Background: an optimization exercise with open tools, aiming at small area. Do not read the settings as production practice. RTL that was checked went through simulation tests only; none was proved equivalent to the original. Some runs may be left out. An edit can pass the tests and still lose a function that they never use. The RTL of runs 6 to 10 was laid out without a check of its function. No driver is modelled on the clock port, so clocking that relies on it looks cheaper here than on a real chip.

`config.mk`:
```
export PLATFORM = sky130hd
export DESIGN_NAME = axi_gpio_top
export DESIGN_NICKNAME = axi_gpio_top
export VERILOG_FILES = /design/flow/design.v
export SDC_FILE = /design/flow/constraint.sdc
export NUM_CORES = 4
export LEC_CHECK = 0
export ABC_AREA = 1
export CAP_MARGIN = 20
export CORE_MARGIN = 2
export CORE_UTILIZATION = 40
export CTS_CLUSTER_DIAMETER = 100
export CTS_CLUSTER_SIZE = 30
export SLEW_MARGIN = 20
```
`standard.sh`:
```
#!/bin/bash
# synth_recipe.tcl (not shown) runs the flow's synth.tcl, then flattens the netlist and writes it again
# the make line also repeats each setting of config.mk as NAME=value (left out here)
make -C /OpenROAD-flow-scripts/flow DESIGN_CONFIG=/design/flow/config.mk WORK_HOME=/design/flow/orfs CLKGATE_MAP_FILE= SYNTH_SCRIPT=/design/flow/synth_recipe.tcl "${@:-finish}"
```
`flow/run.sh`:
```
#!/bin/bash
# Own layout flow: the standard flow (standard.sh) with two changes:
#  - synthesis maps the logic with an area-oriented ABC script (abc_area.script
#    here) instead of ORFS's; everything else in the synthesis is unchanged,
#    so the registers are the standard synthesis's;
#  - port buffering uses sky130_fd_sc_hd__buf_1 cells.
# Each tool's full output stays in orfs/logs/; make's output goes to make.log.
set -euo pipefail
W=$(pwd)
cat > "$W/own_synth.tcl" <<EOT
proc abc {args} {
  set i [lsearch -exact \$args -script]
  if {\$i >= 0} { lset args [expr {\$i + 1}] {$W/flow/abc_area.script} }
  yosys abc {*}\$args
}
source {$W/synth_recipe.tcl}
EOT
sed -e "s#SYNTH_SCRIPT=[^ ']*#SYNTH_SCRIPT=$W/own_synth.tcl#" \
    -e "s#CLKGATE_MAP_FILE= #CLKGATE_MAP_FILE= 'BUFFER_PORTS_ARGS=-buffer_cell sky130_fd_sc_hd__buf_1' #" \
    standard.sh > own_standard.sh
grep -q own_synth.tcl own_standard.sh
grep -q BUFFER_PORTS_ARGS own_standard.sh
bash own_standard.sh > make.log 2>&1
```
`flow/abc_area.script`:
```
strash
dch
amap
topo
```
`constraint.sdc`:
```
create_clock -name core_clock -period 10.0 [get_ports {ACLK}]
set_input_delay 2.0000 -clock core_clock [delete_from_list [all_inputs] [get_ports {ACLK}]]
set_output_delay 2.0000 -clock core_clock [all_outputs]
set_load 0.01 [all_outputs]
```
`design.v`:
```
`timescale 1ns/1ps
module synchro(
  input                clk,
  input                resetn,
  input  [width-1 : 0] data_in,
  output [width-1 : 0] data_out
);
  parameter width = 1;
  reg [width-1 : 0] reg_a_s;
  reg [width-1 : 0] reg_b_s;
  always @(posedge clk or negedge resetn) begin
    if (~resetn) begin
      reg_a_s <= 0;
      reg_b_s <= 0;
    end else begin
      reg_a_s <= data_in;
      reg_b_s <= reg_a_s;
    end
  end
  assign data_out = reg_b_s;
endmodule  
`timescale 1ns/1ps
module debouncer(
  input        clk,
  input        res_n,
  input        ena,       
  input  [4:0] tgt,       
  input        tgt_ok,    
  input        data_in,   
  output       data_out   
);
  reg [12:0] lo;
  reg [4:0]  hi;
  reg        fil;
  wire d     = data_in ^ fil;
  wire hold  = ~ena;
  wire adv   = ena & d;                             
  wire lz    = ~|lo[11:0];
  wire wrap  = lo[12] & lz;                         
  wire lfb   = lo[12] ^ lo[3] ^ lo[2] ^ lo[0] ^ lz;
  wire hz    = ~|hi[3:0];
  wire hfb   = hi[4] ^ hi[2] ^ hz;
  wire hadv  = adv & wrap;
  wire hhold = hold | (adv & ~wrap);
  wire match = tgt_ok & (hi == tgt);
  wire [12:0] lo_n = ({13{hold}} & lo) | ({13{adv}} & {lo[11:0], lfb});
  wire [4:0]  hi_n = ({5{hhold}} & hi) | ({5{hadv}} & {hi[3:0], hfb});
  always @(posedge clk or negedge res_n) begin
    if (~res_n) begin
      lo  <= 13'h0;
      hi  <= 5'h0;
      fil <= 1'b0;
    end else begin
      lo  <= lo_n;
      hi  <= hi_n;
      fil <= fil ^ (adv & match);
    end
  end
  assign data_out = ena ? fil : data_in;
endmodule  
`timescale 1ns/1ps
module int_ctrl(
  input        clk,
  input        res_n,
  input  [7:0] switch,          
  input  [4:0] button,          
  output [7:0] int_switch_sts,  
  input  [7:0] int_switch_ena,  
  input  [7:0] int_switch_clr,  
  output [4:0] int_button_sts,  
  input  [4:0] int_button_ena,  
  input  [4:0] int_button_clr,  
  input  [4:0] button_posedge,  
  input  [4:0] button_negedge,  
  input        invoke_int,      
  output       interrupt
);
  reg [7:0] sw_sts;
  reg [4:0] bt_sts;
  reg       irq;
  reg [7:0] sw_prev;
  reg [4:0] bt_prev;
  wire [7:0] sw_chg = switch ^ sw_prev;
  wire [4:0] bt_chg = button ^ bt_prev;
  wire [4:0] bt_hit = bt_chg & ((button & button_posedge) | (~button & button_negedge));
  wire [7:0] sw_nxt = int_switch_ena & ({8{invoke_int}} | sw_chg | (sw_sts & ~int_switch_clr));
  wire [4:0] bt_nxt = int_button_ena & ({5{invoke_int}} | bt_hit | (bt_sts & (bt_chg | ~int_button_clr)));
  always @(posedge clk or negedge res_n) begin
    if (~res_n) begin
      sw_sts <= 8'h00;
      bt_sts <= 5'h00;
      irq    <= 1'b0;
    end else begin
      sw_sts <= sw_nxt;
      bt_sts <= bt_nxt;
      irq    <= |{sw_sts, bt_sts};
    end
  end
  always @(posedge clk) begin
    sw_prev <= switch;
    bt_prev <= button;
  end
  assign interrupt      = irq;
  assign int_switch_sts = sw_sts;
  assign int_button_sts = bt_sts;
endmodule  
`timescale 1ns/1ps
module axi_lite(
  input         ACLK,
  input         ARESETn,
  input         AWVALID,
  output        AWREADY,
  input  [31:0] AWADDR,
  input  [2 :0] AWPROT,
  input         WVALID,
  output        WREADY,
  input  [31:0] WDATA,
  input  [3 :0] WSTRB,
  output        BVALID,
  input         BREADY,
  output [1 :0] BRESP,
  input         ARVALID,
  output        ARREADY,
  input  [31:0] ARADDR,
  input  [2 :0] ARPROT,
  output        RVALID,
  input         RREADY,
  output [31:0] RDATA,
  output [1 :0] RRESP,
  output [7:0] led,
  input  [7:0] switch,
  input  [4:0] button,
  input  [7:0] int_switch_sts,
  output [7:0] int_switch_ena,
  output [7:0] int_switch_clr,
  input  [4:0] int_button_sts,
  output [4:0] int_button_ena,
  output [4:0] int_button_clr,
  output [4:0] button_posedge,
  output [4:0] button_negedge,
  output [7:0] deb_switch_ena,
  output [4:0] deb_button_ena,
  output [4:0] deb_time,
  output       invoke_int_test
);
  localparam [31:0] ID = 32'h7e8155aa;
  reg ar, rv, aw, bv;
  reg [7:0] led_s;
  reg [7:0] sw_ena;
  reg [4:0] bt_ena;
  reg [4:0] bt_pos;
  reg [4:0] bt_neg;
  reg [7:0] deb_sw_ena;
  reg [4:0] deb_bt_ena;
  reg [4:0] deb_t;
  reg [12:0] rdat;
  reg        rid;    
  reg        rdec;   
  reg        bdec;   
  reg [7:0]  sw_clr;
  reg [4:0]  bt_clr;
  reg        inv;
  wire [3:0] wa = AWADDR[5:2];
  wire [3:0] ra = ARADDR[5:2];
  wire s0 = WSTRB[0];
  wire s1 = WSTRB[1];
  wire w0 = s0 & WDATA[0];
  always @(posedge ACLK or negedge ARESETn) begin
    if (~ARESETn) begin
      ar         <= 1'b0;
      rv         <= 1'b0;
      aw         <= 1'b0;
      bv         <= 1'b0;
      led_s      <= 8'h00;
      sw_ena     <= 8'h00;
      bt_ena     <= 5'h00;
      bt_pos     <= 5'h00;
      bt_neg     <= 5'h00;
      deb_sw_ena <= 8'hff;
      deb_bt_ena <= 5'h1f;
      deb_t      <= 5'h00;
    end else begin
      ar <= (~ar & ~rv) | (ar & ~ARVALID);
      rv <= (ar & ARVALID) | (rv & ~RREADY);
      aw <= ~aw & ~bv & AWVALID & WVALID;
      bv <= aw | (bv & ~BREADY);
      if (aw) begin
        case (wa)
          4'd0: if (s0) led_s <= WDATA[7:0];
          4'd3: begin
            if (s0) sw_ena <= sw_ena | WDATA[7:0];
            if (s1) bt_ena <= bt_ena | WDATA[12:8];
          end
          4'd4: begin
            if (s0) sw_ena <= sw_ena & ~WDATA[7:0];
            if (s1) bt_ena <= bt_ena & ~WDATA[12:8];
          end
          4'd5: begin
            if (s0) bt_pos <= WDATA[4:0];
            if (s1) bt_neg <= WDATA[12:8];
          end
          4'd6: if (w0) begin
            sw_ena <= 8'hff;
            bt_ena <= 5'h1f;
            bt_pos <= 5'h1f;
            bt_neg <= 5'h1f;
          end
          4'd7: if (w0) begin
            sw_ena <= 8'h00;
            bt_ena <= 5'h00;
          end
          4'd8: begin
            if (s0) deb_sw_ena <= WDATA[7:0];
            if (s1) deb_bt_ena <= WDATA[12:8];
          end
          4'd9: if (s0) deb_t <= WDATA[4:0];
          default: ;
        endcase
      end
    end
  end
  always @(posedge ACLK) begin
    sw_clr <= {8{aw & (wa == 4'd2) & s0}} & WDATA[7:0];
    bt_clr <= {5{aw & (wa == 4'd2) & s1}} & WDATA[12:8];
    inv    <= aw & (wa == 4'd11) & w0;
    if (aw)
      bdec <= wa[3] & wa[2];
    if (ar) begin
      rid  <= (ra == 4'd10);
      rdec <= ra[3] & ra[2];
      case (ra)
        4'd0:    rdat <= {5'h00, led_s};
        4'd1:    rdat <= {button, switch};
        4'd2:    rdat <= {int_button_sts, int_switch_sts};
        4'd3:    rdat <= {bt_ena, sw_ena};
        4'd4:    rdat <= {bt_ena, sw_ena};
        4'd5:    rdat <= {bt_neg, 3'b000, bt_pos};
        4'd8:    rdat <= {deb_bt_ena, deb_sw_ena};
        4'd9:    rdat <= {8'h00, deb_t};
        4'd10:   rdat <= ID[12:0];
        default: rdat <= 13'h0000;
      endcase
    end
  end
  assign ARREADY = ar;
  assign RVALID  = rv;
  assign RDATA   = {ID[31:13] & {19{rid}}, rdat};
  assign RRESP   = {rdec, rdec};
  assign AWREADY = aw;
  assign WREADY  = aw;
  assign BVALID  = bv;
  assign BRESP   = {bdec, bdec};
  assign led             = led_s;
  assign int_switch_ena  = sw_ena;
  assign int_button_ena  = bt_ena;
  assign int_switch_clr  = sw_clr;
  assign int_button_clr  = bt_clr;
  assign button_posedge  = bt_pos;
  assign button_negedge  = bt_neg;
  assign deb_switch_ena  = deb_sw_ena;
  assign deb_button_ena  = deb_bt_ena;
  assign deb_time        = deb_t;
  assign invoke_int_test = inv;
endmodule  
 `timescale 1ns/1ps
module axi_gpio_top(  
  input ACLK,
  input ARESETn,
  input        AWVALID,
  output       AWREADY,
  input [31:0] AWADDR,
  input [2 :0] AWPROT,
  input        WVALID,
  output       WREADY,
  input [31:0] WDATA,
  input [3 :0] WSTRB,  
  output       BVALID,
  input        BREADY,
  output[1 :0] BRESP,
  input        ARVALID,
  output       ARREADY,
  input [31:0] ARADDR,
  input [2 :0] ARPROT,
  output       RVALID,
  input        RREADY,
  output[31:0] RDATA,
  output[1 :0] RRESP,
  output [7:0] led,      
  input  [7:0] switch,   
  input  [4:0] button,    
  output interrupt
);
  wire [7:0] int_switch_sts;
  wire [7:0] int_switch_ena;
  wire [7:0] int_switch_clr;
  wire [4:0] int_button_sts;
  wire [4:0] int_button_ena;
  wire [4:0] int_button_clr;
  wire [4:0] button_posedge;
  wire [4:0] button_negedge;
  wire [7:0] deb_switch_ena;
  wire [4:0] deb_button_ena;
  wire [7:0] switch_synch;
  wire [4:0] button_synch;
  wire [7:0] switch_deb;
  wire [4:0] button_deb;  
  wire [4:0] deb_time;
  wire       invoke_int;
  reg [4:0] deb_tgt;
  always @(*) begin
    case (deb_time)
      5'd0: deb_tgt = 5'd1;
      5'd1: deb_tgt = 5'd2;
      5'd2: deb_tgt = 5'd4;
      5'd3: deb_tgt = 5'd9;
      5'd4: deb_tgt = 5'd18;
      5'd5: deb_tgt = 5'd5;
      5'd6: deb_tgt = 5'd11;
      5'd7: deb_tgt = 5'd22;
      5'd8: deb_tgt = 5'd12;
      5'd9: deb_tgt = 5'd25;
      5'd10: deb_tgt = 5'd19;
      5'd11: deb_tgt = 5'd7;
      5'd12: deb_tgt = 5'd15;
      5'd13: deb_tgt = 5'd31;
      5'd14: deb_tgt = 5'd30;
      5'd15: deb_tgt = 5'd28;
      5'd16: deb_tgt = 5'd24;
      5'd17: deb_tgt = 5'd17;
      5'd18: deb_tgt = 5'd3;
      5'd19: deb_tgt = 5'd6;
      5'd20: deb_tgt = 5'd13;
      5'd21: deb_tgt = 5'd27;
      5'd22: deb_tgt = 5'd23;
      5'd23: deb_tgt = 5'd14;
      5'd24: deb_tgt = 5'd29;
      5'd25: deb_tgt = 5'd26;
      5'd26: deb_tgt = 5'd21;
      5'd27: deb_tgt = 5'd10;
      5'd28: deb_tgt = 5'd20;
      5'd29: deb_tgt = 5'd8;
      5'd30: deb_tgt = 5'd16;
      default: deb_tgt = 5'd0;
    endcase
  end
  wire       deb_tgt_ok = ~&deb_time;
  synchro#(8) 
  synchro_switch(  
    .clk     (ACLK),
    .resetn  (ARESETn),
    .data_in (switch),
    .data_out(switch_synch)
  );
  synchro#(5) 
  synchro_button(  
    .clk     (ACLK),
    .resetn  (ARESETn),
    .data_in (button),
    .data_out(button_synch)
  ); 
 genvar i;
 generate
    for (i=0; i<=7; i=i+1) begin : switch_debouncers 
    debouncer i_debouncer(  
     .clk(ACLK), 
     .res_n(ARESETn),
     .ena(deb_switch_ena[i]),
     .tgt(deb_tgt),
     .tgt_ok(deb_tgt_ok),
     .data_in(switch_synch[i]), 
     .data_out(switch_deb[i])      
 );
 end 
 endgenerate
 genvar j;
 generate
    for (j=0; j<=4; j=j+1) begin : buttton_debouncers
    debouncer j_debouncer(  
     .clk(ACLK), 
     .res_n(ARESETn),
     .ena(deb_button_ena[j]),
     .tgt(deb_tgt),
     .tgt_ok(deb_tgt_ok),
     .data_in(button_synch[j]), 
     .data_out(button_deb[j])      
 );
 end 
 endgenerate
 int_ctrl i_int_ctrl(  
   .clk(ACLK),
   .res_n(ARESETn),
   .switch(switch_deb),          
   .button(button_deb),          
   .int_switch_sts(int_switch_sts),
   .int_switch_ena(int_switch_ena), 
   .int_switch_clr(int_switch_clr),
   .int_button_sts(int_button_sts),
   .int_button_ena(int_button_ena),
   .int_button_clr(int_button_clr),
   .button_posedge(button_posedge),
   .button_negedge(button_negedge), 
   .invoke_int(invoke_int),
   .interrupt(interrupt)
);
 axi_lite i_axi_lite(  
   .ACLK(ACLK),
   .ARESETn(ARESETn),
   .AWVALID(AWVALID),
   .AWREADY(AWREADY),
   .AWADDR(AWADDR),
   .AWPROT(AWPROT),
   .WVALID(WVALID),
   .WREADY(WREADY),
   .WDATA(WDATA),
   .WSTRB(WSTRB),  
   .BVALID(BVALID),
   .BREADY(BREADY),
   .BRESP(BRESP),
   .ARVALID(ARVALID),
   .ARREADY(ARREADY),
   .ARADDR(ARADDR),
   .ARPROT(ARPROT),
   .RVALID(RVALID),
   .RREADY(RREADY),
   .RDATA(RDATA),
   .RRESP(RRESP),
   .led(led),            
   .switch(switch_deb),         
   .button(button_deb),         
   .int_switch_sts(int_switch_sts), 
   .int_switch_ena(int_switch_ena), 
   .int_switch_clr(int_switch_clr), 
   .int_button_sts(int_button_sts), 
   .int_button_ena(int_button_ena),
   .int_button_clr(int_button_clr),
   .button_posedge(button_posedge),
   .button_negedge(button_negedge), 
   .deb_switch_ena(deb_switch_ena),
   .deb_button_ena(deb_button_ena),
   .deb_time(deb_time),
   .invoke_int_test(invoke_int)
);  
endmodule  
```
==> metrics.csv, run 1 <==
stage,metric,value,unit
run_status,result of the run,no timing/DRC/antenna violations,
route,routed len/inst,17.7,um
finish,register area,9550,sq um
finish,Multi-input gate area,5440,sq um
route,uppermost routed layer,met5,
timing,fmax,0.208,GHz
grt,met3 GRT Util,2.61,%
placement,routability cong.,0.871,
route,DRT Pass-1 Iters,5,
hold_path,WHS Path Cells,0,
finish,layout cell share with drive strength beyond 1,3.62,%
placement,# placed instances,2298,
floorplan,I/O pins,176,
logic_synthesis,Synth cell types,40,
route,Initial DRC Count,851,
clock_tree,CTS tree,done,
grt,met2 Usage GRT,31.0,%
hold_path,Hold Path Origin,synchro_switch.reg_a_s[5],
clock_tree,Post-CTS Hold Buffers,0,
logic_synthesis,Post-Syn Instances,1680,
logic_synthesis,yosys warns,6,
setup_path,CP startpoint kind,input port,
setup_path,CP required,10420,ps
floorplan,# rows,74,
hold_path,Min-Delay Path Class,reg2reg,
clock_tree,CTS Buf Count,16,
route,drt total wl,41200,um
clock_tree,number of setup buffers added after CTS,0,
route,DRC,0,
setup_path,Worst R2R Path Depth,12,
timing,RSZ-0062 raised after global routing,no,
clock_tree,Resized cells post-CTS,0,
run 1: registers in the layout, summed over array words and instances, names as in the netlist, 13 cells and up:
name and cells:
i_axi_lite.rdat 13, buttton_debouncers.j_debouncer.lo 65, switch_debouncers.i_debouncer.hi 40, buttton_debouncers.j_debouncer.hi 25, switch_debouncers.i_debouncer.lo 104
run 1: layout make-up:
cell class | instances | area share (%)
tap | 532 | 3.69
inverter | 372 | 7.75
sequential | 383 | 53.0
multi-input combinational | 910 | 30.2
clock inverter | 1 | 0.0486
timing repair buffer | 102 | 2.74
antenna | 3 | 0.0417
clock buffer | 27 | 2.57
run 1: kinds of logic (layout without fill, tap and decap cells):
family                   Yosys count  in the layout  synth area share [%]
flip-flops                       383            383                  58.1
AND/OR/NAND/NOR                  318            318                  8.84
buffers and inverters            396            502                  9.59
adder cells (fa/ha/maj)            8              8                 0.609
other                              1             13                0.0228
AO/OA/AOI/OAI                    574            574                  22.8
run 1: synthesized netlist by cell type, drive strengths merged:
cell	n
a22oi	2
a222oi	3
nand3	16
o41a	1
nor4	43
o211ai	3
dfxtp	27
o22ai	352
a211o	1
nor2	135
o211a	13
a211oi	6
buf	24
dfstp	13
o31a	5
o21a	2
a31oi	21
dfrtp	327
nand2b	13
or3	1
nor3	24
nor2b	5
o22a	1
o221ai	23
a221oi	10
nand2	63
a41oi	1
or4	7
conb	1
clkinv	372
a2111oi	13
o32ai	16
a21oi	31
edfxtp	16
a32oi	7
ha	8
or2	3
o21ai	61
o21bai	2
nand4	8
run 1: critical path, stage by stage:
cell and delay (ps):
buf_1 210, or2_0 590, nor2_1 300, nor2_1 650
clkinv_1 480, o221ai_1 350, nor2_1 160, clkinv_1 230
o21ai_0 130, o31a_1 110
run 1: worst max path at each step:
| stage | slack [ps] | endpoint | start | cells after the start |
|---|---|---|---|---|
| floorplan | 5960 | i_axi_lite.sw_ena[0] | AWADDR[2] | 9 |
| global placement | 4800 | i_axi_lite.sw_ena[2] | AWADDR[2] | 10 |
| detailed placement | 4680 | i_axi_lite.sw_ena[3] | AWADDR[2] | 10 |
| CTS | 5240 | i_axi_lite.sw_ena[3] | AWADDR[2] | 10 |
| global route | 4780 | i_axi_lite.sw_ena[0] | AWADDR[2] | 10 |
| finish | 5200 | i_axi_lite.sw_ena[4] | AWADDR[2] | 10 |
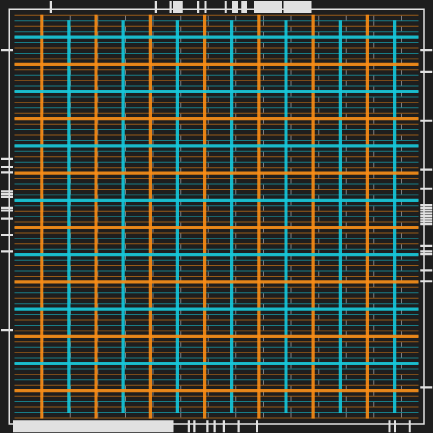
run_1/pdn.png
Scale: 2 px per um. Pins as bars on the die edge. Tap cells in gray.
- orange: VSS
- cyan: VDD
- met1 rails: 75
- signal pins: 176
die width: 207 um
core area: 40600 sq um
Die Height: 207 um

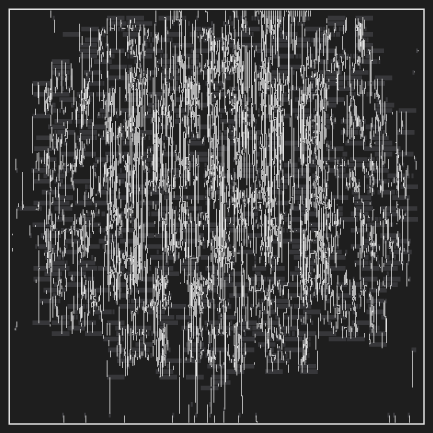
run_1/met2.png
Scale: 2 px per um. Cells faint in the background.
- main direction: vertical
- longest straight run: 84.3 um
- wire length on this layer: 19000 um
- share of all routed wire: 46%

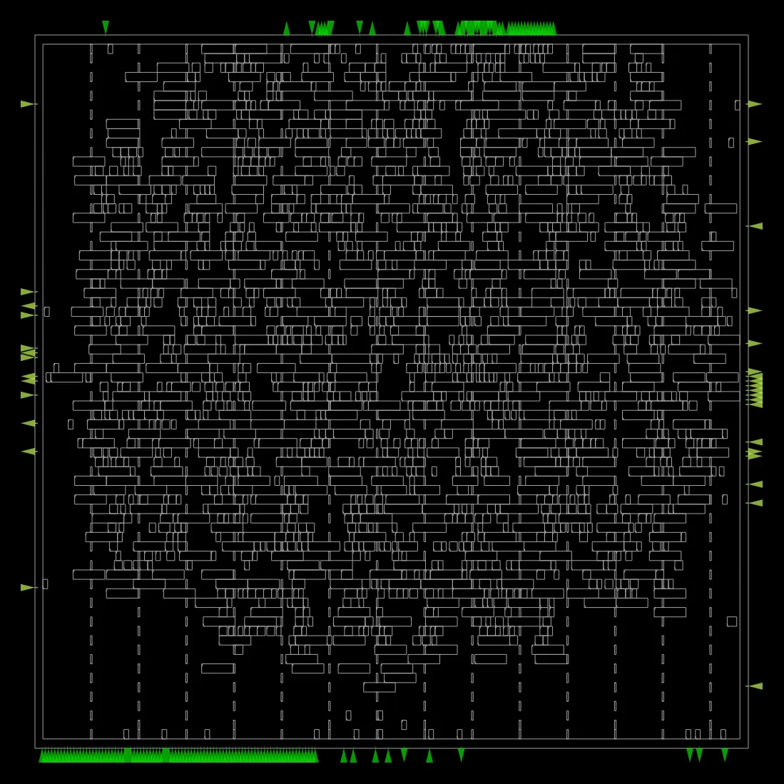
run_1/final_placement.png
fin cells: 2330
fin util: 44.3%
Seq/total area: 53.0%
Filler cells: 3944
Seq cells: 383

==> run 2: changes to the inputs <==
--- a/config.mk
+++ b/config.mk
@@ -8,7 +8,7 @@
 export ABC_AREA = 1
 export CAP_MARGIN = 20
 export CORE_MARGIN = 2
-export CORE_UTILIZATION = 40
+export CORE_UTILIZATION = 65
 export CTS_CLUSTER_DIAMETER = 100
 export CTS_CLUSTER_SIZE = 30
 export SLEW_MARGIN = 20
==> metrics.csv, run 2 <==
stage,metric,value,unit,change
floorplan,core area,25000,sq um,-39%
logic_synthesis,Post-Syn Instances,1680,,unchanged
hold_path,Min-Delay Path Class,reg2reg,,
logic_synthesis,"count leader, synth",clkinv_1,,
setup_path,CP required,10430,ps,about the same
logic_synthesis,asr flop ratio synth,88.8,%,unchanged
timing,skew final,16.0,ps,
setup_path,CP startpoint kind,input port,,
timing,RSZ-0062 raised after global routing,no,,
clock_tree,number of setup buffers added after CTS,0,,unchanged
logic_synthesis,yosys warns,6,,unchanged
run,max-capacitance violation count,0,,
route,DRC,0,,unchanged
timing,final period utilization,47.9,%,
setup_path,CP max FO,12,,
clock_tree,CTS Buf Count,16,,unchanged
finish,fin util,71.1,%,+27 points
finish,Largest Register,switch_debouncers.i_debouncer.lo,,
finish,max reg flops,104,,unchanged
floorplan,# rows,58,,-22%
route,routed len/inst,18.4,um,+4.0%
logic_synthesis,Post-synth EDFFs,16,,unchanged
placement,# placed instances,2092,,-9.0%
clock_tree,CTS tree,done,,
logic_synthesis,top cell type's share of synthesized area,49.8,%,
clock_tree,clock-pin slew on the worst setup and hold paths,120,ps,
run_status,result of the run,no timing/DRC/antenna violations,,
timing,final setup fails,0,,
logic_synthesis,most frequent cells after synthesis,"clkinv_1 (372), o22ai_1 (352), dfrtp_1 (327)",,
floorplan,I/O pins,176,,unchanged
clock_tree,Resized cells post-CTS,0,,unchanged
placement,routability cong.,0.932,,+7.0%
finish,layout cell share with drive strength beyond 1,3.41,%,-0.21 points
finish,Filler cells,1934,,-51%
clock_tree,Post-CTS Hold Buffers,0,,unchanged
timing,fmax,0.209,GHz,+0.27%
finish,Regs by FF count,"switch_debouncers.i_debouncer.lo x104, buttton_debouncers.j_debouncer.lo x65, switch_debouncers.i_debouncer.hi x40",,
grt,vias in the first global route,12700,,
logic_synthesis,main flop type after synthesis,dfrtp_1,,
finish,Antenna Cells,0,,-3
route,drt total wl,39000,um,-5.4%
route,Initial DRC Count,1139,,+34%
route,DRT Pass-1 Iters,7,,+2
finish,fin cells,2120,,-9.0%
logic_synthesis,leading area contributor after synthesis,dfrtp_1,,
logic_synthesis,Synth cell types,40,,unchanged
-- run 2: changes by cell type in the layout (fill, tap and decap cells not counted), sizes merged --
cell    change
buf         -4
clkbuf      -1
clkinv      -1
diode       -3
inv         +1
-- run 2: layout make-up --
| type | count | area (sq um) | area share (%) |
|---|---|---|---|
| multi-input combinational | 910 | 5460 | 30.8 |
| tap | 330 | 413 | 2.33 |
| timing repair buffer | 97 | 449 | 2.53 |
| clock buffer | 27 | 463 | 2.61 |
| sequential | 383 | 9550 | 53.8 |
| clock inverter | 1 | 8.76 | 0.0494 |
| inverter | 372 | 1400 | 7.87 |
-- run 2: worst paths after layout --
| path | startpoint | cells past startpoint | end |
|---|---|---|---|
| worst min register to register | synchro_switch.reg_a_s[5] | 0 | synchro_switch.reg_b_s[5] |
| min in group asynchronous | ARESETn | 1 | synchro_switch.reg_a_s[4] |
| worst max-delay path | AWADDR[2] | 10 | i_axi_lite.sw_ena[4] |
| max in group asynchronous | ARESETn | 2 | switch_debouncers[3].i_debouncer.lo[5] |
| worst max register to register | i_axi_lite.deb_t[0] | 13 | switch_debouncers[3].i_debouncer.fil |
| worst min-delay path | synchro_switch.reg_a_s[5] | 0 | synchro_switch.reg_b_s[5] |
-- run 2: critical path, cell delays in order --
cell      delay, ps
buf_1           190
or2_0           610
nor2_1          310
nor2_1          610
clkinv_1        470
o221ai_1        340
nor2_1          170
clkinv_1        240
o21ai_0         150
o31a_1          120
-- run 2: metal layers --
layer  global-route usage (%)  wire (um)  part of all wire [%]  vias up
met2                     49.0      18800                    48      425
met4                     10.9       1500                   3.8        0
li1                         -          -                     -     6321
met1                     41.3      16500                    42     6297
met5                        0          0                     0        -
met3                     4.02       2270                   5.8      109
-- run 2: logic make-up (layout without fill, tap and decap cells) --
family          after synthesis  count (layout)  share of synthesized area (%)
other cells                   1              10                         0.0228
flops                       383             383                           58.1
simple gates                318             318                           8.84
compound gates              574             574                           22.8
buf+inv                     396             497                           9.59
fa+ha+maj                     8               8                          0.609
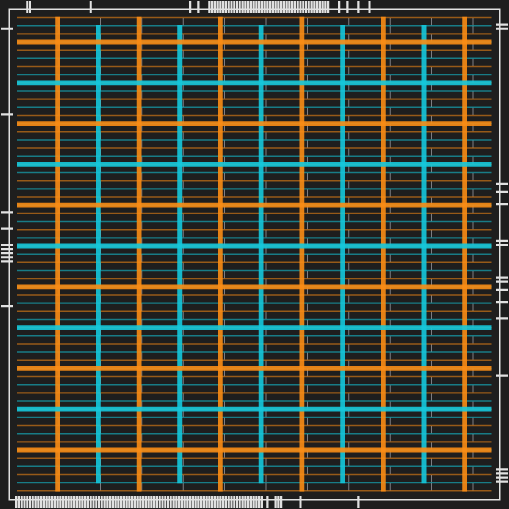
run_2/pdn.png
Scale: 3 px per um. Pins as bars on the die edge. Tap cells in gray.
- cyan: VDD
- orange: VSS
- signal pins: 176
- met1 rails: 59
- met4 straps: 11
- rows: 58
- met5 straps: 11
die width: 163 um

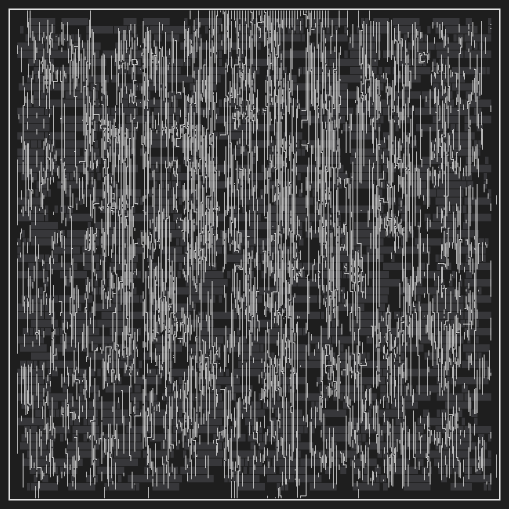
run_2/met2.png
Scale: 3 px per um. Cells faint in the background.
- share of all routed wire: 48%
- wire length on this layer: 18800 um
- longest straight run: 71.1 um
- main direction: vertical
- nets with wire on the layer: 1614

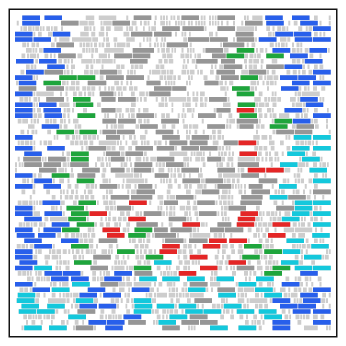
run_2/registers.png
Scale: 2 px per um.
- cyan: buttton_debouncers.j_debouncer.lo (sequential cells 65)
- red: buttton_debouncers.j_debouncer.hi (sequential cells 25)
- green: switch_debouncers.i_debouncer.hi (sequential cells 40)
- blue: switch_debouncers.i_debouncer.lo (sequential cells 104; where spread over the die)

==> run 3: changes to the inputs <==
--- a/flow/run.sh
+++ b/flow/run.sh
@@ -8,10 +8,11 @@
 set -euo pipefail
 W=$(pwd)
 cat > "$W/own_synth.tcl" <<EOT
+rename abc my_std_abc
 proc abc {args} {
   set i [lsearch -exact \$args -script]
   if {\$i >= 0} { lset args [expr {\$i + 1}] {$W/flow/abc_area.script} }
-  yosys abc {*}\$args
+  my_std_abc {*}\$args
 }
 source {$W/synth_recipe.tcl}
 EOT
--- a/config.mk
+++ b/config.mk
@@ -8,7 +8,7 @@
 export ABC_AREA = 1
 export CAP_MARGIN = 20
 export CORE_MARGIN = 2
-export CORE_UTILIZATION = 65
+export CORE_UTILIZATION = 40
 export CTS_CLUSTER_DIAMETER = 100
 export CTS_CLUSTER_SIZE = 30
 export SLEW_MARGIN = 20
==> metrics.csv, run 3 <==
stage,metric,value,unit,change
run_status,result of the run,stopped before the end,,
logic_synthesis,yosys warns,6,,unchanged
run_status,Err,"ERROR: TCL interpreter returned an error: can't rename ""abc"": command doesn't exist",,
run_status,Fail Step,1_2_yosys,,
==> run 4: changes to the inputs <==
==> run.sh (new file) <==
#!/bin/bash
# synth_recipe.tcl (not shown) runs the flow's synth.tcl, then flattens the netlist and writes it again
# the make line also repeats each setting of config.mk as NAME=value (left out here)
make -C /OpenROAD-flow-scripts/flow DESIGN_CONFIG=/design/flow/config.mk WORK_HOME=/design/flow/orfs CLKGATE_MAP_FILE= SYNTH_SCRIPT=/design/flow/synth_recipe.tcl finish
removed: flow/run.sh
removed: flow/abc_area.script
removed: standard.sh
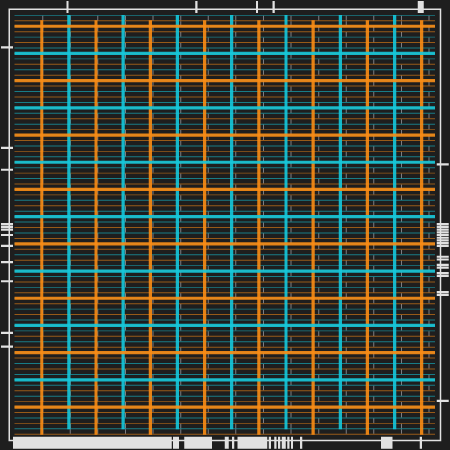
run_4/pdn.png
Scale: 2 px per um. Pins as bars on the die edge. Tap cells in gray.
- orange: VSS
- cyan: VDD
- met5 straps: 15
- tap cells: 592
- met1 rails: 78
- met4 straps: 15
- rows: 77
die width: 215 um
Die Height: 215 um
core area: 44000 sq um

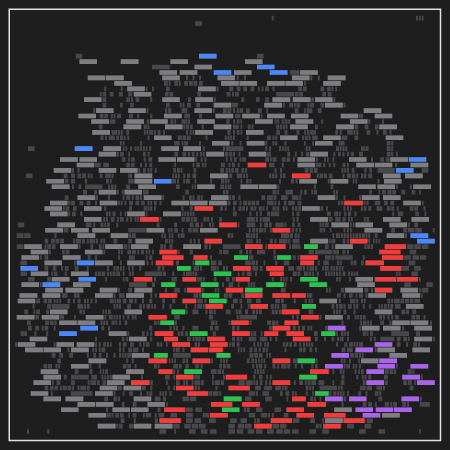
run_4/hierarchy.png
Scale: 2 px per um.
- blue: synchro_switch (sequential cells 16)
- green: i_int_ctrl (sequential cells 27)
- red: i_axi_lite (sequential cells 83)
- purple: buttton_debouncers[3] (sequential cells 19; where south-east)
fin util: 44.1%
die area: 46200 sq um

==> metrics.csv, run 4 <==
stage,metric,value,unit,change
setup_path,Critical R2R Launch,i_axi_lite.deb_t[0],,
logic_synthesis,yosys warns,6,,unchanged
floorplan,I/O pins,176,,
setup_path,data arrival time of the critical path,4100,ps,
setup_path,CP max FO,10,,
grt,vias in the first global route,13300,,
timing,Slew headroom,27.6,%,
clock_tree,# clock sinks,383,,
logic_synthesis,leading area contributor after synthesis,dfrtp_1,,
timing,Slew Limit Fails,0,,
route,routed vias/inst,5.16,,
timing,worst setup margin,6160,ps,
hold_path,Hold Path Origin,synchro_switch.reg_a_s[1],,
timing,TNS Setup,0,ps,
clock_tree,Max clock buf depth,3,,
logic_synthesis,Yosys reg bits,383,,
clock_tree,CTS tree,done,,
finish,layout net count,2215,,
run_status,result of the run,no timing/DRC/antenna violations,,
timing,skew final,21.2,ps,
setup_path,Buf/Inv on CP,2,,
logic_synthesis,main flop type after synthesis,dfrtp_1,,
grt,Tot GR Track Use,18.7,%,
timing,"Hold Vio Cnt, Final",0,,
run,max-capacitance violation count,0,,
setup_path,critical-path cell list,clkdlybuf4s50_1 -> nor2_1 -> nand2_1 -> clkinv_1 -> a221oi_1 -> o211ai_1,,
clock_tree,number of setup buffers added after CTS,0,,
finish,"most common cell after layout, fill and taps aside",inv_1,,
timing,final setup fails,0,,
setup_path,CP startpoint kind,input port,,
timing,Slew @ Worst Pin,1080,ps,
route,vias,13800,,
logic_synthesis,"count leader, synth",inv_1,,
logic_synthesis,top cell type's share of synthesized area,46.0,%,
placement,routability cong.,0.870,,
logic_synthesis,sequential area share after synthesis,53.7,%,
finish,Antenna Cells,0,,
finish,layout cell share with drive strength beyond 1,3.78,%,
placement,dpl ws,5720,ps,
logic_synthesis,Synth cell types,44,,
timing,final period utilization,38.4,%,
logic_synthesis,ranking of synthesized cells by area,"dfrtp_1 (46%), inv_1 (8.0%), o22ai_1 (7.6%)",,
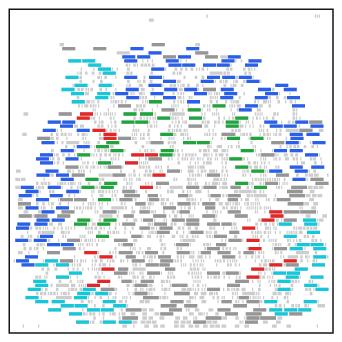
run_4/registers.png
Scale: 1.5 px per um.
- green: switch_debouncers.i_debouncer.hi (sequential cells 40)
- red: buttton_debouncers.j_debouncer.hi (sequential cells 25)
- blue: switch_debouncers.i_debouncer.lo (sequential cells 104)
- cyan: buttton_debouncers.j_debouncer.lo (sequential cells 65; where spread over the die)

run 4: cell type report:
cell class	instances	area [sq um]
repair buffers	85	861
clock buffers	27	473
fillers	4322	24600
multi-input cells	1212	6340
clock inverters	1	30.0
inverters	383	1440
flip-flops and latches	383	9550
well taps	592	741
run 4: cells by family after synthesis:
logic type,synth area share (%)
adder cells (fa/ha/maj),0.563
buffers and inverters,10.9
flip-flops,53.7
XOR/XNOR,2.86
AND/OR/NAND/NOR,17.3
other,0.0211
AO/OA/AOI/OAI,14.7
run 4: path summary, 6_finish.rpt:
| check | slack (ps) | cells past startpoint | end |
|---|---|---|---|
| max in group asynchronous | 6980 | 2 | switch_debouncers[4].i_debouncer.hi[0] |
| min in group asynchronous | 1570 | 1 | buttton_debouncers[3].j_debouncer.lo[6] |
| worst max register to register | 6980 | 13 | switch_debouncers[3].i_debouncer.fil |
| worst min register to register | 360 | 0 | synchro_switch.reg_b_s[1] |
| worst max-delay path | 6160 | 6 | i_axi_lite.rdat[4] |
| worst min-delay path | 360 | 0 | synchro_switch.reg_b_s[1] |
run 4: through the flow:
stage / area, sq um / hold WS (ps) / util [%] / std cells
after global placement: 18900 / 334 / 43.0 / 2655
after floorplan: 17800 / 331 / - / 2068
after detailed placement: 18900 / 337 / 43.0 / 2655
after global routing: 19400 / 375 / 44.1 / 2683
final: 19400 / 360 / 44.1 / 2683
after CTS: 19400 / 362 / 44.1 / 2683
run 4: per-layer routing:
metal | share of wire, % | track usage [%] | vias to the layer above
met3 | 4.4 | 2.46 | 59
met1 | 46 | 26.1 | 6646
met4 | 2.1 | 4.44 | 0
met5 | 0 | 0 | -
li1 | - | - | 6825
met2 | 47 | 31.1 | 304
==> run 5: changes to the inputs <==
--- a/config.mk
+++ b/config.mk
@@ -9,6 +9,4 @@
 export CAP_MARGIN = 20
 export CORE_MARGIN = 2
 export CORE_UTILIZATION = 40
-export CTS_CLUSTER_DIAMETER = 100
-export CTS_CLUSTER_SIZE = 30
 export SLEW_MARGIN = 20
==> metrics.csv, run 5 <==
stage,metric,value,unit,change
run_status,result of the run,no timing/DRC/antenna violations,,
timing,final period utilization,38.1,%,-0.24 points
floorplan,die width,215,um,unchanged
grt,met3 GRT Util,2.79,%,+0.33 points
placement,# placed instances,2655,,unchanged
placement,dpl ws,5720,ps,unchanged
timing,worst setup margin,6190,ps,+24.3 ps
timing,Slew Limit Fails,0,,unchanged
clock_tree,Max clock buf depth,3,,unchanged
hold_path,Hold Path Sink,synchro_switch.reg_b_s[1],,
logic_synthesis,yosys warns,6,,unchanged
grt,vias in the first global route,13600,,+2.3%
floorplan,core area,44000,sq um,unchanged
setup_path,CP max FO,10,,unchanged
logic_synthesis,"count leader, synth",inv_1,,
floorplan,die area,46200,sq um,unchanged
setup_path,flop2flop setup slack,6990,ps,about the same
setup_path,Worst R2R Path Depth,13,,unchanged
hold_path,Hold Path Origin,synchro_switch.reg_a_s[1],,
timing,TNS Setup,0,ps,unchanged
grt,Tot GR Track Use,19.1,%,+0.33 points
logic_synthesis,Yosys reg bits,383,,unchanged
timing,final setup fails,0,,unchanged
run,max-capacitance violation count,0,,unchanged
finish,layout cell share with drive strength beyond 1,5.84,%,+2.1 points
grt,met1 Use GR,26.1,%,-0.036 points
setup_path,Critical R2R Launch,i_axi_lite.deb_t[0],,
clock_tree,number of setup buffers added after CTS,0,,unchanged
finish,"most common cell after layout, fill and taps aside",inv_1,,
clock_tree,# clock sinks,383,,unchanged
logic_synthesis,top cell type's share of synthesized area,46.0,%,unchanged
route,routed vias/inst,5.15,,-0.20%
logic_synthesis,ranking of synthesized cells by area,"dfrtp_1 (46%), inv_1 (8.0%), o22ai_1 (7.6%)",,
grt,Top Usage Layer GRT,met2,,
floorplan,Die Height,215,um,unchanged
## run 5: cell families (layout without fill, tap and decap cells)
logic type	count (synthesis)	in the layout	synth area share, %
and+or+nand+nor	706	706	17.3
buffers and inverters	473	545	10.9
AOI/OAI and AO/OA	430	430	14.7
DFF	383	383	53.7
xor gates and xnor gates	58	58	2.86
adders and majority gates	8	8	0.563
other	1	10	0.0211
## run 5: final cells by class
class                      count  area (sq um)
clock buffer                  64          1240
clock inverter                13          98.8
multi-input combinational   1212          6340
fill                        4252         23800
timing repair buffer          85           861
inverter                     383          1440
tap                          592           741
sequential                   383          9550
## run 5: worst max-delay path, cell delays in order
cell	delay [ps]
clkdlybuf4s50_1	570
nor2_1	110
nand2_1	190
clkinv_1	480
a221oi_1	500
o211ai_1	210
## run 5: how the worst max path moves through the flow
| stage | from | to |
|---|---|---|
| 4_1_cts | ARADDR[5] | i_axi_lite.rdat[4] |
| 5_1_grt | ARADDR[5] | i_axi_lite.rdat[4] |
| 6_report | ARADDR[3] | i_axi_lite.rdat[4] |
| 2_1_floorplan | AWADDR[2] | i_axi_lite.sw_ena[5] |
| 3_5_place_dp | ARADDR[5] | i_axi_lite.rdat[4] |
| 3_3_place_gp | ARADDR[5] | i_axi_lite.rdat[4] |
## run 5: layer usage
metal / vias to the layer above / wire length [um]
li1: 6908 / -
met1: 6743 / 20100
met2: 333 / 20700
met3: 75 / 2130
met4: 0 / 991
met5: - / 0
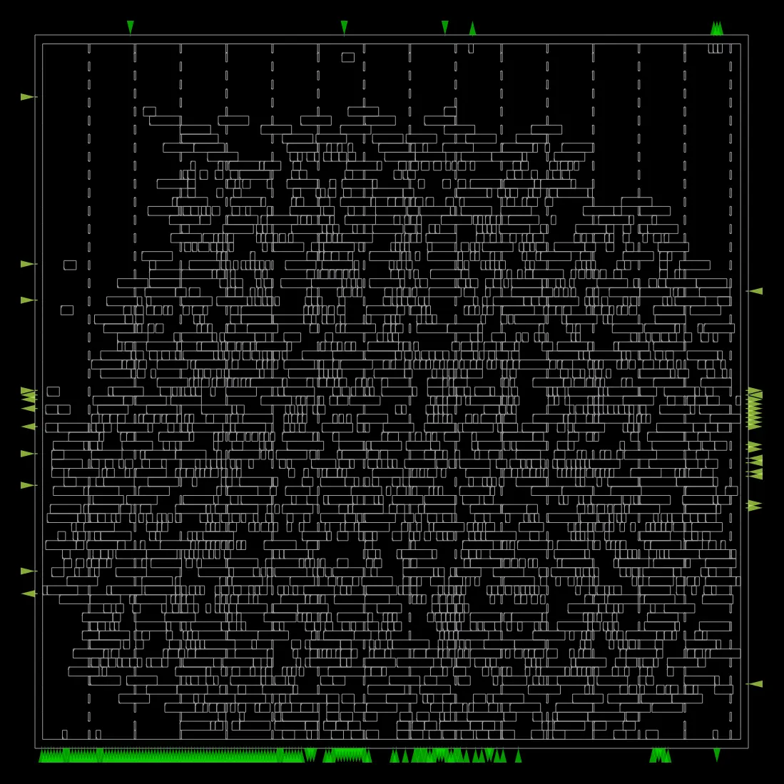
run_5/final_placement.png
n_taps: 592
fin cells: 2732

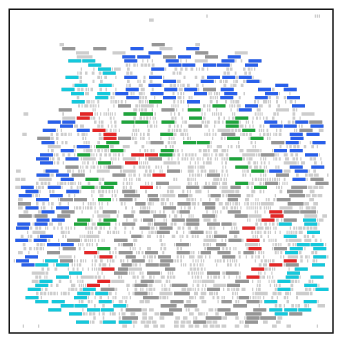
run_5/registers.png
Scale: 1.5 px per um.
- green: switch_debouncers.i_debouncer.hi (sequential cells 40)
- blue: switch_debouncers.i_debouncer.lo (sequential cells 104)
- red: buttton_debouncers.j_debouncer.hi (sequential cells 25)
- cyan: buttton_debouncers.j_debouncer.lo (sequential cells 65; where spread over the die)
- not colored: 149

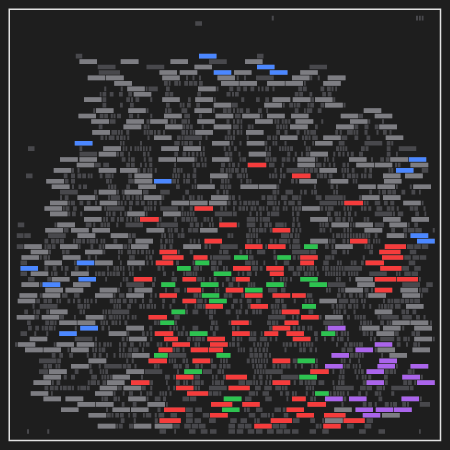
run_5/hierarchy.png
Scale: 2 px per um.
- green: i_int_ctrl (sequential cells 27)
- purple: buttton_debouncers[3] (sequential cells 19; where south-east)
- red: i_axi_lite (sequential cells 83)
- blue: synchro_switch (sequential cells 16)
- not colored: 238
fin util: 46.0%

==> run 6: changes to the inputs <==
--- a/design.v
+++ b/design.v
@@ -33,27 +33,24 @@
   reg [4:0]  hi;
   reg        fil;
   wire d     = data_in ^ fil;
-  wire hold  = ~ena;
-  wire adv   = ena & d;                             
-  wire lz    = ~|lo[11:0];
-  wire wrap  = lo[12] & lz;                         
-  wire lfb   = lo[12] ^ lo[3] ^ lo[2] ^ lo[0] ^ lz;
-  wire hz    = ~|hi[3:0];
-  wire hfb   = hi[4] ^ hi[2] ^ hz;
-  wire hadv  = adv & wrap;
-  wire hhold = hold | (adv & ~wrap);
+  wire z     = ~|lo[11:0];
+  wire wrap  = lo[12] & z;                          
+  wire fb    = lo[12] ^ lo[3] ^ lo[2] ^ lo[0] ^ z;
   wire match = tgt_ok & (hi == tgt);
-  wire [12:0] lo_n = ({13{hold}} & lo) | ({13{adv}} & {lo[11:0], lfb});
-  wire [4:0]  hi_n = ({5{hhold}} & hi) | ({5{hadv}} & {hi[3:0], hfb});
   always @(posedge clk or negedge res_n) begin
     if (~res_n) begin
       lo  <= 13'h0;
       hi  <= 5'h0;
       fil <= 1'b0;
-    end else begin
-      lo  <= lo_n;
-      hi  <= hi_n;
-      fil <= fil ^ (adv & match);
+    end else if (ena) begin
+      if (d) begin
+        lo <= {lo[11:0], fb};
+        hi <= hi + {4'h0, wrap};
+      end else begin
+        lo <= 13'h0;
+        hi <= 5'h0;
+      end
+      fil <= fil ^ (d & match);
     end
   end
   assign data_out = ena ? fil : data_in;
@@ -306,43 +303,7 @@
   wire [4:0] button_deb;  
   wire [4:0] deb_time;
   wire       invoke_int;
-  reg [4:0] deb_tgt;
-  always @(*) begin
-    case (deb_time)
-      5'd0: deb_tgt = 5'd1;
-      5'd1: deb_tgt = 5'd2;
-      5'd2: deb_tgt = 5'd4;
-      5'd3: deb_tgt = 5'd9;
-      5'd4: deb_tgt = 5'd18;
-      5'd5: deb_tgt = 5'd5;
-      5'd6: deb_tgt = 5'd11;
-      5'd7: deb_tgt = 5'd22;
-      5'd8: deb_tgt = 5'd12;
-      5'd9: deb_tgt = 5'd25;
-      5'd10: deb_tgt = 5'd19;
-      5'd11: deb_tgt = 5'd7;
-      5'd12: deb_tgt = 5'd15;
-      5'd13: deb_tgt = 5'd31;
-      5'd14: deb_tgt = 5'd30;
-      5'd15: deb_tgt = 5'd28;
-      5'd16: deb_tgt = 5'd24;
-      5'd17: deb_tgt = 5'd17;
-      5'd18: deb_tgt = 5'd3;
-      5'd19: deb_tgt = 5'd6;
-      5'd20: deb_tgt = 5'd13;
-      5'd21: deb_tgt = 5'd27;
-      5'd22: deb_tgt = 5'd23;
-      5'd23: deb_tgt = 5'd14;
-      5'd24: deb_tgt = 5'd29;
-      5'd25: deb_tgt = 5'd26;
-      5'd26: deb_tgt = 5'd21;
-      5'd27: deb_tgt = 5'd10;
-      5'd28: deb_tgt = 5'd20;
-      5'd29: deb_tgt = 5'd8;
-      5'd30: deb_tgt = 5'd16;
-      default: deb_tgt = 5'd0;
-    endcase
-  end
+  wire [4:0] deb_tgt    = deb_time + 5'd1;
   wire       deb_tgt_ok = ~&deb_time;
   synchro#(8) 
   synchro_switch(  
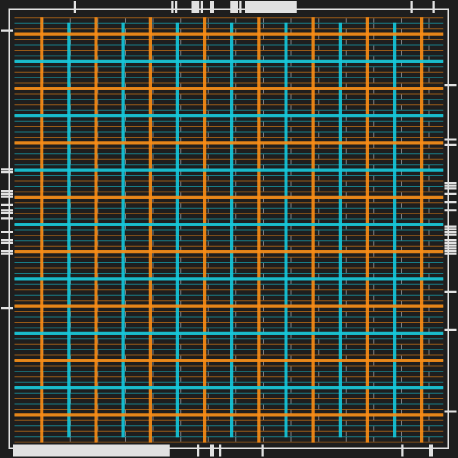
run_6/pdn.png
Scale: 2 px per um. Pins as bars on the die edge. Tap cells in gray.
- cyan: VDD
- orange: VSS
- signal pins: 176
- met5 straps: 15
- met4 straps: 15
- rows: 78
- tap cells: 600

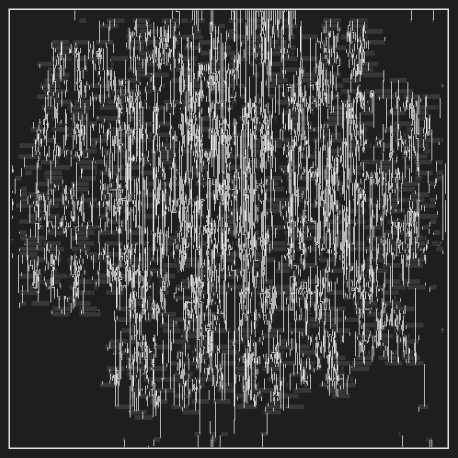
run_6/met2.png
Scale: 2 px per um. Cells faint in the background.
- nets with wire on the layer: 1956
- wire length on this layer: 21.1 mm
- share of all routed wire: 46%
- main direction: vertical
- longest straight run: 74.8 um
met2 Usage GRT: 31.6%
vias: 15200
drt total wl: 46000 um

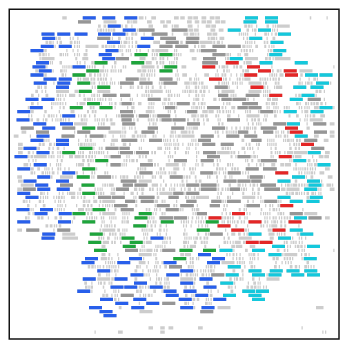
run_6/registers.png
Scale: 1.5 px per um.
- blue: switch_debouncers.i_debouncer.lo (sequential cells 104)
- red: buttton_debouncers.j_debouncer.hi (sequential cells 25)
- green: switch_debouncers.i_debouncer.hi (sequential cells 40)
- cyan: buttton_debouncers.j_debouncer.lo (sequential cells 65; where a column on the right)
register area: 9550 sq um
fin util: 46.3%
Seq/total area: 45.4%

==> metrics.csv, run 6 <==
stage,metric,value,unit,change
run_status,result of the run,no timing/DRC/antenna violations,,
logic_synthesis,yosys warns,5,,-1
logic_synthesis,XOR/XNOR Fraction of Synth Area,0.712,%,-2.1 points
logic_synthesis,ranking of synthesized cells by area,"dfrtp_1 (44%), nand2_1 (11%), inv_1 (7.7%)",,
grt,vias in the first global route,14700,,+8.0%
logic_synthesis,"count leader, synth",nand2_1,,
setup_path,CP max stage cell,clkdlybuf4s50_1,,
setup_path,Crit path max-delay family,buffers and inverters,,
finish,layout cell share with drive strength beyond 1,5.17,%,-0.67 points
logic_synthesis,complex-gate fraction of the synthesized area,11.8,%,-2.8 points
run,max-capacitance violation count,0,,unchanged
placement,# placed instances,2923,,+10%
setup_path,CP max FO,8,,-2
placement,dpl ws,5830,ps,+119 ps
floorplan,core area,45500,sq um,+3.3%
setup_path,Worst R2R Path Depth,13,,unchanged
timing,TNS Setup,0,ps,unchanged
floorplan,Die Height,219,um,+1.8%
logic_synthesis,adder-cell share of the synthesized area,1.90,%,+1.3 points
setup_path,Buf/Inv on CP,1,,-1
timing,final setup fails,0,,unchanged
setup_path,delay of the slowest critical-path stage,600,ps,+30 ps
setup_path,critical-path cell list,clkdlybuf4s50_1,,
floorplan,die width,219,um,+1.8%
grt,Tot GR Track Use,19.6,%,+0.57 points
clock_tree,# clock sinks,383,,unchanged
finish,"most common cell after layout, fill and taps aside",nand2_1,,
timing,worst setup margin,6330,ps,+142 ps
logic_synthesis,multiplexer area fraction after synthesis,0,%,unchanged
clock_tree,Max clock buf depth,3,,unchanged
logic_synthesis,simple-gate portion of the synthesized area,23.4,%,+6.1 points
setup_path,Worst path depth,1,,-5
[run 6: cell count changes in the layout (fill, tap and decap cells not counted), sizes merged, moves of 12 or more]
cell and delta:
nand2 +160, nor2 +130, o22ai -49, nor3 +35, a21oi +33, nand4 -27, xor2 -27, a31oi -25
ha +20, nand3 +20, xnor2 -16, a22o +12
[run 6: cells by family after synthesis]
logic type                 Yosys count
adders and majority gates           28
DFF                                383
xor gates and xnor gates            15
and+or+nand+nor                   1036
other                                1
AOI/OAI and AO/OA                  374
buffers and inverters              472
[run 6: routing by layer]
layer / share of wire, % / track usage (%) / up-vias
li1: - / - / 7530
met1: 46 / 26.6 / 7219
met2: 46 / 31.6 / 342
met3: 5.3 / 3.84 / 94
met4: 2.9 / 6.51 / 2
met5: 0.022 / 0 / -
[run 6: path summary, 6_finish.rpt]
check / slack [ps] / start / end
setup / recovery: 6330 / i_axi_lite.aw / AWREADY
hold / removal: 340 / synchro_button.reg_a_s[3] / synchro_button.reg_b_s[3]
setup reg to reg: 6720 / i_axi_lite.deb_t[1] / flop
hold reg to reg: 340 / synchro_button.reg_a_s[3] / synchro_button.reg_b_s[3]
max in group asynchronous: 6580 / ARESETn / switch_debouncers[7].i_debouncer.hi[3]
min in group asynchronous: 1440 / ARESETn / buttton_debouncers[0].j_debouncer.lo[5]
[run 6: cell type report]
class / count / area, sq um / share of cell area, %
clock buffers: 67 / 1280 / 6.08
clock inverters: 10 / 95.1 / 0.452
inverters: 387 / 1450 / 6.91
multi-input cells: 1463 / 7030 / 33.4
flip-flops and latches: 383 / 9550 / 45.4
well taps: 600 / 751 / 3.57
repair buffers: 90 / 890 / 4.23
[run 6: stage by stage]
step           cell area (sq um)
6_report                   21000
5_1_grt                    21000
4_1_cts                    21000
3_5_place_dp               19700
3_3_place_gp               19700
2_1_floorplan              18500
==> run 7: changes to the inputs <==
--- a/config.mk
+++ b/config.mk
@@ -9,4 +9,5 @@
 export CAP_MARGIN = 20
 export CORE_MARGIN = 2
 export CORE_UTILIZATION = 40
+export CTS_BUF_LIST = sky130_fd_sc_hd__clkbuf_4
 export SLEW_MARGIN = 20
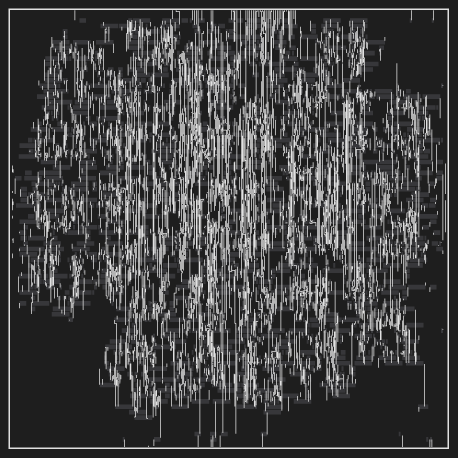
run_7/met2.png
Scale: 2 px per um. Cells faint in the background.
- wire length on this layer: 21.4 mm
- share of all routed wire: 46%
- longest straight run: 73.9 um
- nets with wire on the layer: 2025
- main direction: vertical
met2 Usage GRT: 31.7%
drt total wl: 46100 um
vias: 15600

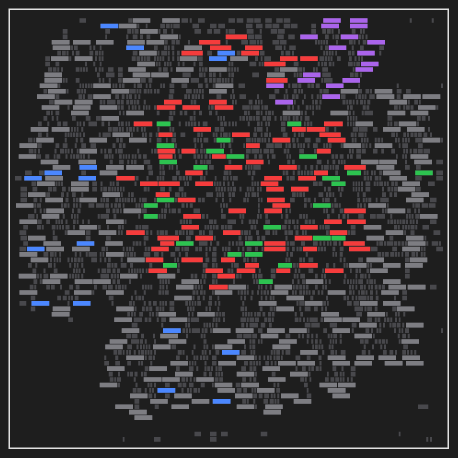
run_7/hierarchy.png
Scale: 2 px per um.
- green: i_int_ctrl (sequential cells 27)
- purple: buttton_debouncers[3] (sequential cells 18; where north-east)
- red: i_axi_lite (sequential cells 83)
- blue: synchro_switch (sequential cells 16)
- not colored: 239
fin util: 46.2%
fin cells: 3114
die area: 47900 sq um

==> metrics.csv, run 7 <==
stage,metric,value,unit,change
placement,dpl ws,5830,ps,unchanged
placement,Placement Cell Area,19700,sq um,unchanged
finish,layout net count,2583,,
setup_path,critical-path cell list,clkdlybuf4s50_1,,
logic_synthesis,Synth Cell Area,18500,sq um,
placement,# placed instances,2923,,unchanged
logic_synthesis,Post-synth EDFFs,16,,
grt,Tot GR Track Use,19.9,%,+0.24 points
logic_synthesis,multiplexer area fraction after synthesis,0,%,unchanged
finish,synth-to-layout area growth,14.0,%,
logic_synthesis,adder-cell share of the synthesized area,1.90,%,unchanged
timing,Slew Limit Fails,0,,
setup_path,CP max stage cell,clkdlybuf4s50_1,,
grt,met3 GRT Util,4.26,%,+0.42 points
grt,met1 Use GR,26.4,%,-0.22 points
clock_tree,# clock sinks,383,,unchanged
setup_path,delay of the slowest critical-path stage,600,ps,about the same
logic_synthesis,ranking of synthesized cells by area,"dfrtp_1 (44%), nand2_1 (11%), inv_1 (7.7%)",,
logic_synthesis,main combinational cell family by area after synthesis,simple AND/OR/NAND/NOR gates,,
logic_synthesis,yosys warns,5,,unchanged
timing,RSZ-0062 raised after global routing,no,,
logic_synthesis,asr flop ratio synth,88.8,%,
run_status,result of the run,no timing/DRC/antenna violations,,
timing,final setup fails,0,,unchanged
logic_synthesis,complex-gate fraction of the synthesized area,11.8,%,unchanged
setup_path,Buf/Inv on CP,1,,unchanged
clock_tree,Max clock buf depth,3,,unchanged
logic_synthesis,Synth cell types,40,,
floorplan,Die Height,219,um,unchanged
timing,TNS Setup,0,ps,unchanged
finish,Regs by FF count,"switch_debouncers.i_debouncer.lo x104, buttton_debouncers.j_debouncer.lo x65, switch_debouncers.i_debouncer.hi x40",,
logic_synthesis,"count leader, synth",nand2_1,,
finish,layout cell share with drive strength beyond 1,9.59,%,+4.4 points
floorplan,die width,219,um,unchanged
logic_synthesis,simple-gate portion of the synthesized area,23.4,%,unchanged
timing,worst setup margin,6090,ps,-235 ps
finish,"Non-Filler Cell Area, Final",21000,sq um,about the same
clock_tree,Post-CTS Hold Buffers,0,,
setup_path,Crit path max-delay family,buffers and inverters,,
placement,routability cong.,0.828,,
timing,skew final,39.4,ps,
run,max-capacitance violation count,0,,unchanged
placement,Detailed Place HPWL,30700,um,
floorplan,Initial Util,40.6,%,
placement,IO Port Bufs,82,,
timing,"Hold Vio Cnt, Final",0,,
route,routed len/inst,14.8,um,
finish,"most common cell after layout, fill and taps aside",nand2_1,,
hold_path,Min-Delay Path Class,reg2reg,,
setup_path,CP required,8000,ps,
logic_synthesis,XOR/XNOR Fraction of Synth Area,0.712,%,unchanged
grt,vias in the first global route,15200,,+3.6%
timing,Slew @ Worst Pin,1030,ps,
setup_path,CP max FO,8,,unchanged
grt,Top Usage Layer GRT,met2,,
clock_tree,clock insertion delay at the later pin of the skew report,810,ps,
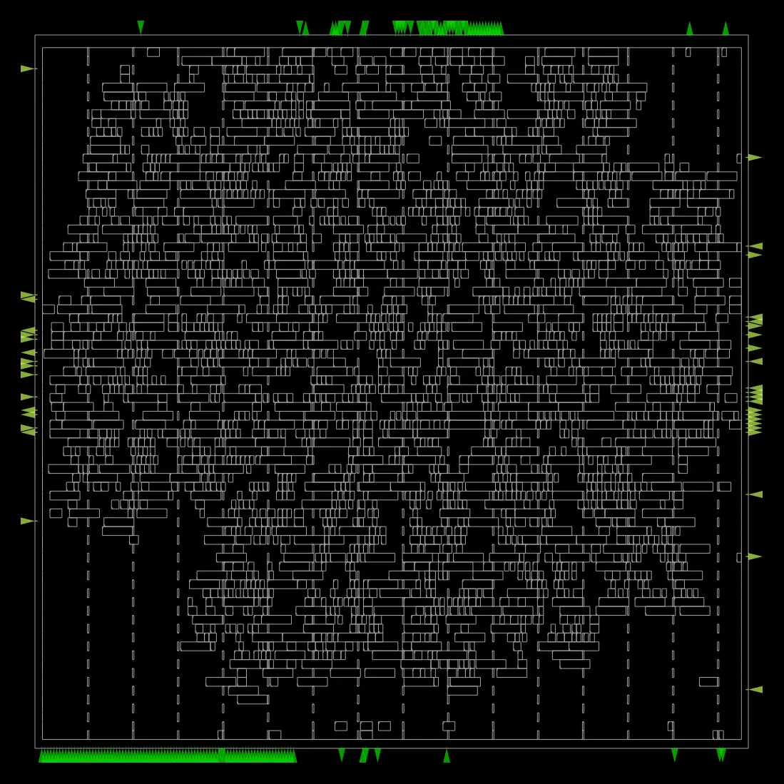
run_7/final_placement.png
core area: 45500 sq um
Seq/total area: 45.4%
Filler cells: 4551
n_taps: 600

-- run 7: cell count changes in the layout (fill, tap and decap cells not counted) --
cell / delta
clkbuf_16: -45
clkinv_2: -3
inv_2: +3
clkbuf_4: +171
clkinv_1: +11
clkbuf_1: -15
diode_2: +1
bufinv_16: -2
clkbuf_8: -7
-- run 7: worst paths after layout --
path	start	endpoint	slack, ps	cells after the start
worst max-delay path	i_axi_lite.aw	AWREADY	6090	1
worst min-delay path	synchro_switch.reg_a_s[5]	synchro_switch.reg_b_s[5]	340	0
worst max register to register	i_axi_lite.deb_t[1]	flop	6740	13
worst min register to register	synchro_switch.reg_a_s[5]	synchro_switch.reg_b_s[5]	340	0
max in group asynchronous	ARESETn	switch_debouncers[4].i_debouncer.hi[4]	6850	3
min in group asynchronous	ARESETn	buttton_debouncers[4].j_debouncer.lo[2]	1190	1
-- run 7: final cells by class --
class                      count  area [sq um]
timing repair buffer          90           890
fill                        4551         24500
clock inverter                19          72.6
clock buffer                 171          1280
antenna                        1          2.50
multi-input combinational   1463          7030
tap                          600           751
sequential                   383          9550
inverter                     387          1450
-- run 7: cells by family after synthesis --
| kind of cell | after synthesis |
|---|---|
| compound gates | 374 |
| other cells | 1 |
| fa+ha+maj | 28 |
| flops | 383 |
| buf+inv | 472 |
| simple gates | 1036 |
| xor+xnor | 15 |
-- run 7: routing by layer --
layer | part of all wire [%] | vias to the layer above
li1 | - | 7726
met1 | 46 | 7404
met2 | 46 | 386
met3 | 5.1 | 105
met4 | 2.8 | 2
met5 | 0.022 | -
==> run 8: changes to the inputs <==
--- a/config.mk
+++ b/config.mk
@@ -9,5 +9,5 @@
 export CAP_MARGIN = 20
 export CORE_MARGIN = 2
 export CORE_UTILIZATION = 40
-export CTS_BUF_LIST = sky130_fd_sc_hd__clkbuf_4
+export CTS_BUF_LIST = sky130_fd_sc_hd__clkbuf_8
 export SLEW_MARGIN = 20
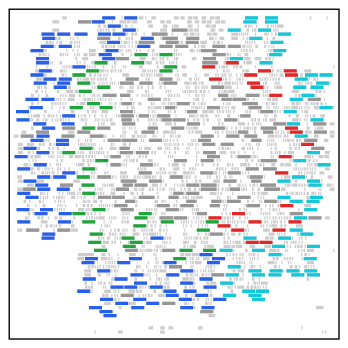
run_8/registers.png
Scale: 1.5 px per um.
- blue: switch_debouncers.i_debouncer.lo (sequential cells 104)
- red: buttton_debouncers.j_debouncer.hi (sequential cells 25)
- green: switch_debouncers.i_debouncer.hi (sequential cells 40)
- cyan: buttton_debouncers.j_debouncer.lo (sequential cells 65; where a column on the right)

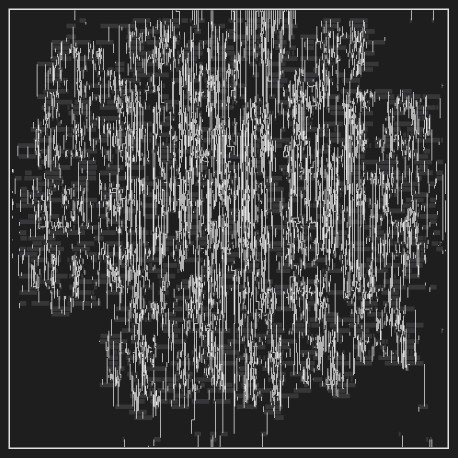
run_8/met2.png
Scale: 2 px per um. Cells faint in the background.
- longest straight run: 89.1 um
- main direction: vertical
- wire length on this layer: 21.4 mm
- nets with wire on the layer: 1981

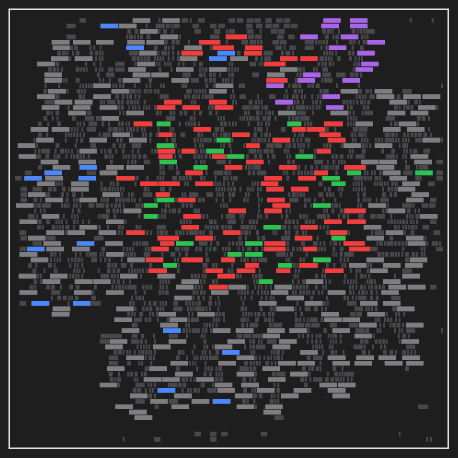
run_8/hierarchy.png
Scale: 2 px per um.
- red: i_axi_lite (sequential cells 83)
- purple: buttton_debouncers[3] (sequential cells 18; where north-east)
- green: i_int_ctrl (sequential cells 27)
- blue: synchro_switch (sequential cells 16)
- not colored: 239
fin util: 46.3%
fin cells: 3047

==> metrics.csv, run 8 <==
stage,metric,value,unit,change
logic_synthesis,ranking of synthesized cells by area,"dfrtp_1 (44%), nand2_1 (11%), inv_1 (7.7%)",,
grt,vias in the first global route,14900,,-2.1%
hold_path,Min-Delay Path Class,reg2reg,,
finish,synth-to-layout area growth,14.2,%,
route,drt total wl,46300,um,+0.42%
placement,# placed instances,2923,,unchanged
run_status,result of the run,no timing/DRC/antenna violations,,
floorplan,Die Height,219,um,unchanged
finish,layout cell share with drive strength beyond 1,6.62,%,-3.0 points
placement,Detailed Place HPWL,30700,um,unchanged
setup_path,critical-path cell list,clkdlybuf4s50_1,,
hold_path,WHS Path Cells,0,,unchanged
placement,IO Port Bufs,82,,unchanged
timing,Slew @ Worst Pin,1070,ps,+43.4 ps
placement,Placement Cell Area,19700,sq um,unchanged
timing,RSZ-0062 raised after global routing,no,,
setup_path,Buf/Inv on CP,1,,unchanged
timing,final setup fails,0,,unchanged
setup_path,CP max FO,8,,unchanged
logic_synthesis,yosys warns,5,,unchanged
grt,Tot GR Track Use,19.9,%,-0.031 points
timing,"Hold Vio Cnt, Final",0,,unchanged
floorplan,die width,219,um,unchanged
setup_path,Crit path max-delay family,buffers and inverters,,
run,max-capacitance violation count,0,,unchanged
==> run 8: logic make-up (layout without fill, tap and decap cells) <==
group / count (synthesis) / in the layout / share of synthesized area, %
xor gates and xnor gates: 15 / 15 / 0.712
adders and majority gates: 28 / 28 / 1.90
AOI/OAI and AO/OA: 374 / 374 / 11.8
and+or+nand+nor: 1036 / 1036 / 23.4
buffers and inverters: 472 / 600 / 10.4
DFF: 383 / 383 / 51.7
other: 1 / 11 / 0.0203
==> run 8: path summary, 6_finish.rpt <==
check,from,endpoint,slack [ps]
min reg2reg,synchro_button.reg_a_s[3],synchro_button.reg_b_s[3],350
max,i_axi_lite.aw,AWREADY,6270
max in group asynchronous,ARESETn,switch_debouncers[4].i_debouncer.hi[4],6660
max reg2reg,i_axi_lite.deb_t[1],flop,6710
min,synchro_button.reg_a_s[3],synchro_button.reg_b_s[3],350
min in group asynchronous,ARESETn,buttton_debouncers[0].j_debouncer.lo[7],1390
==> run 8: per-stage QoR <==
stage	worst slack [ps]	utilization, %
2_1_floorplan	7070	-
5_1_grt	6190	46.3
4_1_cts	6230	46.3
3_5_place_dp	5830	43.2
3_3_place_gp	5870	43.2
6_report	6270	46.3
==> run 8: layout make-up <==
class	instances	area, sq um
tap	600	751
antenna	1	2.50
fill	4462	24400
clock inverter	33	170
timing repair buffer	90	890
inverter	387	1450
sequential	383	9550
clock buffer	90	1240
multi-input combinational	1463	7030
==> run 8: metal layers <==
metal | vias to the layer above | share of wire, % | GRT usage, %
met3 | 108 | 5.2 | 4.01
met5 | - | 0.022 | 0
met2 | 355 | 46 | 31.7
met4 | 2 | 3.0 | 7.59
li1 | 7594 | - | -
met1 | 7313 | 45 | 26.7
==> run 9: changes to the inputs <==
--- a/design.v
+++ b/design.v
@@ -33,24 +33,27 @@
   reg [4:0]  hi;
   reg        fil;
   wire d     = data_in ^ fil;
-  wire z     = ~|lo[11:0];
-  wire wrap  = lo[12] & z;                          
-  wire fb    = lo[12] ^ lo[3] ^ lo[2] ^ lo[0] ^ z;
+  wire hold  = ~ena;
+  wire adv   = ena & d;                             
+  wire lz    = ~|lo[11:0];
+  wire wrap  = lo[12] & lz;                         
+  wire lfb   = lo[12] ^ lo[3] ^ lo[2] ^ lo[0] ^ lz;
+  wire hz    = ~|hi[3:0];
+  wire hfb   = hi[4] ^ hi[2] ^ hz;
+  wire hadv  = adv & wrap;
+  wire hhold = hold | (adv & ~wrap);
   wire match = tgt_ok & (hi == tgt);
+  wire [12:0] lo_n = ({13{hold}} & lo) | ({13{adv}} & {lo[11:0], lfb});
+  wire [4:0]  hi_n = ({5{hhold}} & hi) | ({5{hadv}} & {hi[3:0], hfb});
   always @(posedge clk or negedge res_n) begin
     if (~res_n) begin
       lo  <= 13'h0;
       hi  <= 5'h0;
       fil <= 1'b0;
-    end else if (ena) begin
-      if (d) begin
-        lo <= {lo[11:0], fb};
-        hi <= hi + {4'h0, wrap};
-      end else begin
-        lo <= 13'h0;
-        hi <= 5'h0;
-      end
-      fil <= fil ^ (d & match);
+    end else begin
+      lo  <= lo_n;
+      hi  <= hi_n;
+      fil <= fil ^ (adv & match);
     end
   end
   assign data_out = ena ? fil : data_in;
@@ -216,28 +219,29 @@
       end
     end
   end
+  reg [12:0] rmux;
+  always @(*) begin
+    case (ra)
+      4'd0:    rmux = {5'h00, led_s};
+      4'd1:    rmux = {button, switch};
+      4'd2:    rmux = {int_button_sts, int_switch_sts};
+      4'd3:    rmux = {bt_ena, sw_ena};
+      4'd4:    rmux = {bt_ena, sw_ena};
+      4'd5:    rmux = {bt_neg, 3'b000, bt_pos};
+      4'd8:    rmux = {deb_bt_ena, deb_sw_ena};
+      4'd9:    rmux = {8'h00, deb_t};
+      4'd10:   rmux = ID[12:0];
+      default: rmux = 13'h0000;
+    endcase
+  end
   always @(posedge ACLK) begin
     sw_clr <= {8{aw & (wa == 4'd2) & s0}} & WDATA[7:0];
     bt_clr <= {5{aw & (wa == 4'd2) & s1}} & WDATA[12:8];
     inv    <= aw & (wa == 4'd11) & w0;
-    if (aw)
-      bdec <= wa[3] & wa[2];
-    if (ar) begin
-      rid  <= (ra == 4'd10);
-      rdec <= ra[3] & ra[2];
-      case (ra)
-        4'd0:    rdat <= {5'h00, led_s};
-        4'd1:    rdat <= {button, switch};
-        4'd2:    rdat <= {int_button_sts, int_switch_sts};
-        4'd3:    rdat <= {bt_ena, sw_ena};
-        4'd4:    rdat <= {bt_ena, sw_ena};
-        4'd5:    rdat <= {bt_neg, 3'b000, bt_pos};
-        4'd8:    rdat <= {deb_bt_ena, deb_sw_ena};
-        4'd9:    rdat <= {8'h00, deb_t};
-        4'd10:   rdat <= ID[12:0];
-        default: rdat <= 13'h0000;
-      endcase
-    end
+    bdec   <= (aw & wa[3] & wa[2]) | (bv & bdec);
+    rid    <= (ar & (ra == 4'd10)) | (rv & rid);
+    rdec   <= (ar & ra[3] & ra[2]) | (rv & rdec);
+    rdat   <= ({13{ar}} & rmux) | ({13{rv}} & rdat);
   end
   assign ARREADY = ar;
   assign RVALID  = rv;
@@ -303,7 +307,43 @@
   wire [4:0] button_deb;  
   wire [4:0] deb_time;
   wire       invoke_int;
-  wire [4:0] deb_tgt    = deb_time + 5'd1;
+  reg [4:0] deb_tgt;
+  always @(*) begin
+    case (deb_time)
+      5'd0: deb_tgt = 5'd1;
+      5'd1: deb_tgt = 5'd2;
+      5'd2: deb_tgt = 5'd4;
+      5'd3: deb_tgt = 5'd9;
+      5'd4: deb_tgt = 5'd18;
+      5'd5: deb_tgt = 5'd5;
+      5'd6: deb_tgt = 5'd11;
+      5'd7: deb_tgt = 5'd22;
+      5'd8: deb_tgt = 5'd12;
+      5'd9: deb_tgt = 5'd25;
+      5'd10: deb_tgt = 5'd19;
+      5'd11: deb_tgt = 5'd7;
+      5'd12: deb_tgt = 5'd15;
+      5'd13: deb_tgt = 5'd31;
+      5'd14: deb_tgt = 5'd30;
+      5'd15: deb_tgt = 5'd28;
+      5'd16: deb_tgt = 5'd24;
+      5'd17: deb_tgt = 5'd17;
+      5'd18: deb_tgt = 5'd3;
+      5'd19: deb_tgt = 5'd6;
+      5'd20: deb_tgt = 5'd13;
+      5'd21: deb_tgt = 5'd27;
+      5'd22: deb_tgt = 5'd23;
+      5'd23: deb_tgt = 5'd14;
+      5'd24: deb_tgt = 5'd29;
+      5'd25: deb_tgt = 5'd26;
+      5'd26: deb_tgt = 5'd21;
+      5'd27: deb_tgt = 5'd10;
+      5'd28: deb_tgt = 5'd20;
+      5'd29: deb_tgt = 5'd8;
+      5'd30: deb_tgt = 5'd16;
+      default: deb_tgt = 5'd0;
+    endcase
+  end
   wire       deb_tgt_ok = ~&deb_time;
   synchro#(8) 
   synchro_switch(  
==> flow/run.sh (new file) <==
#!/bin/bash
# Own layout flow: the standard flow (standard.sh) with two changes:
#  - synthesis maps the logic with an area-oriented ABC script (abc_area.script
#    here) instead of ORFS's; everything else in the synthesis is unchanged,
#    so the registers are the standard synthesis's;
#  - port buffering uses sky130_fd_sc_hd__buf_1 cells.
# Each tool's full output stays in orfs/logs/; make's output goes to make.log.
set -euo pipefail
W=$(pwd)
cat > "$W/own_synth.tcl" <<EOT
proc abc {args} {
  set i [lsearch -exact \$args -script]
  if {\$i >= 0} { lset args [expr {\$i + 1}] {$W/flow/abc_area.script} }
  yosys abc {*}\$args
}
source {$W/synth_recipe.tcl}
EOT
sed -e "s#SYNTH_SCRIPT=[^ ']*#SYNTH_SCRIPT=$W/own_synth.tcl#" \
    -e "s#CLKGATE_MAP_FILE= #CLKGATE_MAP_FILE= 'BUFFER_PORTS_ARGS=-buffer_cell sky130_fd_sc_hd__buf_1' #" \
    standard.sh > own_standard.sh
grep -q own_synth.tcl own_standard.sh
grep -q BUFFER_PORTS_ARGS own_standard.sh
bash own_standard.sh > make.log 2>&1
==> flow/abc_area.script (new file) <==
strash
dch
amap
topo
==> standard.sh (new file) <==
#!/bin/bash
# synth_recipe.tcl (not shown) runs the flow's synth.tcl, then flattens the netlist and writes it again
# the make line also repeats each setting of config.mk as NAME=value (left out here)
make -C /OpenROAD-flow-scripts/flow DESIGN_CONFIG=/design/flow/config.mk WORK_HOME=/design/flow/orfs CLKGATE_MAP_FILE= SYNTH_SCRIPT=/design/flow/synth_recipe.tcl "${@:-finish}"
--- a/config.mk
+++ b/config.mk
@@ -8,6 +8,7 @@
 export ABC_AREA = 1
 export CAP_MARGIN = 20
 export CORE_MARGIN = 2
-export CORE_UTILIZATION = 40
-export CTS_BUF_LIST = sky130_fd_sc_hd__clkbuf_8
+export CORE_UTILIZATION = 65
+export CTS_CLUSTER_DIAMETER = 60
+export CTS_CLUSTER_SIZE = 20
 export SLEW_MARGIN = 20
removed: run.sh
==> metrics.csv, run 9 <==
stage,metric,value,unit,change
timing,final setup fails,0,,unchanged
setup_path,Crit path max-delay family,simple AND/OR/NAND/NOR gates,,
grt,vias in the first global route,12800,,-14%
hold_path,WHS Path Cells,0,,unchanged
setup_path,Buf/Inv on CP,3,,+2
setup_path,Critical R2R Launch,i_axi_lite.deb_t[0],,
clock_tree,Resized cells post-CTS,0,,
timing,"Hold Vio Cnt, Final",0,,unchanged
grt,met1 Use GR,41.2,%,+15 points
placement,# placed instances,2128,,-27%
finish,Regs by FF count,"switch_debouncers.i_debouncer.lo x104, buttton_debouncers.j_debouncer.lo x65, switch_debouncers.i_debouncer.hi x40",,
hold_path,Hold Path Origin,synchro_button.reg_a_s[2],,
timing,crit path time final,4530,ps,
route,routed vias/inst,6.15,,
placement,dpl ws,4980,ps,-859 ps
finish,layout cell share with drive strength beyond 1,5.91,%,-0.71 points
setup_path,flop2flop setup slack,6290,ps,-420 ps
setup_path,CP max FO,12,,+4
logic_synthesis,ranking of synthesized cells by area,"dfrtp_1 (50%), o22ai_1 (14%), clkinv_1 (8.1%)",,
floorplan,Die Height,163,um,-26%
timing,Slew @ Worst Pin,969,ps,-101 ps
finish,Antenna Cells,0,,-1
timing,hold_ws,353,ps,
setup_path,worst flop-to-flop path endpoint,switch_debouncers[2].i_debouncer.fil,,
placement,IO Port Bufs,82,,unchanged
run_status,result of the run,no timing/DRC/antenna violations,,
floorplan,die width,163,um,-26%
timing,fmax,0.221,GHz,
finish,Largest Register,switch_debouncers.i_debouncer.lo,,
grt,met3 GRT Util,4.46,%,+0.45 points
logic_synthesis,yosys warns,6,,+1
grt,Tot GR Track Use,30.5,%,+11 points
hold_path,Hold Path Sink,synchro_button.reg_b_s[2],,
placement,Detailed Place HPWL,26700,um,-13%
route,drt total wl,40000,um,-14%
hold_path,Min-Delay Path Class,reg2reg,,
grt,largest net degree at the start of global routing,80,,
logic_synthesis,Post-Syn Instances,1705,,
timing,worst setup margin,5470,ps,-801 ps
logic_synthesis,"Avg Cell Area, Syn",9.60,sq um,
grt,Top Usage Layer GRT,met2,,
timing,Slew headroom,35.2,%,
setup_path,critical-path cell list,buf_1 -> clkinv_1 -> nand2_1 -> nor2_1 -> nor2_1 -> clkinv_1 -> nor2_1 -> nor2_1 -> o21ai_1 -> a211oi_1 -> o22ai_1,,
timing,RSZ-0062 raised after global routing,no,,
run,max-capacitance violation count,0,,unchanged
==> run 9: changes by cell type in the layout (fill, tap and decap cells not counted), moves of 81 or more <==
cell / before / now
buf_1: 0 / 81
clkbuf_8: 90 / 0
clkdlybuf4s50_1: 81 / 0
clkinv_1: 0 / 352
inv_1: 406 / 0
nand2_1: 519 / 78
nand3_1: 135 / 13
nor2_1: 263 / 137
o22ai_1: 168 / 363
==> run 9: layout make-up <==
| type | instances | area (sq um) |
|---|---|---|
| Sequential cell | 383 | 9390 |
| Fill cell | 1853 | 6480 |
| Multi-Input combinational cell | 955 | 5590 |
| Inverter | 352 | 1320 |
| Clock buffer | 36 | 880 |
| Timing Repair Buffer | 109 | 534 |
| Tap cell | 330 | 413 |
| Clock inverter | 25 | 360 |
==> run 9: logic make-up after synthesis <==
family | after synthesis | share of synthesized area (%)
compound gates | 589 | 23.1
buf+inv | 376 | 9.17
fa+ha+maj | 8 | 0.611
xor+xnor | 1 | 0.0535
other cells | 1 | 0.0229
simple gates | 347 | 9.73
flops | 383 | 57.3
==> run 9: worst max path at each step <==
stage / endpoint / cells past startpoint / start / slack [ps]
finish: i_axi_lite.bt_ena[1] / 11 / AWADDR[2] / 5470
global route: i_axi_lite.bt_ena[1] / 11 / AWADDR[2] / 5230
CTS: i_axi_lite.bt_ena[1] / 10 / AWADDR[2] / 5520
detailed placement: i_axi_lite.bt_ena[1] / 10 / AWADDR[2] / 4980
global placement: i_axi_lite.bt_ena[4] / 10 / AWADDR[2] / 5020
floorplan: i_axi_lite.sw_ena[5] / 10 / AWADDR[2] / 5740
==> run 9: worst reg2reg max path: stages (launching register included) <==
cell and delay (ps):
dfrtp_1 520, clkinv_1 330, ha_1 400, o21ai_0 340
o32a_1 240, o32ai_2 80, clkinv_1 350, o22ai_1 120
or4_1 530, a2111oi_0 520, xor2_1 130
==> run 9: routing by layer <==
| metal | vias to the layer above | part of all wire [%] |
|---|---|---|
| met3 | 73 | 6.0 |
| met1 | 6513 | 43 |
| met4 | 0 | 2.4 |
| met2 | 436 | 49 |
| li1 | 6446 | - |
| met5 | - | 0 |
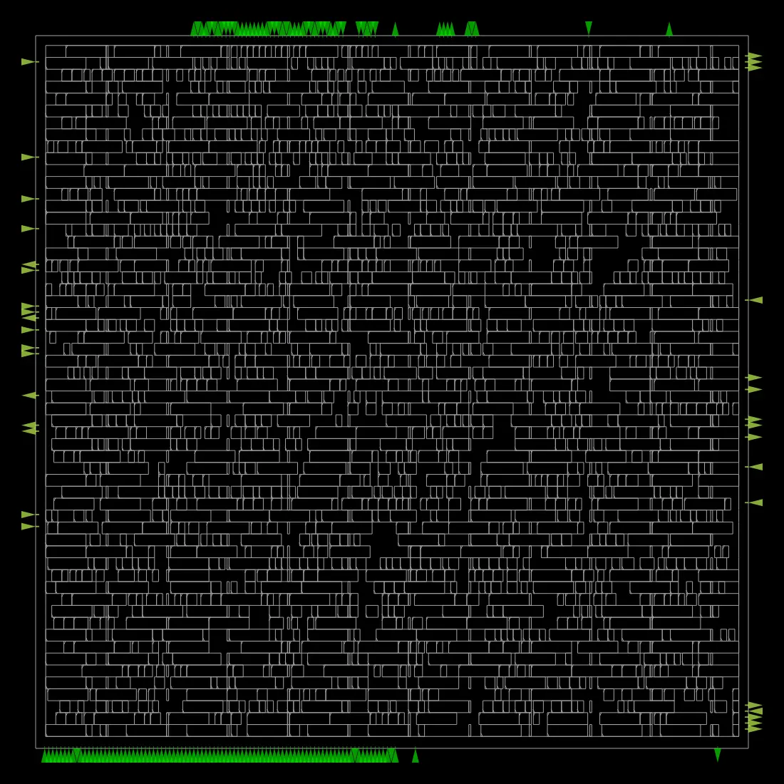
run_9/final_placement.png
fin cells: 2190
Seq/total area: 50.8%
fin util: 74.0%
n_taps: 330

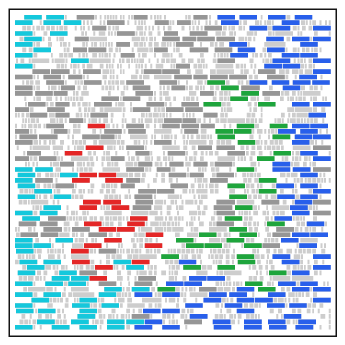
run_9/registers.png
Scale: 2 px per um.
- green: switch_debouncers.i_debouncer.hi (sequential cells 40)
- red: buttton_debouncers.j_debouncer.hi (sequential cells 25)
- cyan: buttton_debouncers.j_debouncer.lo (sequential cells 65)
- blue: switch_debouncers.i_debouncer.lo (sequential cells 104)

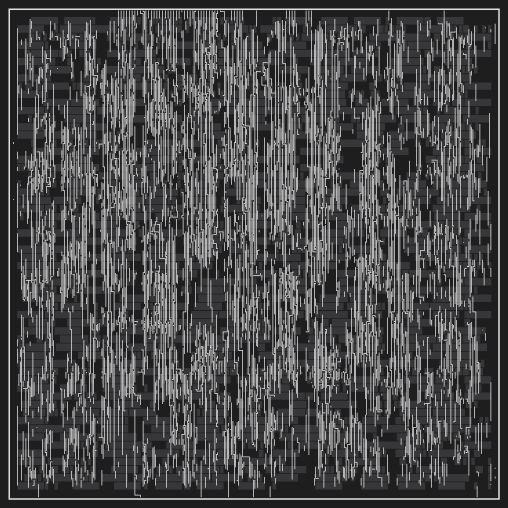
run_9/met2.png
Scale: 3 px per um. Cells faint in the background.
- main direction: vertical
- share of all routed wire: 49%
- longest straight run: 61.2 um
- wire length on this layer: 19600 um
- nets with wire on the layer: 1649
met2 Usage GRT: 51.6%
vias: 13500

==> run 10: changes to the inputs <==
==> flow/run.sh (replaced) <==
#!/bin/bash
# Own layout flow: the standard flow (standard.sh), with these changes:
#  - synthesis maps the logic with an area-oriented ABC script (abc_area.script
#    here) instead of ORFS's; everything else in the synthesis is unchanged,
#    so the registers are the standard synthesis's;
#  - port buffering uses sky130_fd_sc_hd__buf_1 cells;
#  - CTS without dummy loads;
#  - after CTS, cells off the critical paths are sized down (post_cts.tcl).
# Each tool's full output stays in orfs/logs/; make's output goes to make.log.
set -euo pipefail
W=$(pwd)
cat > "$W/own_synth.tcl" <<EOT
proc abc {args} {
  set i [lsearch -exact \$args -script]
  if {\$i >= 0} { lset args [expr {\$i + 1}] {$W/flow/abc_area.script} }
  yosys abc {*}\$args
}
source {$W/synth_recipe.tcl}
EOT
EXTRA="'BUFFER_PORTS_ARGS=-buffer_cell sky130_fd_sc_hd__buf_1'"
EXTRA+=" 'CTS_ARGS=-sink_clustering_enable -repair_clock_nets -sink_clustering_size 30 -sink_clustering_max_diameter 100 -dont_use_dummy_load'"
EXTRA+=" 'POST_CTS_TCL=$W/flow/post_cts.tcl'"
sed -e "s#SYNTH_SCRIPT=[^ ']*#SYNTH_SCRIPT=$W/own_synth.tcl#" \
    -e "s#CLKGATE_MAP_FILE= #CLKGATE_MAP_FILE= $EXTRA #" \
    standard.sh > own_standard.sh
grep -q own_synth.tcl own_standard.sh
grep -q POST_CTS_TCL own_standard.sh
bash own_standard.sh > make.log 2>&1
==> flow/post_cts.tcl (new file) <==
# size down cells on paths with slack to spare, then re-legalise
log_cmd repair_timing -recover_power 100 -setup_margin 0 -hold_margin 0 -verbose
detailed_placement
check_placement -verbose
--- a/config.mk
+++ b/config.mk
@@ -8,7 +8,7 @@
 export ABC_AREA = 1
 export CAP_MARGIN = 20
 export CORE_MARGIN = 2
-export CORE_UTILIZATION = 65
-export CTS_CLUSTER_DIAMETER = 60
-export CTS_CLUSTER_SIZE = 20
+export CORE_UTILIZATION = 40
+export CTS_CLUSTER_DIAMETER = 100
+export CTS_CLUSTER_SIZE = 30
 export SLEW_MARGIN = 20
==> metrics.csv, run 10 <==
stage,metric,value,unit,change
run_status,result of the run,no timing/DRC/antenna violations,,
grt,largest net degree at the start of global routing,177,,+120%
timing,worst setup margin,4790,ps,-674 ps
floorplan,die width,206,um,+27%
timing,final setup fails,0,,unchanged
finish,fin util,44.1,%,-30 points
logic_synthesis,multiplexer area fraction after synthesis,0,%,unchanged
timing,RSZ-0062 raised after global routing,no,,
logic_synthesis,main combinational cell family by area after synthesis,compound AO/OA/AOI/OAI gates,,
logic_synthesis,adder-cell share of the synthesized area,0.611,%,unchanged
timing,"Hold Vio Cnt, Final",0,,unchanged
finish,register area,9390,sq um,unchanged
finish,Largest Register,switch_debouncers.i_debouncer.lo,,
logic_synthesis,yosys warns,6,,unchanged
run,max-capacitance violation count,0,,unchanged
setup_path,Crit path max-delay family,buffers and inverters,,
logic_synthesis,"Avg Cell Area, Syn",9.60,sq um,unchanged
timing,fmax,0.192,GHz,-13%
finish,layout cell share with drive strength beyond 1,2.20,%,-3.7 points
timing,Slew @ Worst Pin,1060,ps,+88.9 ps
route,drt total wl,40900,um,+2.2%
placement,# placed instances,2330,,+9.5%
placement,dpl ws,4780,ps,-198 ps
timing,Slew headroom,29.5,%,-5.7 points
route,routed vias/inst,5.60,,-9.0%
grt,global-route wire length before repair,65800,um,
setup_path,CP max FO,13,,+1
logic_synthesis,simple-gate portion of the synthesized area,9.73,%,unchanged
grt,Tot GR Track Use,19.5,%,-11 points
finish,Multi-input gate area,5590,sq um,about the same
placement,IO Port Bufs,82,,unchanged
logic_synthesis,Synth Cell Area,16400,sq um,
setup_path,critical-path cell list,buf_1 -> clkinv_1 -> nand2_1 -> nor2_1 -> nor2_1 -> clkinv_1 -> nor2_1 -> nor2_1 -> o21ai_0 -> clkbuf_1 -> clkinv_1 -> o32a_1,,
hold_path,Min-Delay Path Class,reg2reg,,
finish,fin cells,2351,,+7.4%
route,vias,13200,,-2.3%
floorplan,Die Height,206,um,+27%
route,DRC,0,,
placement,Detailed Place HPWL,28300,um,+5.9%
logic_synthesis,ranking of synthesized cells by area,"dfrtp_1 (50%), o22ai_1 (14%), clkinv_1 (8.1%)",,
logic_synthesis,complex-gate fraction of the synthesized area,23.1,%,unchanged
grt,vias in the first global route,12400,,-3.4%
run 10: kinds of logic after synthesis:
group / Yosys count
buf+inv: 376
xor+xnor: 1
other cells: 1
fa+ha+maj: 8
flops: 383
compound gates: 589
simple gates: 347
run 10: path summary, 6_finish.rpt:
path	start	endpoint	slack (ps)	cells past startpoint
max	AWADDR[2]	i_axi_lite.sw_ena[5]	4790	12
min reg2reg	synchro_button.reg_a_s[0]	synchro_button.reg_b_s[0]	300	0
min in group asynchronous	ARESETn	switch_debouncers[1].i_debouncer.lo[2]	1470	2
min	synchro_button.reg_a_s[0]	synchro_button.reg_b_s[0]	300	0
max reg2reg	i_axi_lite.deb_t[0]	buttton_debouncers[0].j_debouncer.fil	5320	11
max in group asynchronous	ARESETn	buttton_debouncers[3].j_debouncer.lo[9]	7540	2
run 10: metrics by stage:
step                      cell area, sq um  hold WS, ps
after global routing                 17900          321
after global placement               17500          336
after floorplan                      16400          331
after detailed placement             17500          335
final                                17900          305
run 10: routing by layer:
metal	up-vias	wire, um	track usage [%]
met3	76	2360	3.26
met2	376	17900	29.4
met5	-	30	0
met4	6	1150	6.45
li1	6420	-	-
met1	6281	19500	28.4
run 10: final cells by class:
class,instances,area share [%]
tap,532,3.71
timing repair buffer,111,3.03
multi-input combinational,955,31.2
antenna,1,0.0140
clock buffer,17,2.37
sequential,383,52.3
inverter,352,7.37
run 10: worst reg2reg max path, cell delays in order (launching register included):
cell and delay (ps):
dfrtp_1 540, clkinv_1 330, ha_1 400, nor2b_1 200
nor3_1 100, o32ai_2 210, clkbuf_1 810, clkinv_1 950
a222oi_1 570, nand2_1 80, nor3_1 230, o21ai_0 130
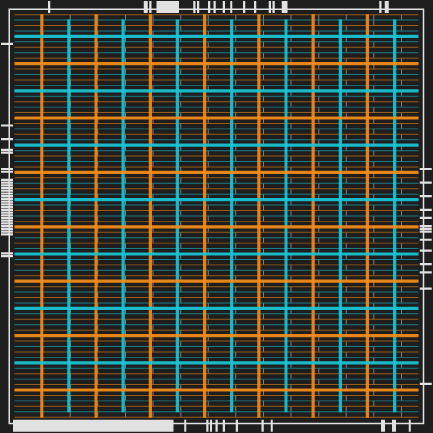
run_10/pdn.png
Scale: 2 px per um. Pins as bars on the die edge. Tap cells in gray.
- orange: VSS
- cyan: VDD
- tap cells: 532
- rows: 74
- met5 straps: 14
- met1 rails: 75
- met4 straps: 14

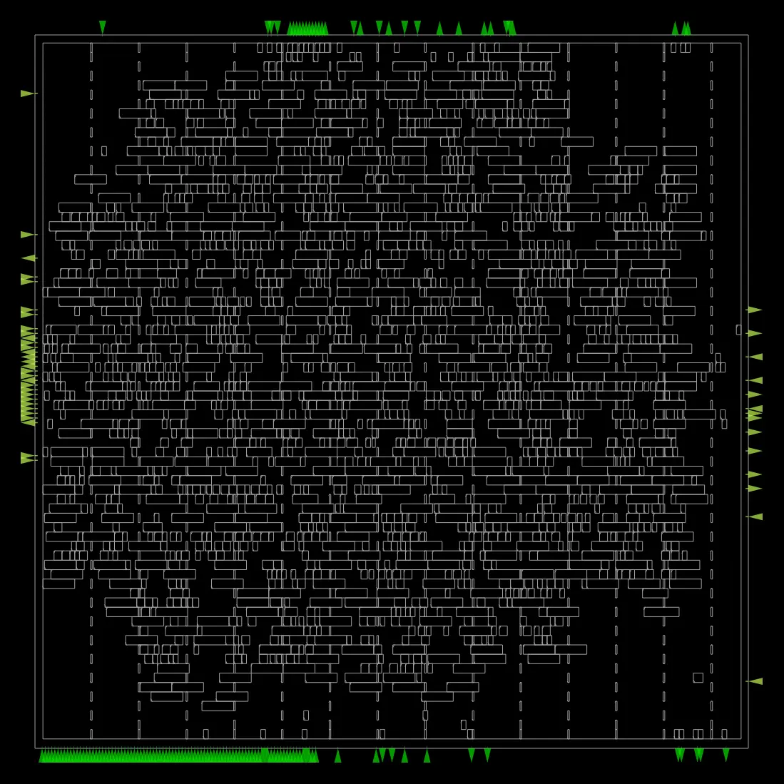
run_10/final_placement.png
n_taps: 532
Filler cells: 3928

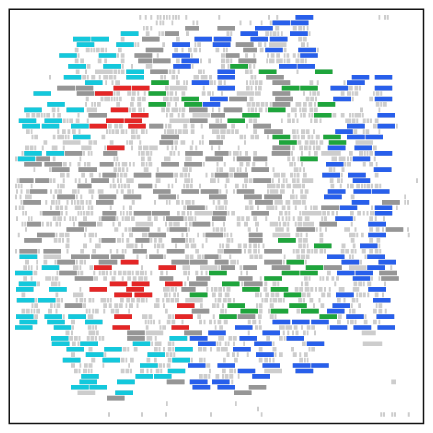
run_10/registers.png
Scale: 2 px per um.
- blue: switch_debouncers.i_debouncer.lo (sequential cells 104)
- green: switch_debouncers.i_debouncer.hi (sequential cells 40)
- red: buttton_debouncers.j_debouncer.hi (sequential cells 25)
- cyan: buttton_debouncers.j_debouncer.lo (sequential cells 65)
- not colored: 149

==> run 11: changes to the inputs <==
--- a/design.v
+++ b/design.v
@@ -23,7 +23,7 @@
 module debouncer(
   input        clk,
   input        res_n,
-  input        ena,       
+  input        dis,       
   input  [4:0] tgt,       
   input        tgt_ok,    
   input        data_in,   
@@ -33,8 +33,8 @@
   reg [4:0]  hi;
   reg        fil;
   wire d     = data_in ^ fil;
-  wire hold  = ~ena;
-  wire adv   = ena & d;                             
+  wire hold  = dis;
+  wire adv   = ~dis & d;                            
   wire lz    = ~|lo[11:0];
   wire wrap  = lo[12] & lz;                         
   wire lfb   = lo[12] ^ lo[3] ^ lo[2] ^ lo[0] ^ lz;
@@ -56,7 +56,7 @@
       fil <= fil ^ (adv & match);
     end
   end
-  assign data_out = ena ? fil : data_in;
+  assign data_out = dis ? data_in : fil;
 endmodule  
 `timescale 1ns/1ps
 module int_ctrl(
@@ -138,8 +138,8 @@
   output [4:0] int_button_clr,
   output [4:0] button_posedge,
   output [4:0] button_negedge,
-  output [7:0] deb_switch_ena,
-  output [4:0] deb_button_ena,
+  output [7:0] deb_switch_dis,  
+  output [4:0] deb_button_dis,
   output [4:0] deb_time,
   output       invoke_int_test
 );
@@ -150,8 +150,8 @@
   reg [4:0] bt_ena;
   reg [4:0] bt_pos;
   reg [4:0] bt_neg;
-  reg [7:0] deb_sw_ena;
-  reg [4:0] deb_bt_ena;
+  reg [7:0] deb_sw_dis;   
+  reg [4:0] deb_bt_dis;
   reg [4:0] deb_t;
   reg [12:0] rdat;
   reg        rid;    
@@ -176,8 +176,8 @@
       bt_ena     <= 5'h00;
       bt_pos     <= 5'h00;
       bt_neg     <= 5'h00;
-      deb_sw_ena <= 8'hff;
-      deb_bt_ena <= 5'h1f;
+      deb_sw_dis <= 8'h00;
+      deb_bt_dis <= 5'h00;
       deb_t      <= 5'h00;
     end else begin
       ar <= (~ar & ~rv) | (ar & ~ARVALID);
@@ -210,8 +210,8 @@
             bt_ena <= 5'h00;
           end
           4'd8: begin
-            if (s0) deb_sw_ena <= WDATA[7:0];
-            if (s1) deb_bt_ena <= WDATA[12:8];
+            if (s0) deb_sw_dis <= ~WDATA[7:0];
+            if (s1) deb_bt_dis <= ~WDATA[12:8];
           end
           4'd9: if (s0) deb_t <= WDATA[4:0];
           default: ;
@@ -228,7 +228,7 @@
       4'd3:    rmux = {bt_ena, sw_ena};
       4'd4:    rmux = {bt_ena, sw_ena};
       4'd5:    rmux = {bt_neg, 3'b000, bt_pos};
-      4'd8:    rmux = {deb_bt_ena, deb_sw_ena};
+      4'd8:    rmux = ~{deb_bt_dis, deb_sw_dis};
       4'd9:    rmux = {8'h00, deb_t};
       4'd10:   rmux = ID[12:0];
       default: rmux = 13'h0000;
@@ -258,8 +258,8 @@
   assign int_button_clr  = bt_clr;
   assign button_posedge  = bt_pos;
   assign button_negedge  = bt_neg;
-  assign deb_switch_ena  = deb_sw_ena;
-  assign deb_button_ena  = deb_bt_ena;
+  assign deb_switch_dis  = deb_sw_dis;
+  assign deb_button_dis  = deb_bt_dis;
   assign deb_time        = deb_t;
   assign invoke_int_test = inv;
 endmodule  
@@ -299,8 +299,8 @@
   wire [4:0] int_button_clr;
   wire [4:0] button_posedge;
   wire [4:0] button_negedge;
-  wire [7:0] deb_switch_ena;
-  wire [4:0] deb_button_ena;
+  wire [7:0] deb_switch_dis;
+  wire [4:0] deb_button_dis;
   wire [7:0] switch_synch;
   wire [4:0] button_synch;
   wire [7:0] switch_deb;
@@ -365,7 +365,7 @@
     debouncer i_debouncer(  
      .clk(ACLK), 
      .res_n(ARESETn),
-     .ena(deb_switch_ena[i]),
+     .dis(deb_switch_dis[i]),
      .tgt(deb_tgt),
      .tgt_ok(deb_tgt_ok),
      .data_in(switch_synch[i]), 
@@ -379,7 +379,7 @@
     debouncer j_debouncer(  
      .clk(ACLK), 
      .res_n(ARESETn),
-     .ena(deb_button_ena[j]),
+     .dis(deb_button_dis[j]),
      .tgt(deb_tgt),
      .tgt_ok(deb_tgt_ok),
      .data_in(button_synch[j]), 
@@ -436,8 +436,8 @@
    .int_button_clr(int_button_clr),
    .button_posedge(button_posedge),
    .button_negedge(button_negedge), 
-   .deb_switch_ena(deb_switch_ena),
-   .deb_button_ena(deb_button_ena),
+   .deb_switch_dis(deb_switch_dis),
+   .deb_button_dis(deb_button_dis),
    .deb_time(deb_time),
    .invoke_int_test(invoke_int)
 );  
==> flow/abc_area.script (replaced) <==
strash
dch
amap
strash
dch
amap
strash
dch
amap
topo
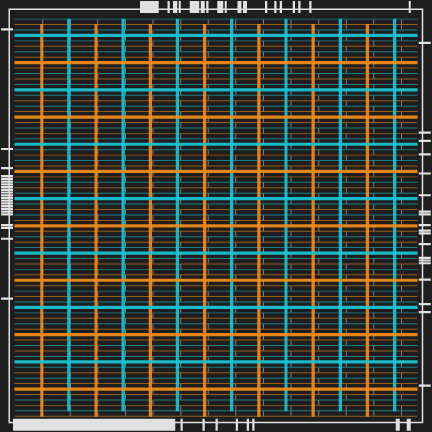
run_11/pdn.png
Scale: 2 px per um. Pins as bars on the die edge. Tap cells in gray.
- cyan: VDD
- orange: VSS
- met1 rails: 74
- met5 straps: 14
- signal pins: 176
die width: 206 um
Die Height: 206 um
core area: 40000 sq um

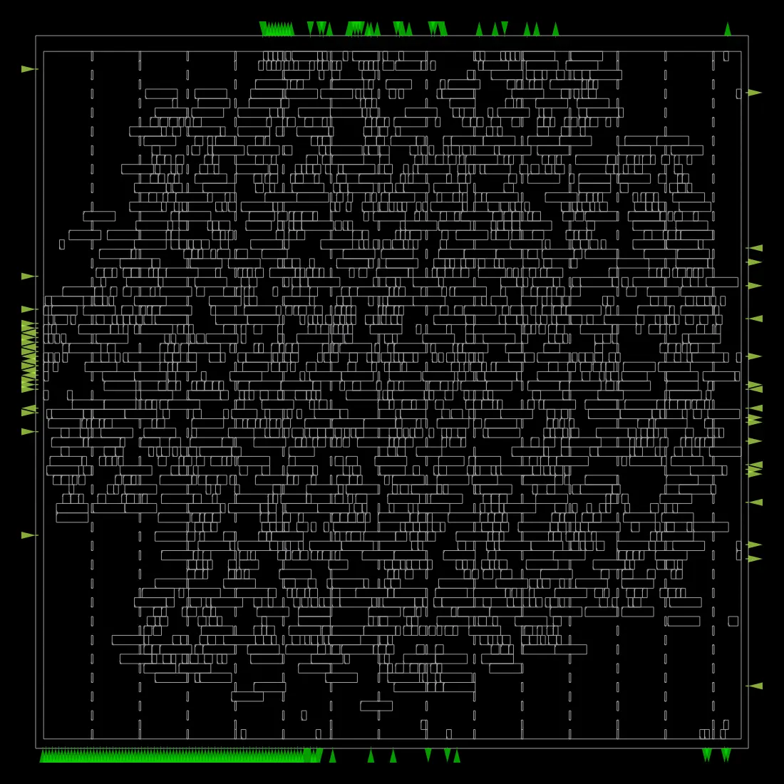
run_11/final_placement.png
fin cells: 2345
n_taps: 525

==> metrics.csv, run 11 <==
stage,metric,value,unit,change
timing,TNS Setup,0,ps,
timing,worst setup margin,5360,ps,+568 ps
logic_synthesis,yosys warns,6,,unchanged
floorplan,# rows,73,,
clock_tree,clock-pin slew on the worst setup and hold paths,120,ps,
timing,fmax,0.216,GHz,+12%
run,max-capacitance violation count,0,,unchanged
grt,largest net degree at the start of global routing,179,,+1.1%
logic_synthesis,ranking of synthesized cells by area,"dfrtp_1 (52%), o22ai_1 (14%), clkinv_1 (8.1%)",,
placement,IO Port Bufs,82,,unchanged
timing,hold_ws,334,ps,+29.2 ps
logic_synthesis,top cell type's share of synthesized area,52.2,%,
grt,vias in the first global route,12300,,-0.82%
logic_synthesis,multiplexer area fraction after synthesis,0,%,unchanged
finish,Largest Register,switch_debouncers.i_debouncer.lo,,
timing,Slew @ Worst Pin,1080,ps,+19.1 ps
setup_path,Worst R2R Path Depth,14,,+3
run_status,result of the run,no timing/DRC/antenna violations,,
placement,dpl ws,5460,ps,+686 ps
clock_tree,# clock sinks,383,,
logic_synthesis,complex-gate fraction of the synthesized area,22.6,%,-0.49 points
logic_synthesis,sequential area share after synthesis,57.5,%,
hold_path,Min-Delay Path Class,reg2reg,,
setup_path,CP max FO,12,,-1
logic_synthesis,main combinational cell family by area after synthesis,compound AO/OA/AOI/OAI gates,,
setup_path,critical-path cell list,clkinv_1 -> ha_1 -> a21oi_1 -> o21ai_0 -> a32oi_1 -> buf_4 -> clkinv_1 -> o22ai_1 -> o221ai_1 -> a221oi_1 -> o221ai_1 -> nor4_1 -> nor2_1 -> a21oi_1,,
grt,Tot GR Track Use,19.8,%,+0.30 points
grt,global-route wire length before repair,66500,um,+1.2%
placement,Detailed Place HPWL,28900,um,+2.2%
route,drt total wl,41800,um,+2.2%
timing,RSZ-0062 raised after global routing,no,,
route,DRC,0,,unchanged
placement,routability cong.,0.888,,
setup_path,data arrival time of the critical path,5130,ps,
logic_synthesis,simple-gate portion of the synthesized area,10.0,%,+0.30 points
route,vias,13200,,+0.24%
logic_synthesis,adder-cell share of the synthesized area,0.614,%,+0.0030 points
timing,skew final,62.2,ps,
clock_tree,clock insertion delay at the later pin of the skew report,550,ps,
timing,"Hold Vio Cnt, Final",0,,unchanged
timing,final setup fails,0,,unchanged
timing,Slew headroom,27.5,%,-2.0 points
route,routed vias/inst,5.62,,+0.49%
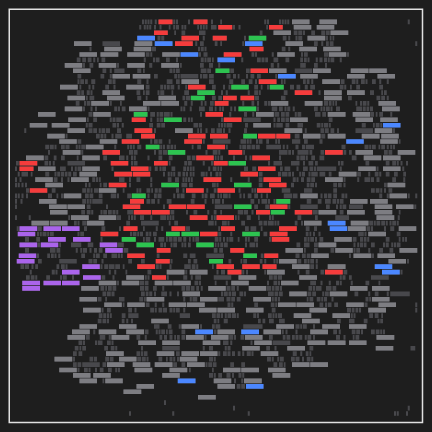
run_11/hierarchy.png
Scale: 2 px per um.
- blue: synchro_switch (sequential cells 16)
- green: i_int_ctrl (sequential cells 27)
- purple: buttton_debouncers[3] (sequential cells 19; where west)
- red: i_axi_lite (sequential cells 83)
- not colored: 238
fin util: 44.7%
die area: 42400 sq um

==> run 11: critical path, delay by kind of cell, from the launching register on <==
family	cells	cell delay, ps
compound gates	8	2060
buf+inv	3	1270
flops	1	490
fa+ha+maj	1	310
simple gates	2	420
==> run 11: path summary, 6_finish.rpt <==
kind                                           start                                       to  slack (ps)
max                              i_axi_lite.deb_t[0]     switch_debouncers[1].i_debouncer.fil        5360
min                        synchro_switch.reg_a_s[2]                synchro_switch.reg_b_s[2]         330
max reg2reg                      i_axi_lite.deb_t[0]     switch_debouncers[1].i_debouncer.fil        5360
min reg2reg                synchro_switch.reg_a_s[2]                synchro_switch.reg_b_s[2]         330
max in group asynchronous                    ARESETn  buttton_debouncers[0].j_debouncer.lo[0]        7120
min in group asynchronous                    ARESETn  switch_debouncers[1].i_debouncer.lo[10]        1300
==> run 11: per-layer routing <==
metal	up-vias	track usage, %	routed length, um
met5	-	0	24
met4	4	6.61	1270
met3	88	3.34	2690
met2	367	30.8	19100
met1	6332	28.0	18700
li1	6399	-	-
==> run 11: through the flow <==
step,area [sq um],instances
after floorplan,16300,1714
after global placement,17400,2324
after detailed placement,17400,2324
after global routing,17900,2345
final,17900,2345
==> run 11: kinds of logic after synthesis <==
kind of cell,count (synthesis)
AOI/OAI and AO/OA,581
DFF,383
buffers and inverters,377
and+or+nand+nor,355
adders and majority gates,8
other,1
==> run 11: final cells by class <==
| cell class | instances | area (sq um) |
|---|---|---|
| Fill cell | 3902 | 22100 |
| Sequential cell | 383 | 9370 |
| Multi-Input combinational cell | 954 | 5530 |
| Inverter | 353 | 1330 |
| Tap cell | 525 | 657 |
| Timing Repair Buffer | 112 | 571 |
| Clock buffer | 17 | 425 |
| Antenna cell | 1 | 2.50 |
==> run 12: changes to the inputs <==
==> flow/abc_area.script (replaced) <==
strash
dch
amap
strash
&get -n
&dch
&nf -a -R 1000
&put
==> metrics.csv, run 12 <==
stage,metric,value,unit,change
finish,synth-to-layout area growth,8.86,%,
logic_synthesis,sequential area share after synthesis,57.9,%,+0.40 points
placement,Detailed Place HPWL,25200,um,-13%
finish,register area,9370,sq um,unchanged
run_status,result of the run,no timing/DRC/antenna violations,,
placement,Placement Cell Area,17200,sq um,-1.3%
route,drt total wl,38600,um,-7.7%
grt,largest net degree at the start of global routing,153,,-15%
timing,"Hold Vio Cnt, Final",0,,unchanged
timing,final setup fails,0,,unchanged
logic_synthesis,top cell type's share of synthesized area,52.6,%,+0.36 points
hold_path,Min-Delay Path Class,reg2reg,,
clock_tree,clock-pin slew on the worst setup and hold paths,110,ps,about the same
finish,"most common cell after layout, fill and taps aside",dfrtp_1,,
setup_path,CP max FO,12,,unchanged
route,vias,11600,,-12%
finish,"Non-Filler Cell Area, Final",17600,sq um,-1.4%
setup_path,Buf/Inv on CP,2,,-1
floorplan,die width,205,um,-0.34%
placement,routability cong.,0.842,,-5.2%
timing,fmax,0.261,GHz,+21%
logic_synthesis,main flop type after synthesis,dfrtp_1,,
timing,worst setup margin,6170,ps,+807 ps
placement,dpl ws,5480,ps,+11.8 ps
grt,Tot GR Track Use,18.6,%,-1.1 points
route,routed vias/inst,5.81,,+3.2%
setup_path,kind of critical path,reg2reg,,
timing,TNS Setup,0,ps,unchanged
timing,Slew @ Worst Pin,1050,ps,-26.6 ps
grt,vias in the first global route,11200,,-8.8%
setup_path,Crit path max-delay family,compound AO/OA/AOI/OAI gates,,
placement,IO Port Bufs,82,,unchanged
setup_path,CP endpoint kind,flop,,
grt,global-route wire length before repair,62300,um,-6.3%
route,routed len/inst,19.4,um,
clock_tree,# clock sinks,383,,unchanged
route,DRC,0,,unchanged
timing,RSZ-0062 raised after global routing,no,,
run,max-capacitance violation count,0,,unchanged
floorplan,Initial Util,40.6,%,
floorplan,Die Height,205,um,-0.34%
setup_path,Worst R2R Path Depth,11,,-3
timing,Slew headroom,29.4,%,+1.9 points
setup_path,Worst path depth,11,,-3
logic_synthesis,yosys warns,6,,unchanged
setup_path,data arrival time of the critical path,4230,ps,-900 ps
finish,Largest Register,switch_debouncers.i_debouncer.lo,,
setup_path,critical-path cell list,clkinv_1 -> ha_1 -> o21a_1 -> a31oi_1 -> nor2_1 -> a31oi_1 -> clkbuf_2 -> xnor2_1 -> o2111ai_1 -> a2111oi_0 -> xor2_1,,
run 12: changes by cell type in the layout (fill, tap and decap cells not counted), sizes merged, moves of 15 or more:
cell	delta
a221oi	+15
and2	+20
nor2	-74
xnor2	+85
nand2	+21
a22o	+233
o22ai	-346
xor2	+32
clkinv	-319
nor4	+15
run 12: worst paths after layout:
kind	from	endpoint	slack, ps
min in group asynchronous	ARESETn	buttton_debouncers[0].j_debouncer.lo[7]	1320
setup / recovery	i_axi_lite.deb_t[1]	switch_debouncers[2].i_debouncer.fil	6170
max in group asynchronous	ARESETn	buttton_debouncers[3].j_debouncer.hi[1]	7140
setup reg to reg	i_axi_lite.deb_t[1]	switch_debouncers[2].i_debouncer.fil	6170
hold / removal	synchro_switch.reg_a_s[5]	synchro_switch.reg_b_s[5]	360
hold reg to reg	synchro_switch.reg_a_s[5]	synchro_switch.reg_b_s[5]	360
run 12: kinds of logic after synthesis:
logic type	Yosys count	share of synthesized area (%)
AOI/OAI and AO/OA	458	22.0
xor gates and xnor gates	117	6.33
adders and majority gates	8	0.619
buffers and inverters	58	1.90
DFF	383	57.9
muxes	24	1.63
other	1	0.0232
and+or+nand+nor	318	9.57
run 12: layout make-up:
type,instances,area share [%]
Sequential cell,383,53.2
Inverter,34,0.724
Antenna cell,3,0.0426
Timing Repair Buffer,95,2.55
Clock buffer,17,2.41
Multi-Input combinational cell,935,37.4
Tap cell,525,3.73
run 12: stage by stage:
| stage | cells | util (%) | hold WS [ps] |
|---|---|---|---|
| 2_1_floorplan | 1376 | - | 331 |
| 3_3_place_gp | 1971 | 43.1 | 334 |
| 3_5_place_dp | 1971 | 43.1 | 335 |
| 5_1_grt | 1991 | 44.2 | 366 |
| 6_report | 1992 | 44.2 | 361 |
run 12: worst register-to-register path, delay by kind of cell (launching register included):
| family | cells | cell delay (ps) |
|---|---|---|
| AO/OA/AOI/OAI | 5 | 1470 |
| XOR/XNOR | 2 | 330 |
| adder cells (fa/ha/maj) | 1 | 360 |
| buffers and inverters | 2 | 890 |
| flip-flops | 1 | 590 |
| AND/OR/NAND/NOR | 1 | 50 |
run 12: metal layers:
layer  up-vias  share of wire (%)  GRT usage, %
met4         2                2.5          5.09
met1      5875                 47          26.8
met2       246                 46          29.2
li1       5387                  -             -
met3        56                4.5          3.09
met5         -              0.034             0
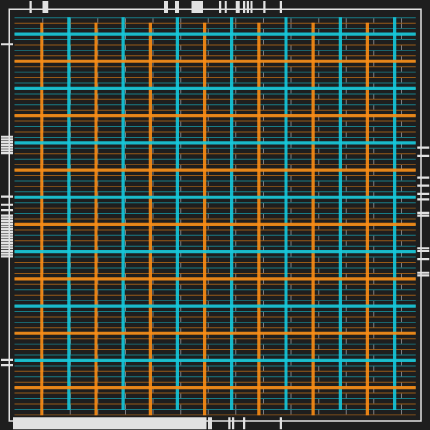
run_12/pdn.png
Scale: 2 px per um. Pins as bars on the die edge. Tap cells in gray.
- orange: VSS
- cyan: VDD
- met1 rails: 74
- tap cells: 525
- signal pins: 176
- met4 straps: 14

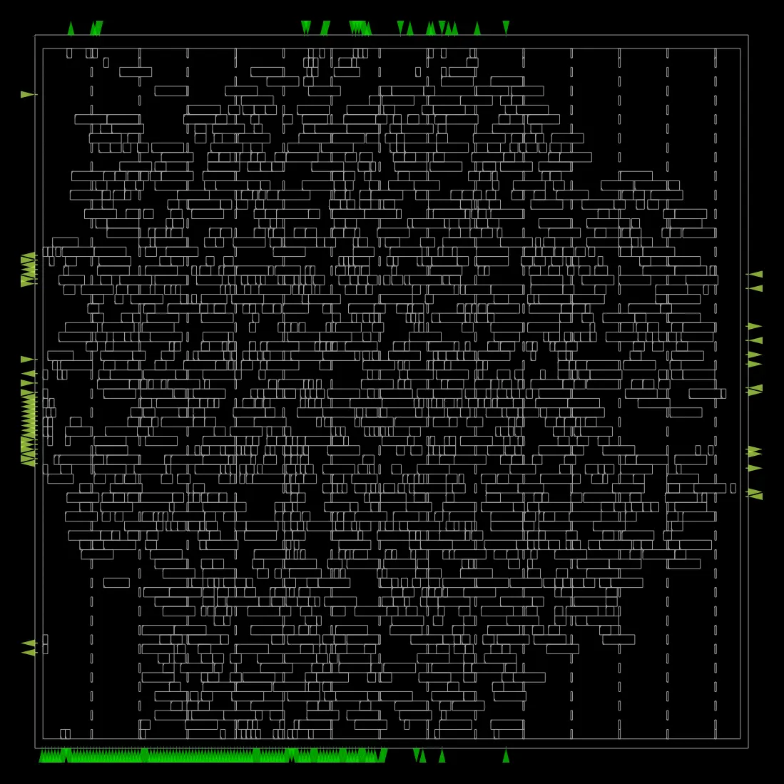
run_12/final_placement.png
core area: 39800 sq um
Filler cells: 3752
# rows: 73
fin util: 44.2%

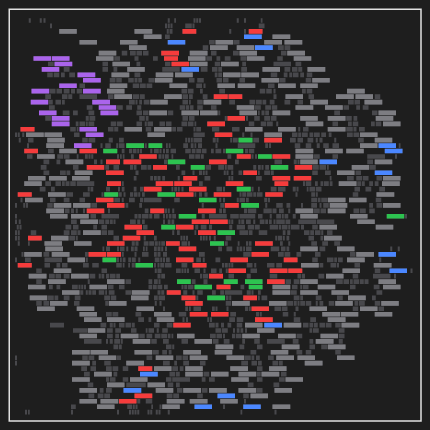
run_12/hierarchy.png
Scale: 2 px per um.
- purple: buttton_debouncers[3] (sequential cells 19; where north-west)
- red: i_axi_lite (sequential cells 83)
- blue: synchro_switch (sequential cells 16)
- green: i_int_ctrl (sequential cells 27; where center)
- not colored: 238
die area: 42100 sq um
fin cells: 1992

==> run 13: changes to the inputs <==
--- a/flow/run.sh
+++ b/flow/run.sh
@@ -3,6 +3,7 @@
 #  - synthesis maps the logic with an area-oriented ABC script (abc_area.script
 #    here) instead of ORFS's; everything else in the synthesis is unchanged,
 #    so the registers are the standard synthesis's;
+#  - no half/full adder extraction before mapping;
 #  - port buffering uses sky130_fd_sc_hd__buf_1 cells;
 #  - CTS without dummy loads;
 #  - after CTS, cells off the critical paths are sized down (post_cts.tcl).
@@ -15,6 +16,8 @@
   if {\$i >= 0} { lset args [expr {\$i + 1}] {$W/flow/abc_area.script} }
   yosys abc {*}\$args
 }
+# ORFS's half/full adder extraction only hurts the area here
+proc extract_fa {args} {}
 source {$W/synth_recipe.tcl}
 EOT
 EXTRA="'BUFFER_PORTS_ARGS=-buffer_cell sky130_fd_sc_hd__buf_1'"
==> metrics.csv, run 13 <==
stage,metric,value,unit,change
setup_path,data arrival time of the critical path,4490,ps,+260 ps
setup_path,kind of critical path,in2reg,,
route,met3 WL,1600,um,-8.6%
logic_synthesis,sequential area share after synthesis,58.2,%,+0.36 points
finish,Filler cells,3727,,-0.67%
floorplan,# rows,73,,unchanged
finish,synth-to-layout area growth,9.02,%,
clock_tree,# clock sinks,383,,unchanged
finish,"Non-Filler Cell Area, Final",17500,sq um,-0.47%
grt,vias in the first global route,10700,,-4.3%
floorplan,Initial Util,40.5,%,-0.16 points
placement,Placement Cell Area,17100,sq um,-0.51%
hold_path,Min-Delay Path Class,reg2reg,,
setup_path,flop2flop setup slack,6900,ps,+730 ps
placement,IO Port Bufs,82,,unchanged
route,routed len/inst,18.5,um,-4.3%
setup_path,Crit path max-delay family,simple AND/OR/NAND/NOR gates,,
timing,Slew headroom,27.0,%,-2.4 points
placement,Detailed Place HPWL,24500,um,-2.8%
setup_path,Critical R2R Launch,i_axi_lite.deb_t[1],,
timing,Slew @ Worst Pin,1090,ps,+44.5 ps
setup_path,Worst path depth,8,,-3
setup_path,CP endpoint kind,flop,,
logic_synthesis,main flop type after synthesis,dfrtp_1,,
grt,largest net degree at the start of global routing,146,,-4.6%
route,metal2 WL,16800,um,-4.5%
route,WL met1,17300,um,-5.6%
route,DRC,0,,unchanged
logic_synthesis,top cell type's share of synthesized area,52.9,%,+0.33 points
run_status,result of the run,no timing/DRC/antenna violations,,
clock_tree,clock-pin slew on the worst setup and hold paths,120,ps,about the same
floorplan,die area,41800,sq um,-0.61%
timing,fmax,0.247,GHz,-5.2%
## run 13: cell types whose count changed in the layout (fill, tap and decap cells not counted), sizes merged, moves of 4 or more
| cell | before | now |
|---|---|---|
| xor2 | 32 | 67 |
| o21ai | 68 | 49 |
| xnor2 | 85 | 70 |
| nor2 | 83 | 93 |
| ha | 8 | 0 |
| nand2 | 71 | 64 |
| nand3 | 19 | 12 |
| clkinv | 34 | 28 |
| nor4 | 48 | 54 |
| a2111oi | 5 | 0 |
| a21oi | 36 | 31 |
| a221oi | 21 | 16 |
| o21bai | 0 | 5 |
| a31oi | 8 | 12 |
## run 13: how the worst max path moves through the flow
stage	slack [ps]	end	from
floorplan	6240	i_axi_lite.sw_ena[5]	AWADDR[3]
global placement	5570	i_axi_lite.sw_ena[7]	AWADDR[3]
detailed placement	5530	i_axi_lite.sw_ena[7]	AWADDR[3]
global route	5800	i_axi_lite.sw_ena[0]	AWADDR[3]
finish	5960	i_axi_lite.sw_ena[7]	AWADDR[3]
## run 13: layout make-up
cell class	count	area, sq um	share of cell area (%)
sequential	383	9370	53.4
timing repair buffer	98	460	2.63
antenna	1	2.50	0.0143
multi-input combinational	925	6520	37.2
tap	525	657	3.75
inverter	28	105	0.599
clock buffer	17	425	2.43
## run 13: cell families after synthesis
kind of cell	share of synthesized area, %
mux	1.59
simple gates	10.2
buf+inv	1.77
other cells	0.0233
compound gates	20.7
xor+xnor	7.46
flops	58.2
## run 13: layer usage
| layer | GRT usage [%] | vias to the layer above |
|---|---|---|
| met1 | 25.0 | 5591 |
| met4 | 4.71 | 6 |
| met2 | 27.4 | 201 |
| met3 | 2.83 | 52 |
| li1 | - | 5310 |
| met5 | 0 | - |
## run 13: per-stage QoR
stage               instances  util (%)  setup slack (ps)
global placement         1956      43.0              5570
detailed placement       1956      43.0              5530
finish                   1977      44.1              5960
floorplan                1360         -              6240
global route             1976      44.1              5800
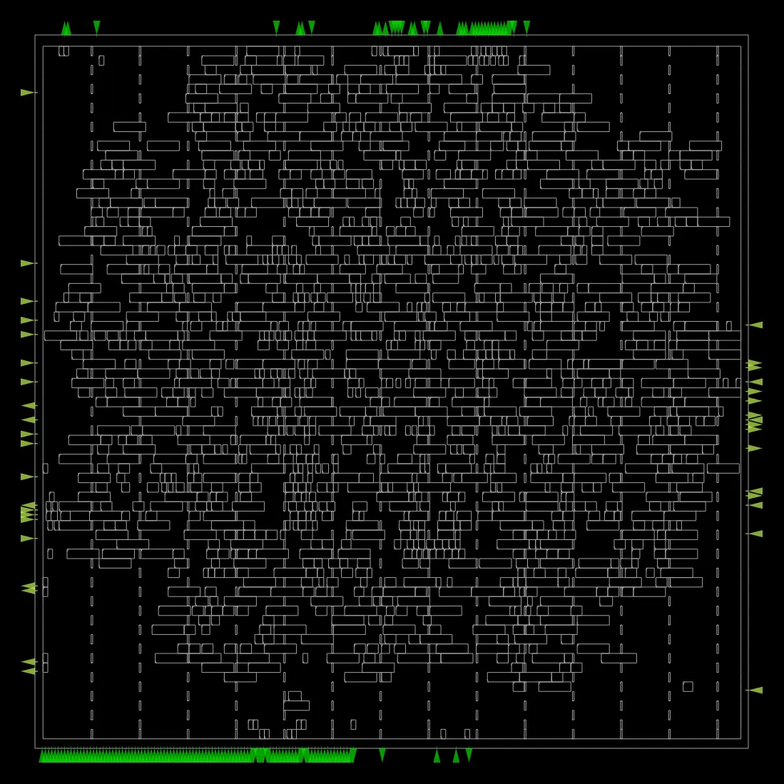
run_13/final_placement.png
core area: 39700 sq um
fin util: 44.1%
Seq/total area: 53.4%

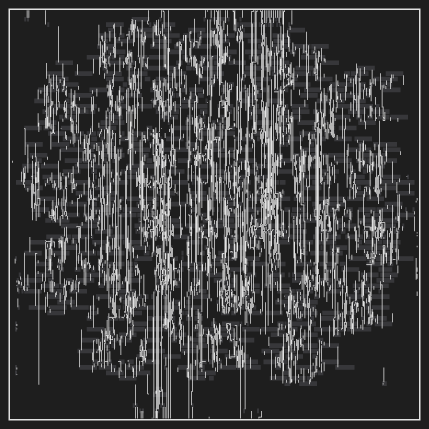
run_13/met2.png
Scale: 2 px per um. Cells faint in the background.
- nets with wire on the layer: 1295
- wire length on this layer: 16800 um
- main direction: vertical
- share of all routed wire: 46%
- longest straight run: 84.7 um
drt total wl: 36600 um
vias: 11200
met2 Usage GRT: 27.4%

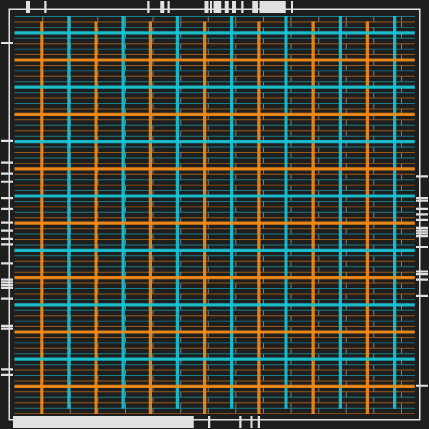
run_13/pdn.png
Scale: 2 px per um. Pins as bars on the die edge. Tap cells in gray.
- orange: VSS
- cyan: VDD
- rows: 73
- met1 rails: 74
- met5 straps: 14
Die Height: 205 um
die width: 205 um

-- static timing again, ports no longer ideal --
Ports are ideal in the flow. The routed layouts listed here were re-timed in OpenROAD. Step 1, drivers: a clkbuf_16 drives ACLK and a buf_2 each remaining input, both assumed. Step 2 adds t to the input delays and takes it off the output delays; t is the mean of the earliest and latest rising clock arrival at the registers after step 1. Input paths then give back, and output paths get back, about the clock's delay inside the block. Slacks: ideal ports / drivers / drivers and shift; pairs: ideal ports / drivers.
run	shift t [ns]	setup slack, ns	worst setup path after step 2	cell pins on the clock port's net
run 1	0.581	5.198 / 5.157 / 4.576	input to register	1
run 2	0.571	5.211 / 5.223 / 4.652	input to register	1
run 4	0.590	6.163 / 6.189 / 5.599	input to register	1
run 5	0.601	6.187 / 6.216 / 5.615	input to register	1
run 6	0.615	6.330 / 6.273 / 5.784	input to register	1
run 7	0.844	6.094 / 6.046 / 5.851	input to register	1
run 8	0.671	6.267 / 6.216 / 5.782	input to register	1
run 9	0.562	5.466 / 5.481 / 4.918	input to register	1
run 10	0.573	4.792 / 4.821 / 4.248	input to register	1
run 11	0.573	5.361 / 5.361 / 5.224	input to register	1
run 12	0.567	6.167 / 6.167 / 5.657	input to register	1
run 13	0.572	5.959 / 5.948 / 5.376	input to register	1
After both steps every run listed still meets setup and hold. For run 1, which loses most, drivers alone change the setup slack by -0.041 ns; drivers and shift together by -0.622 ns.
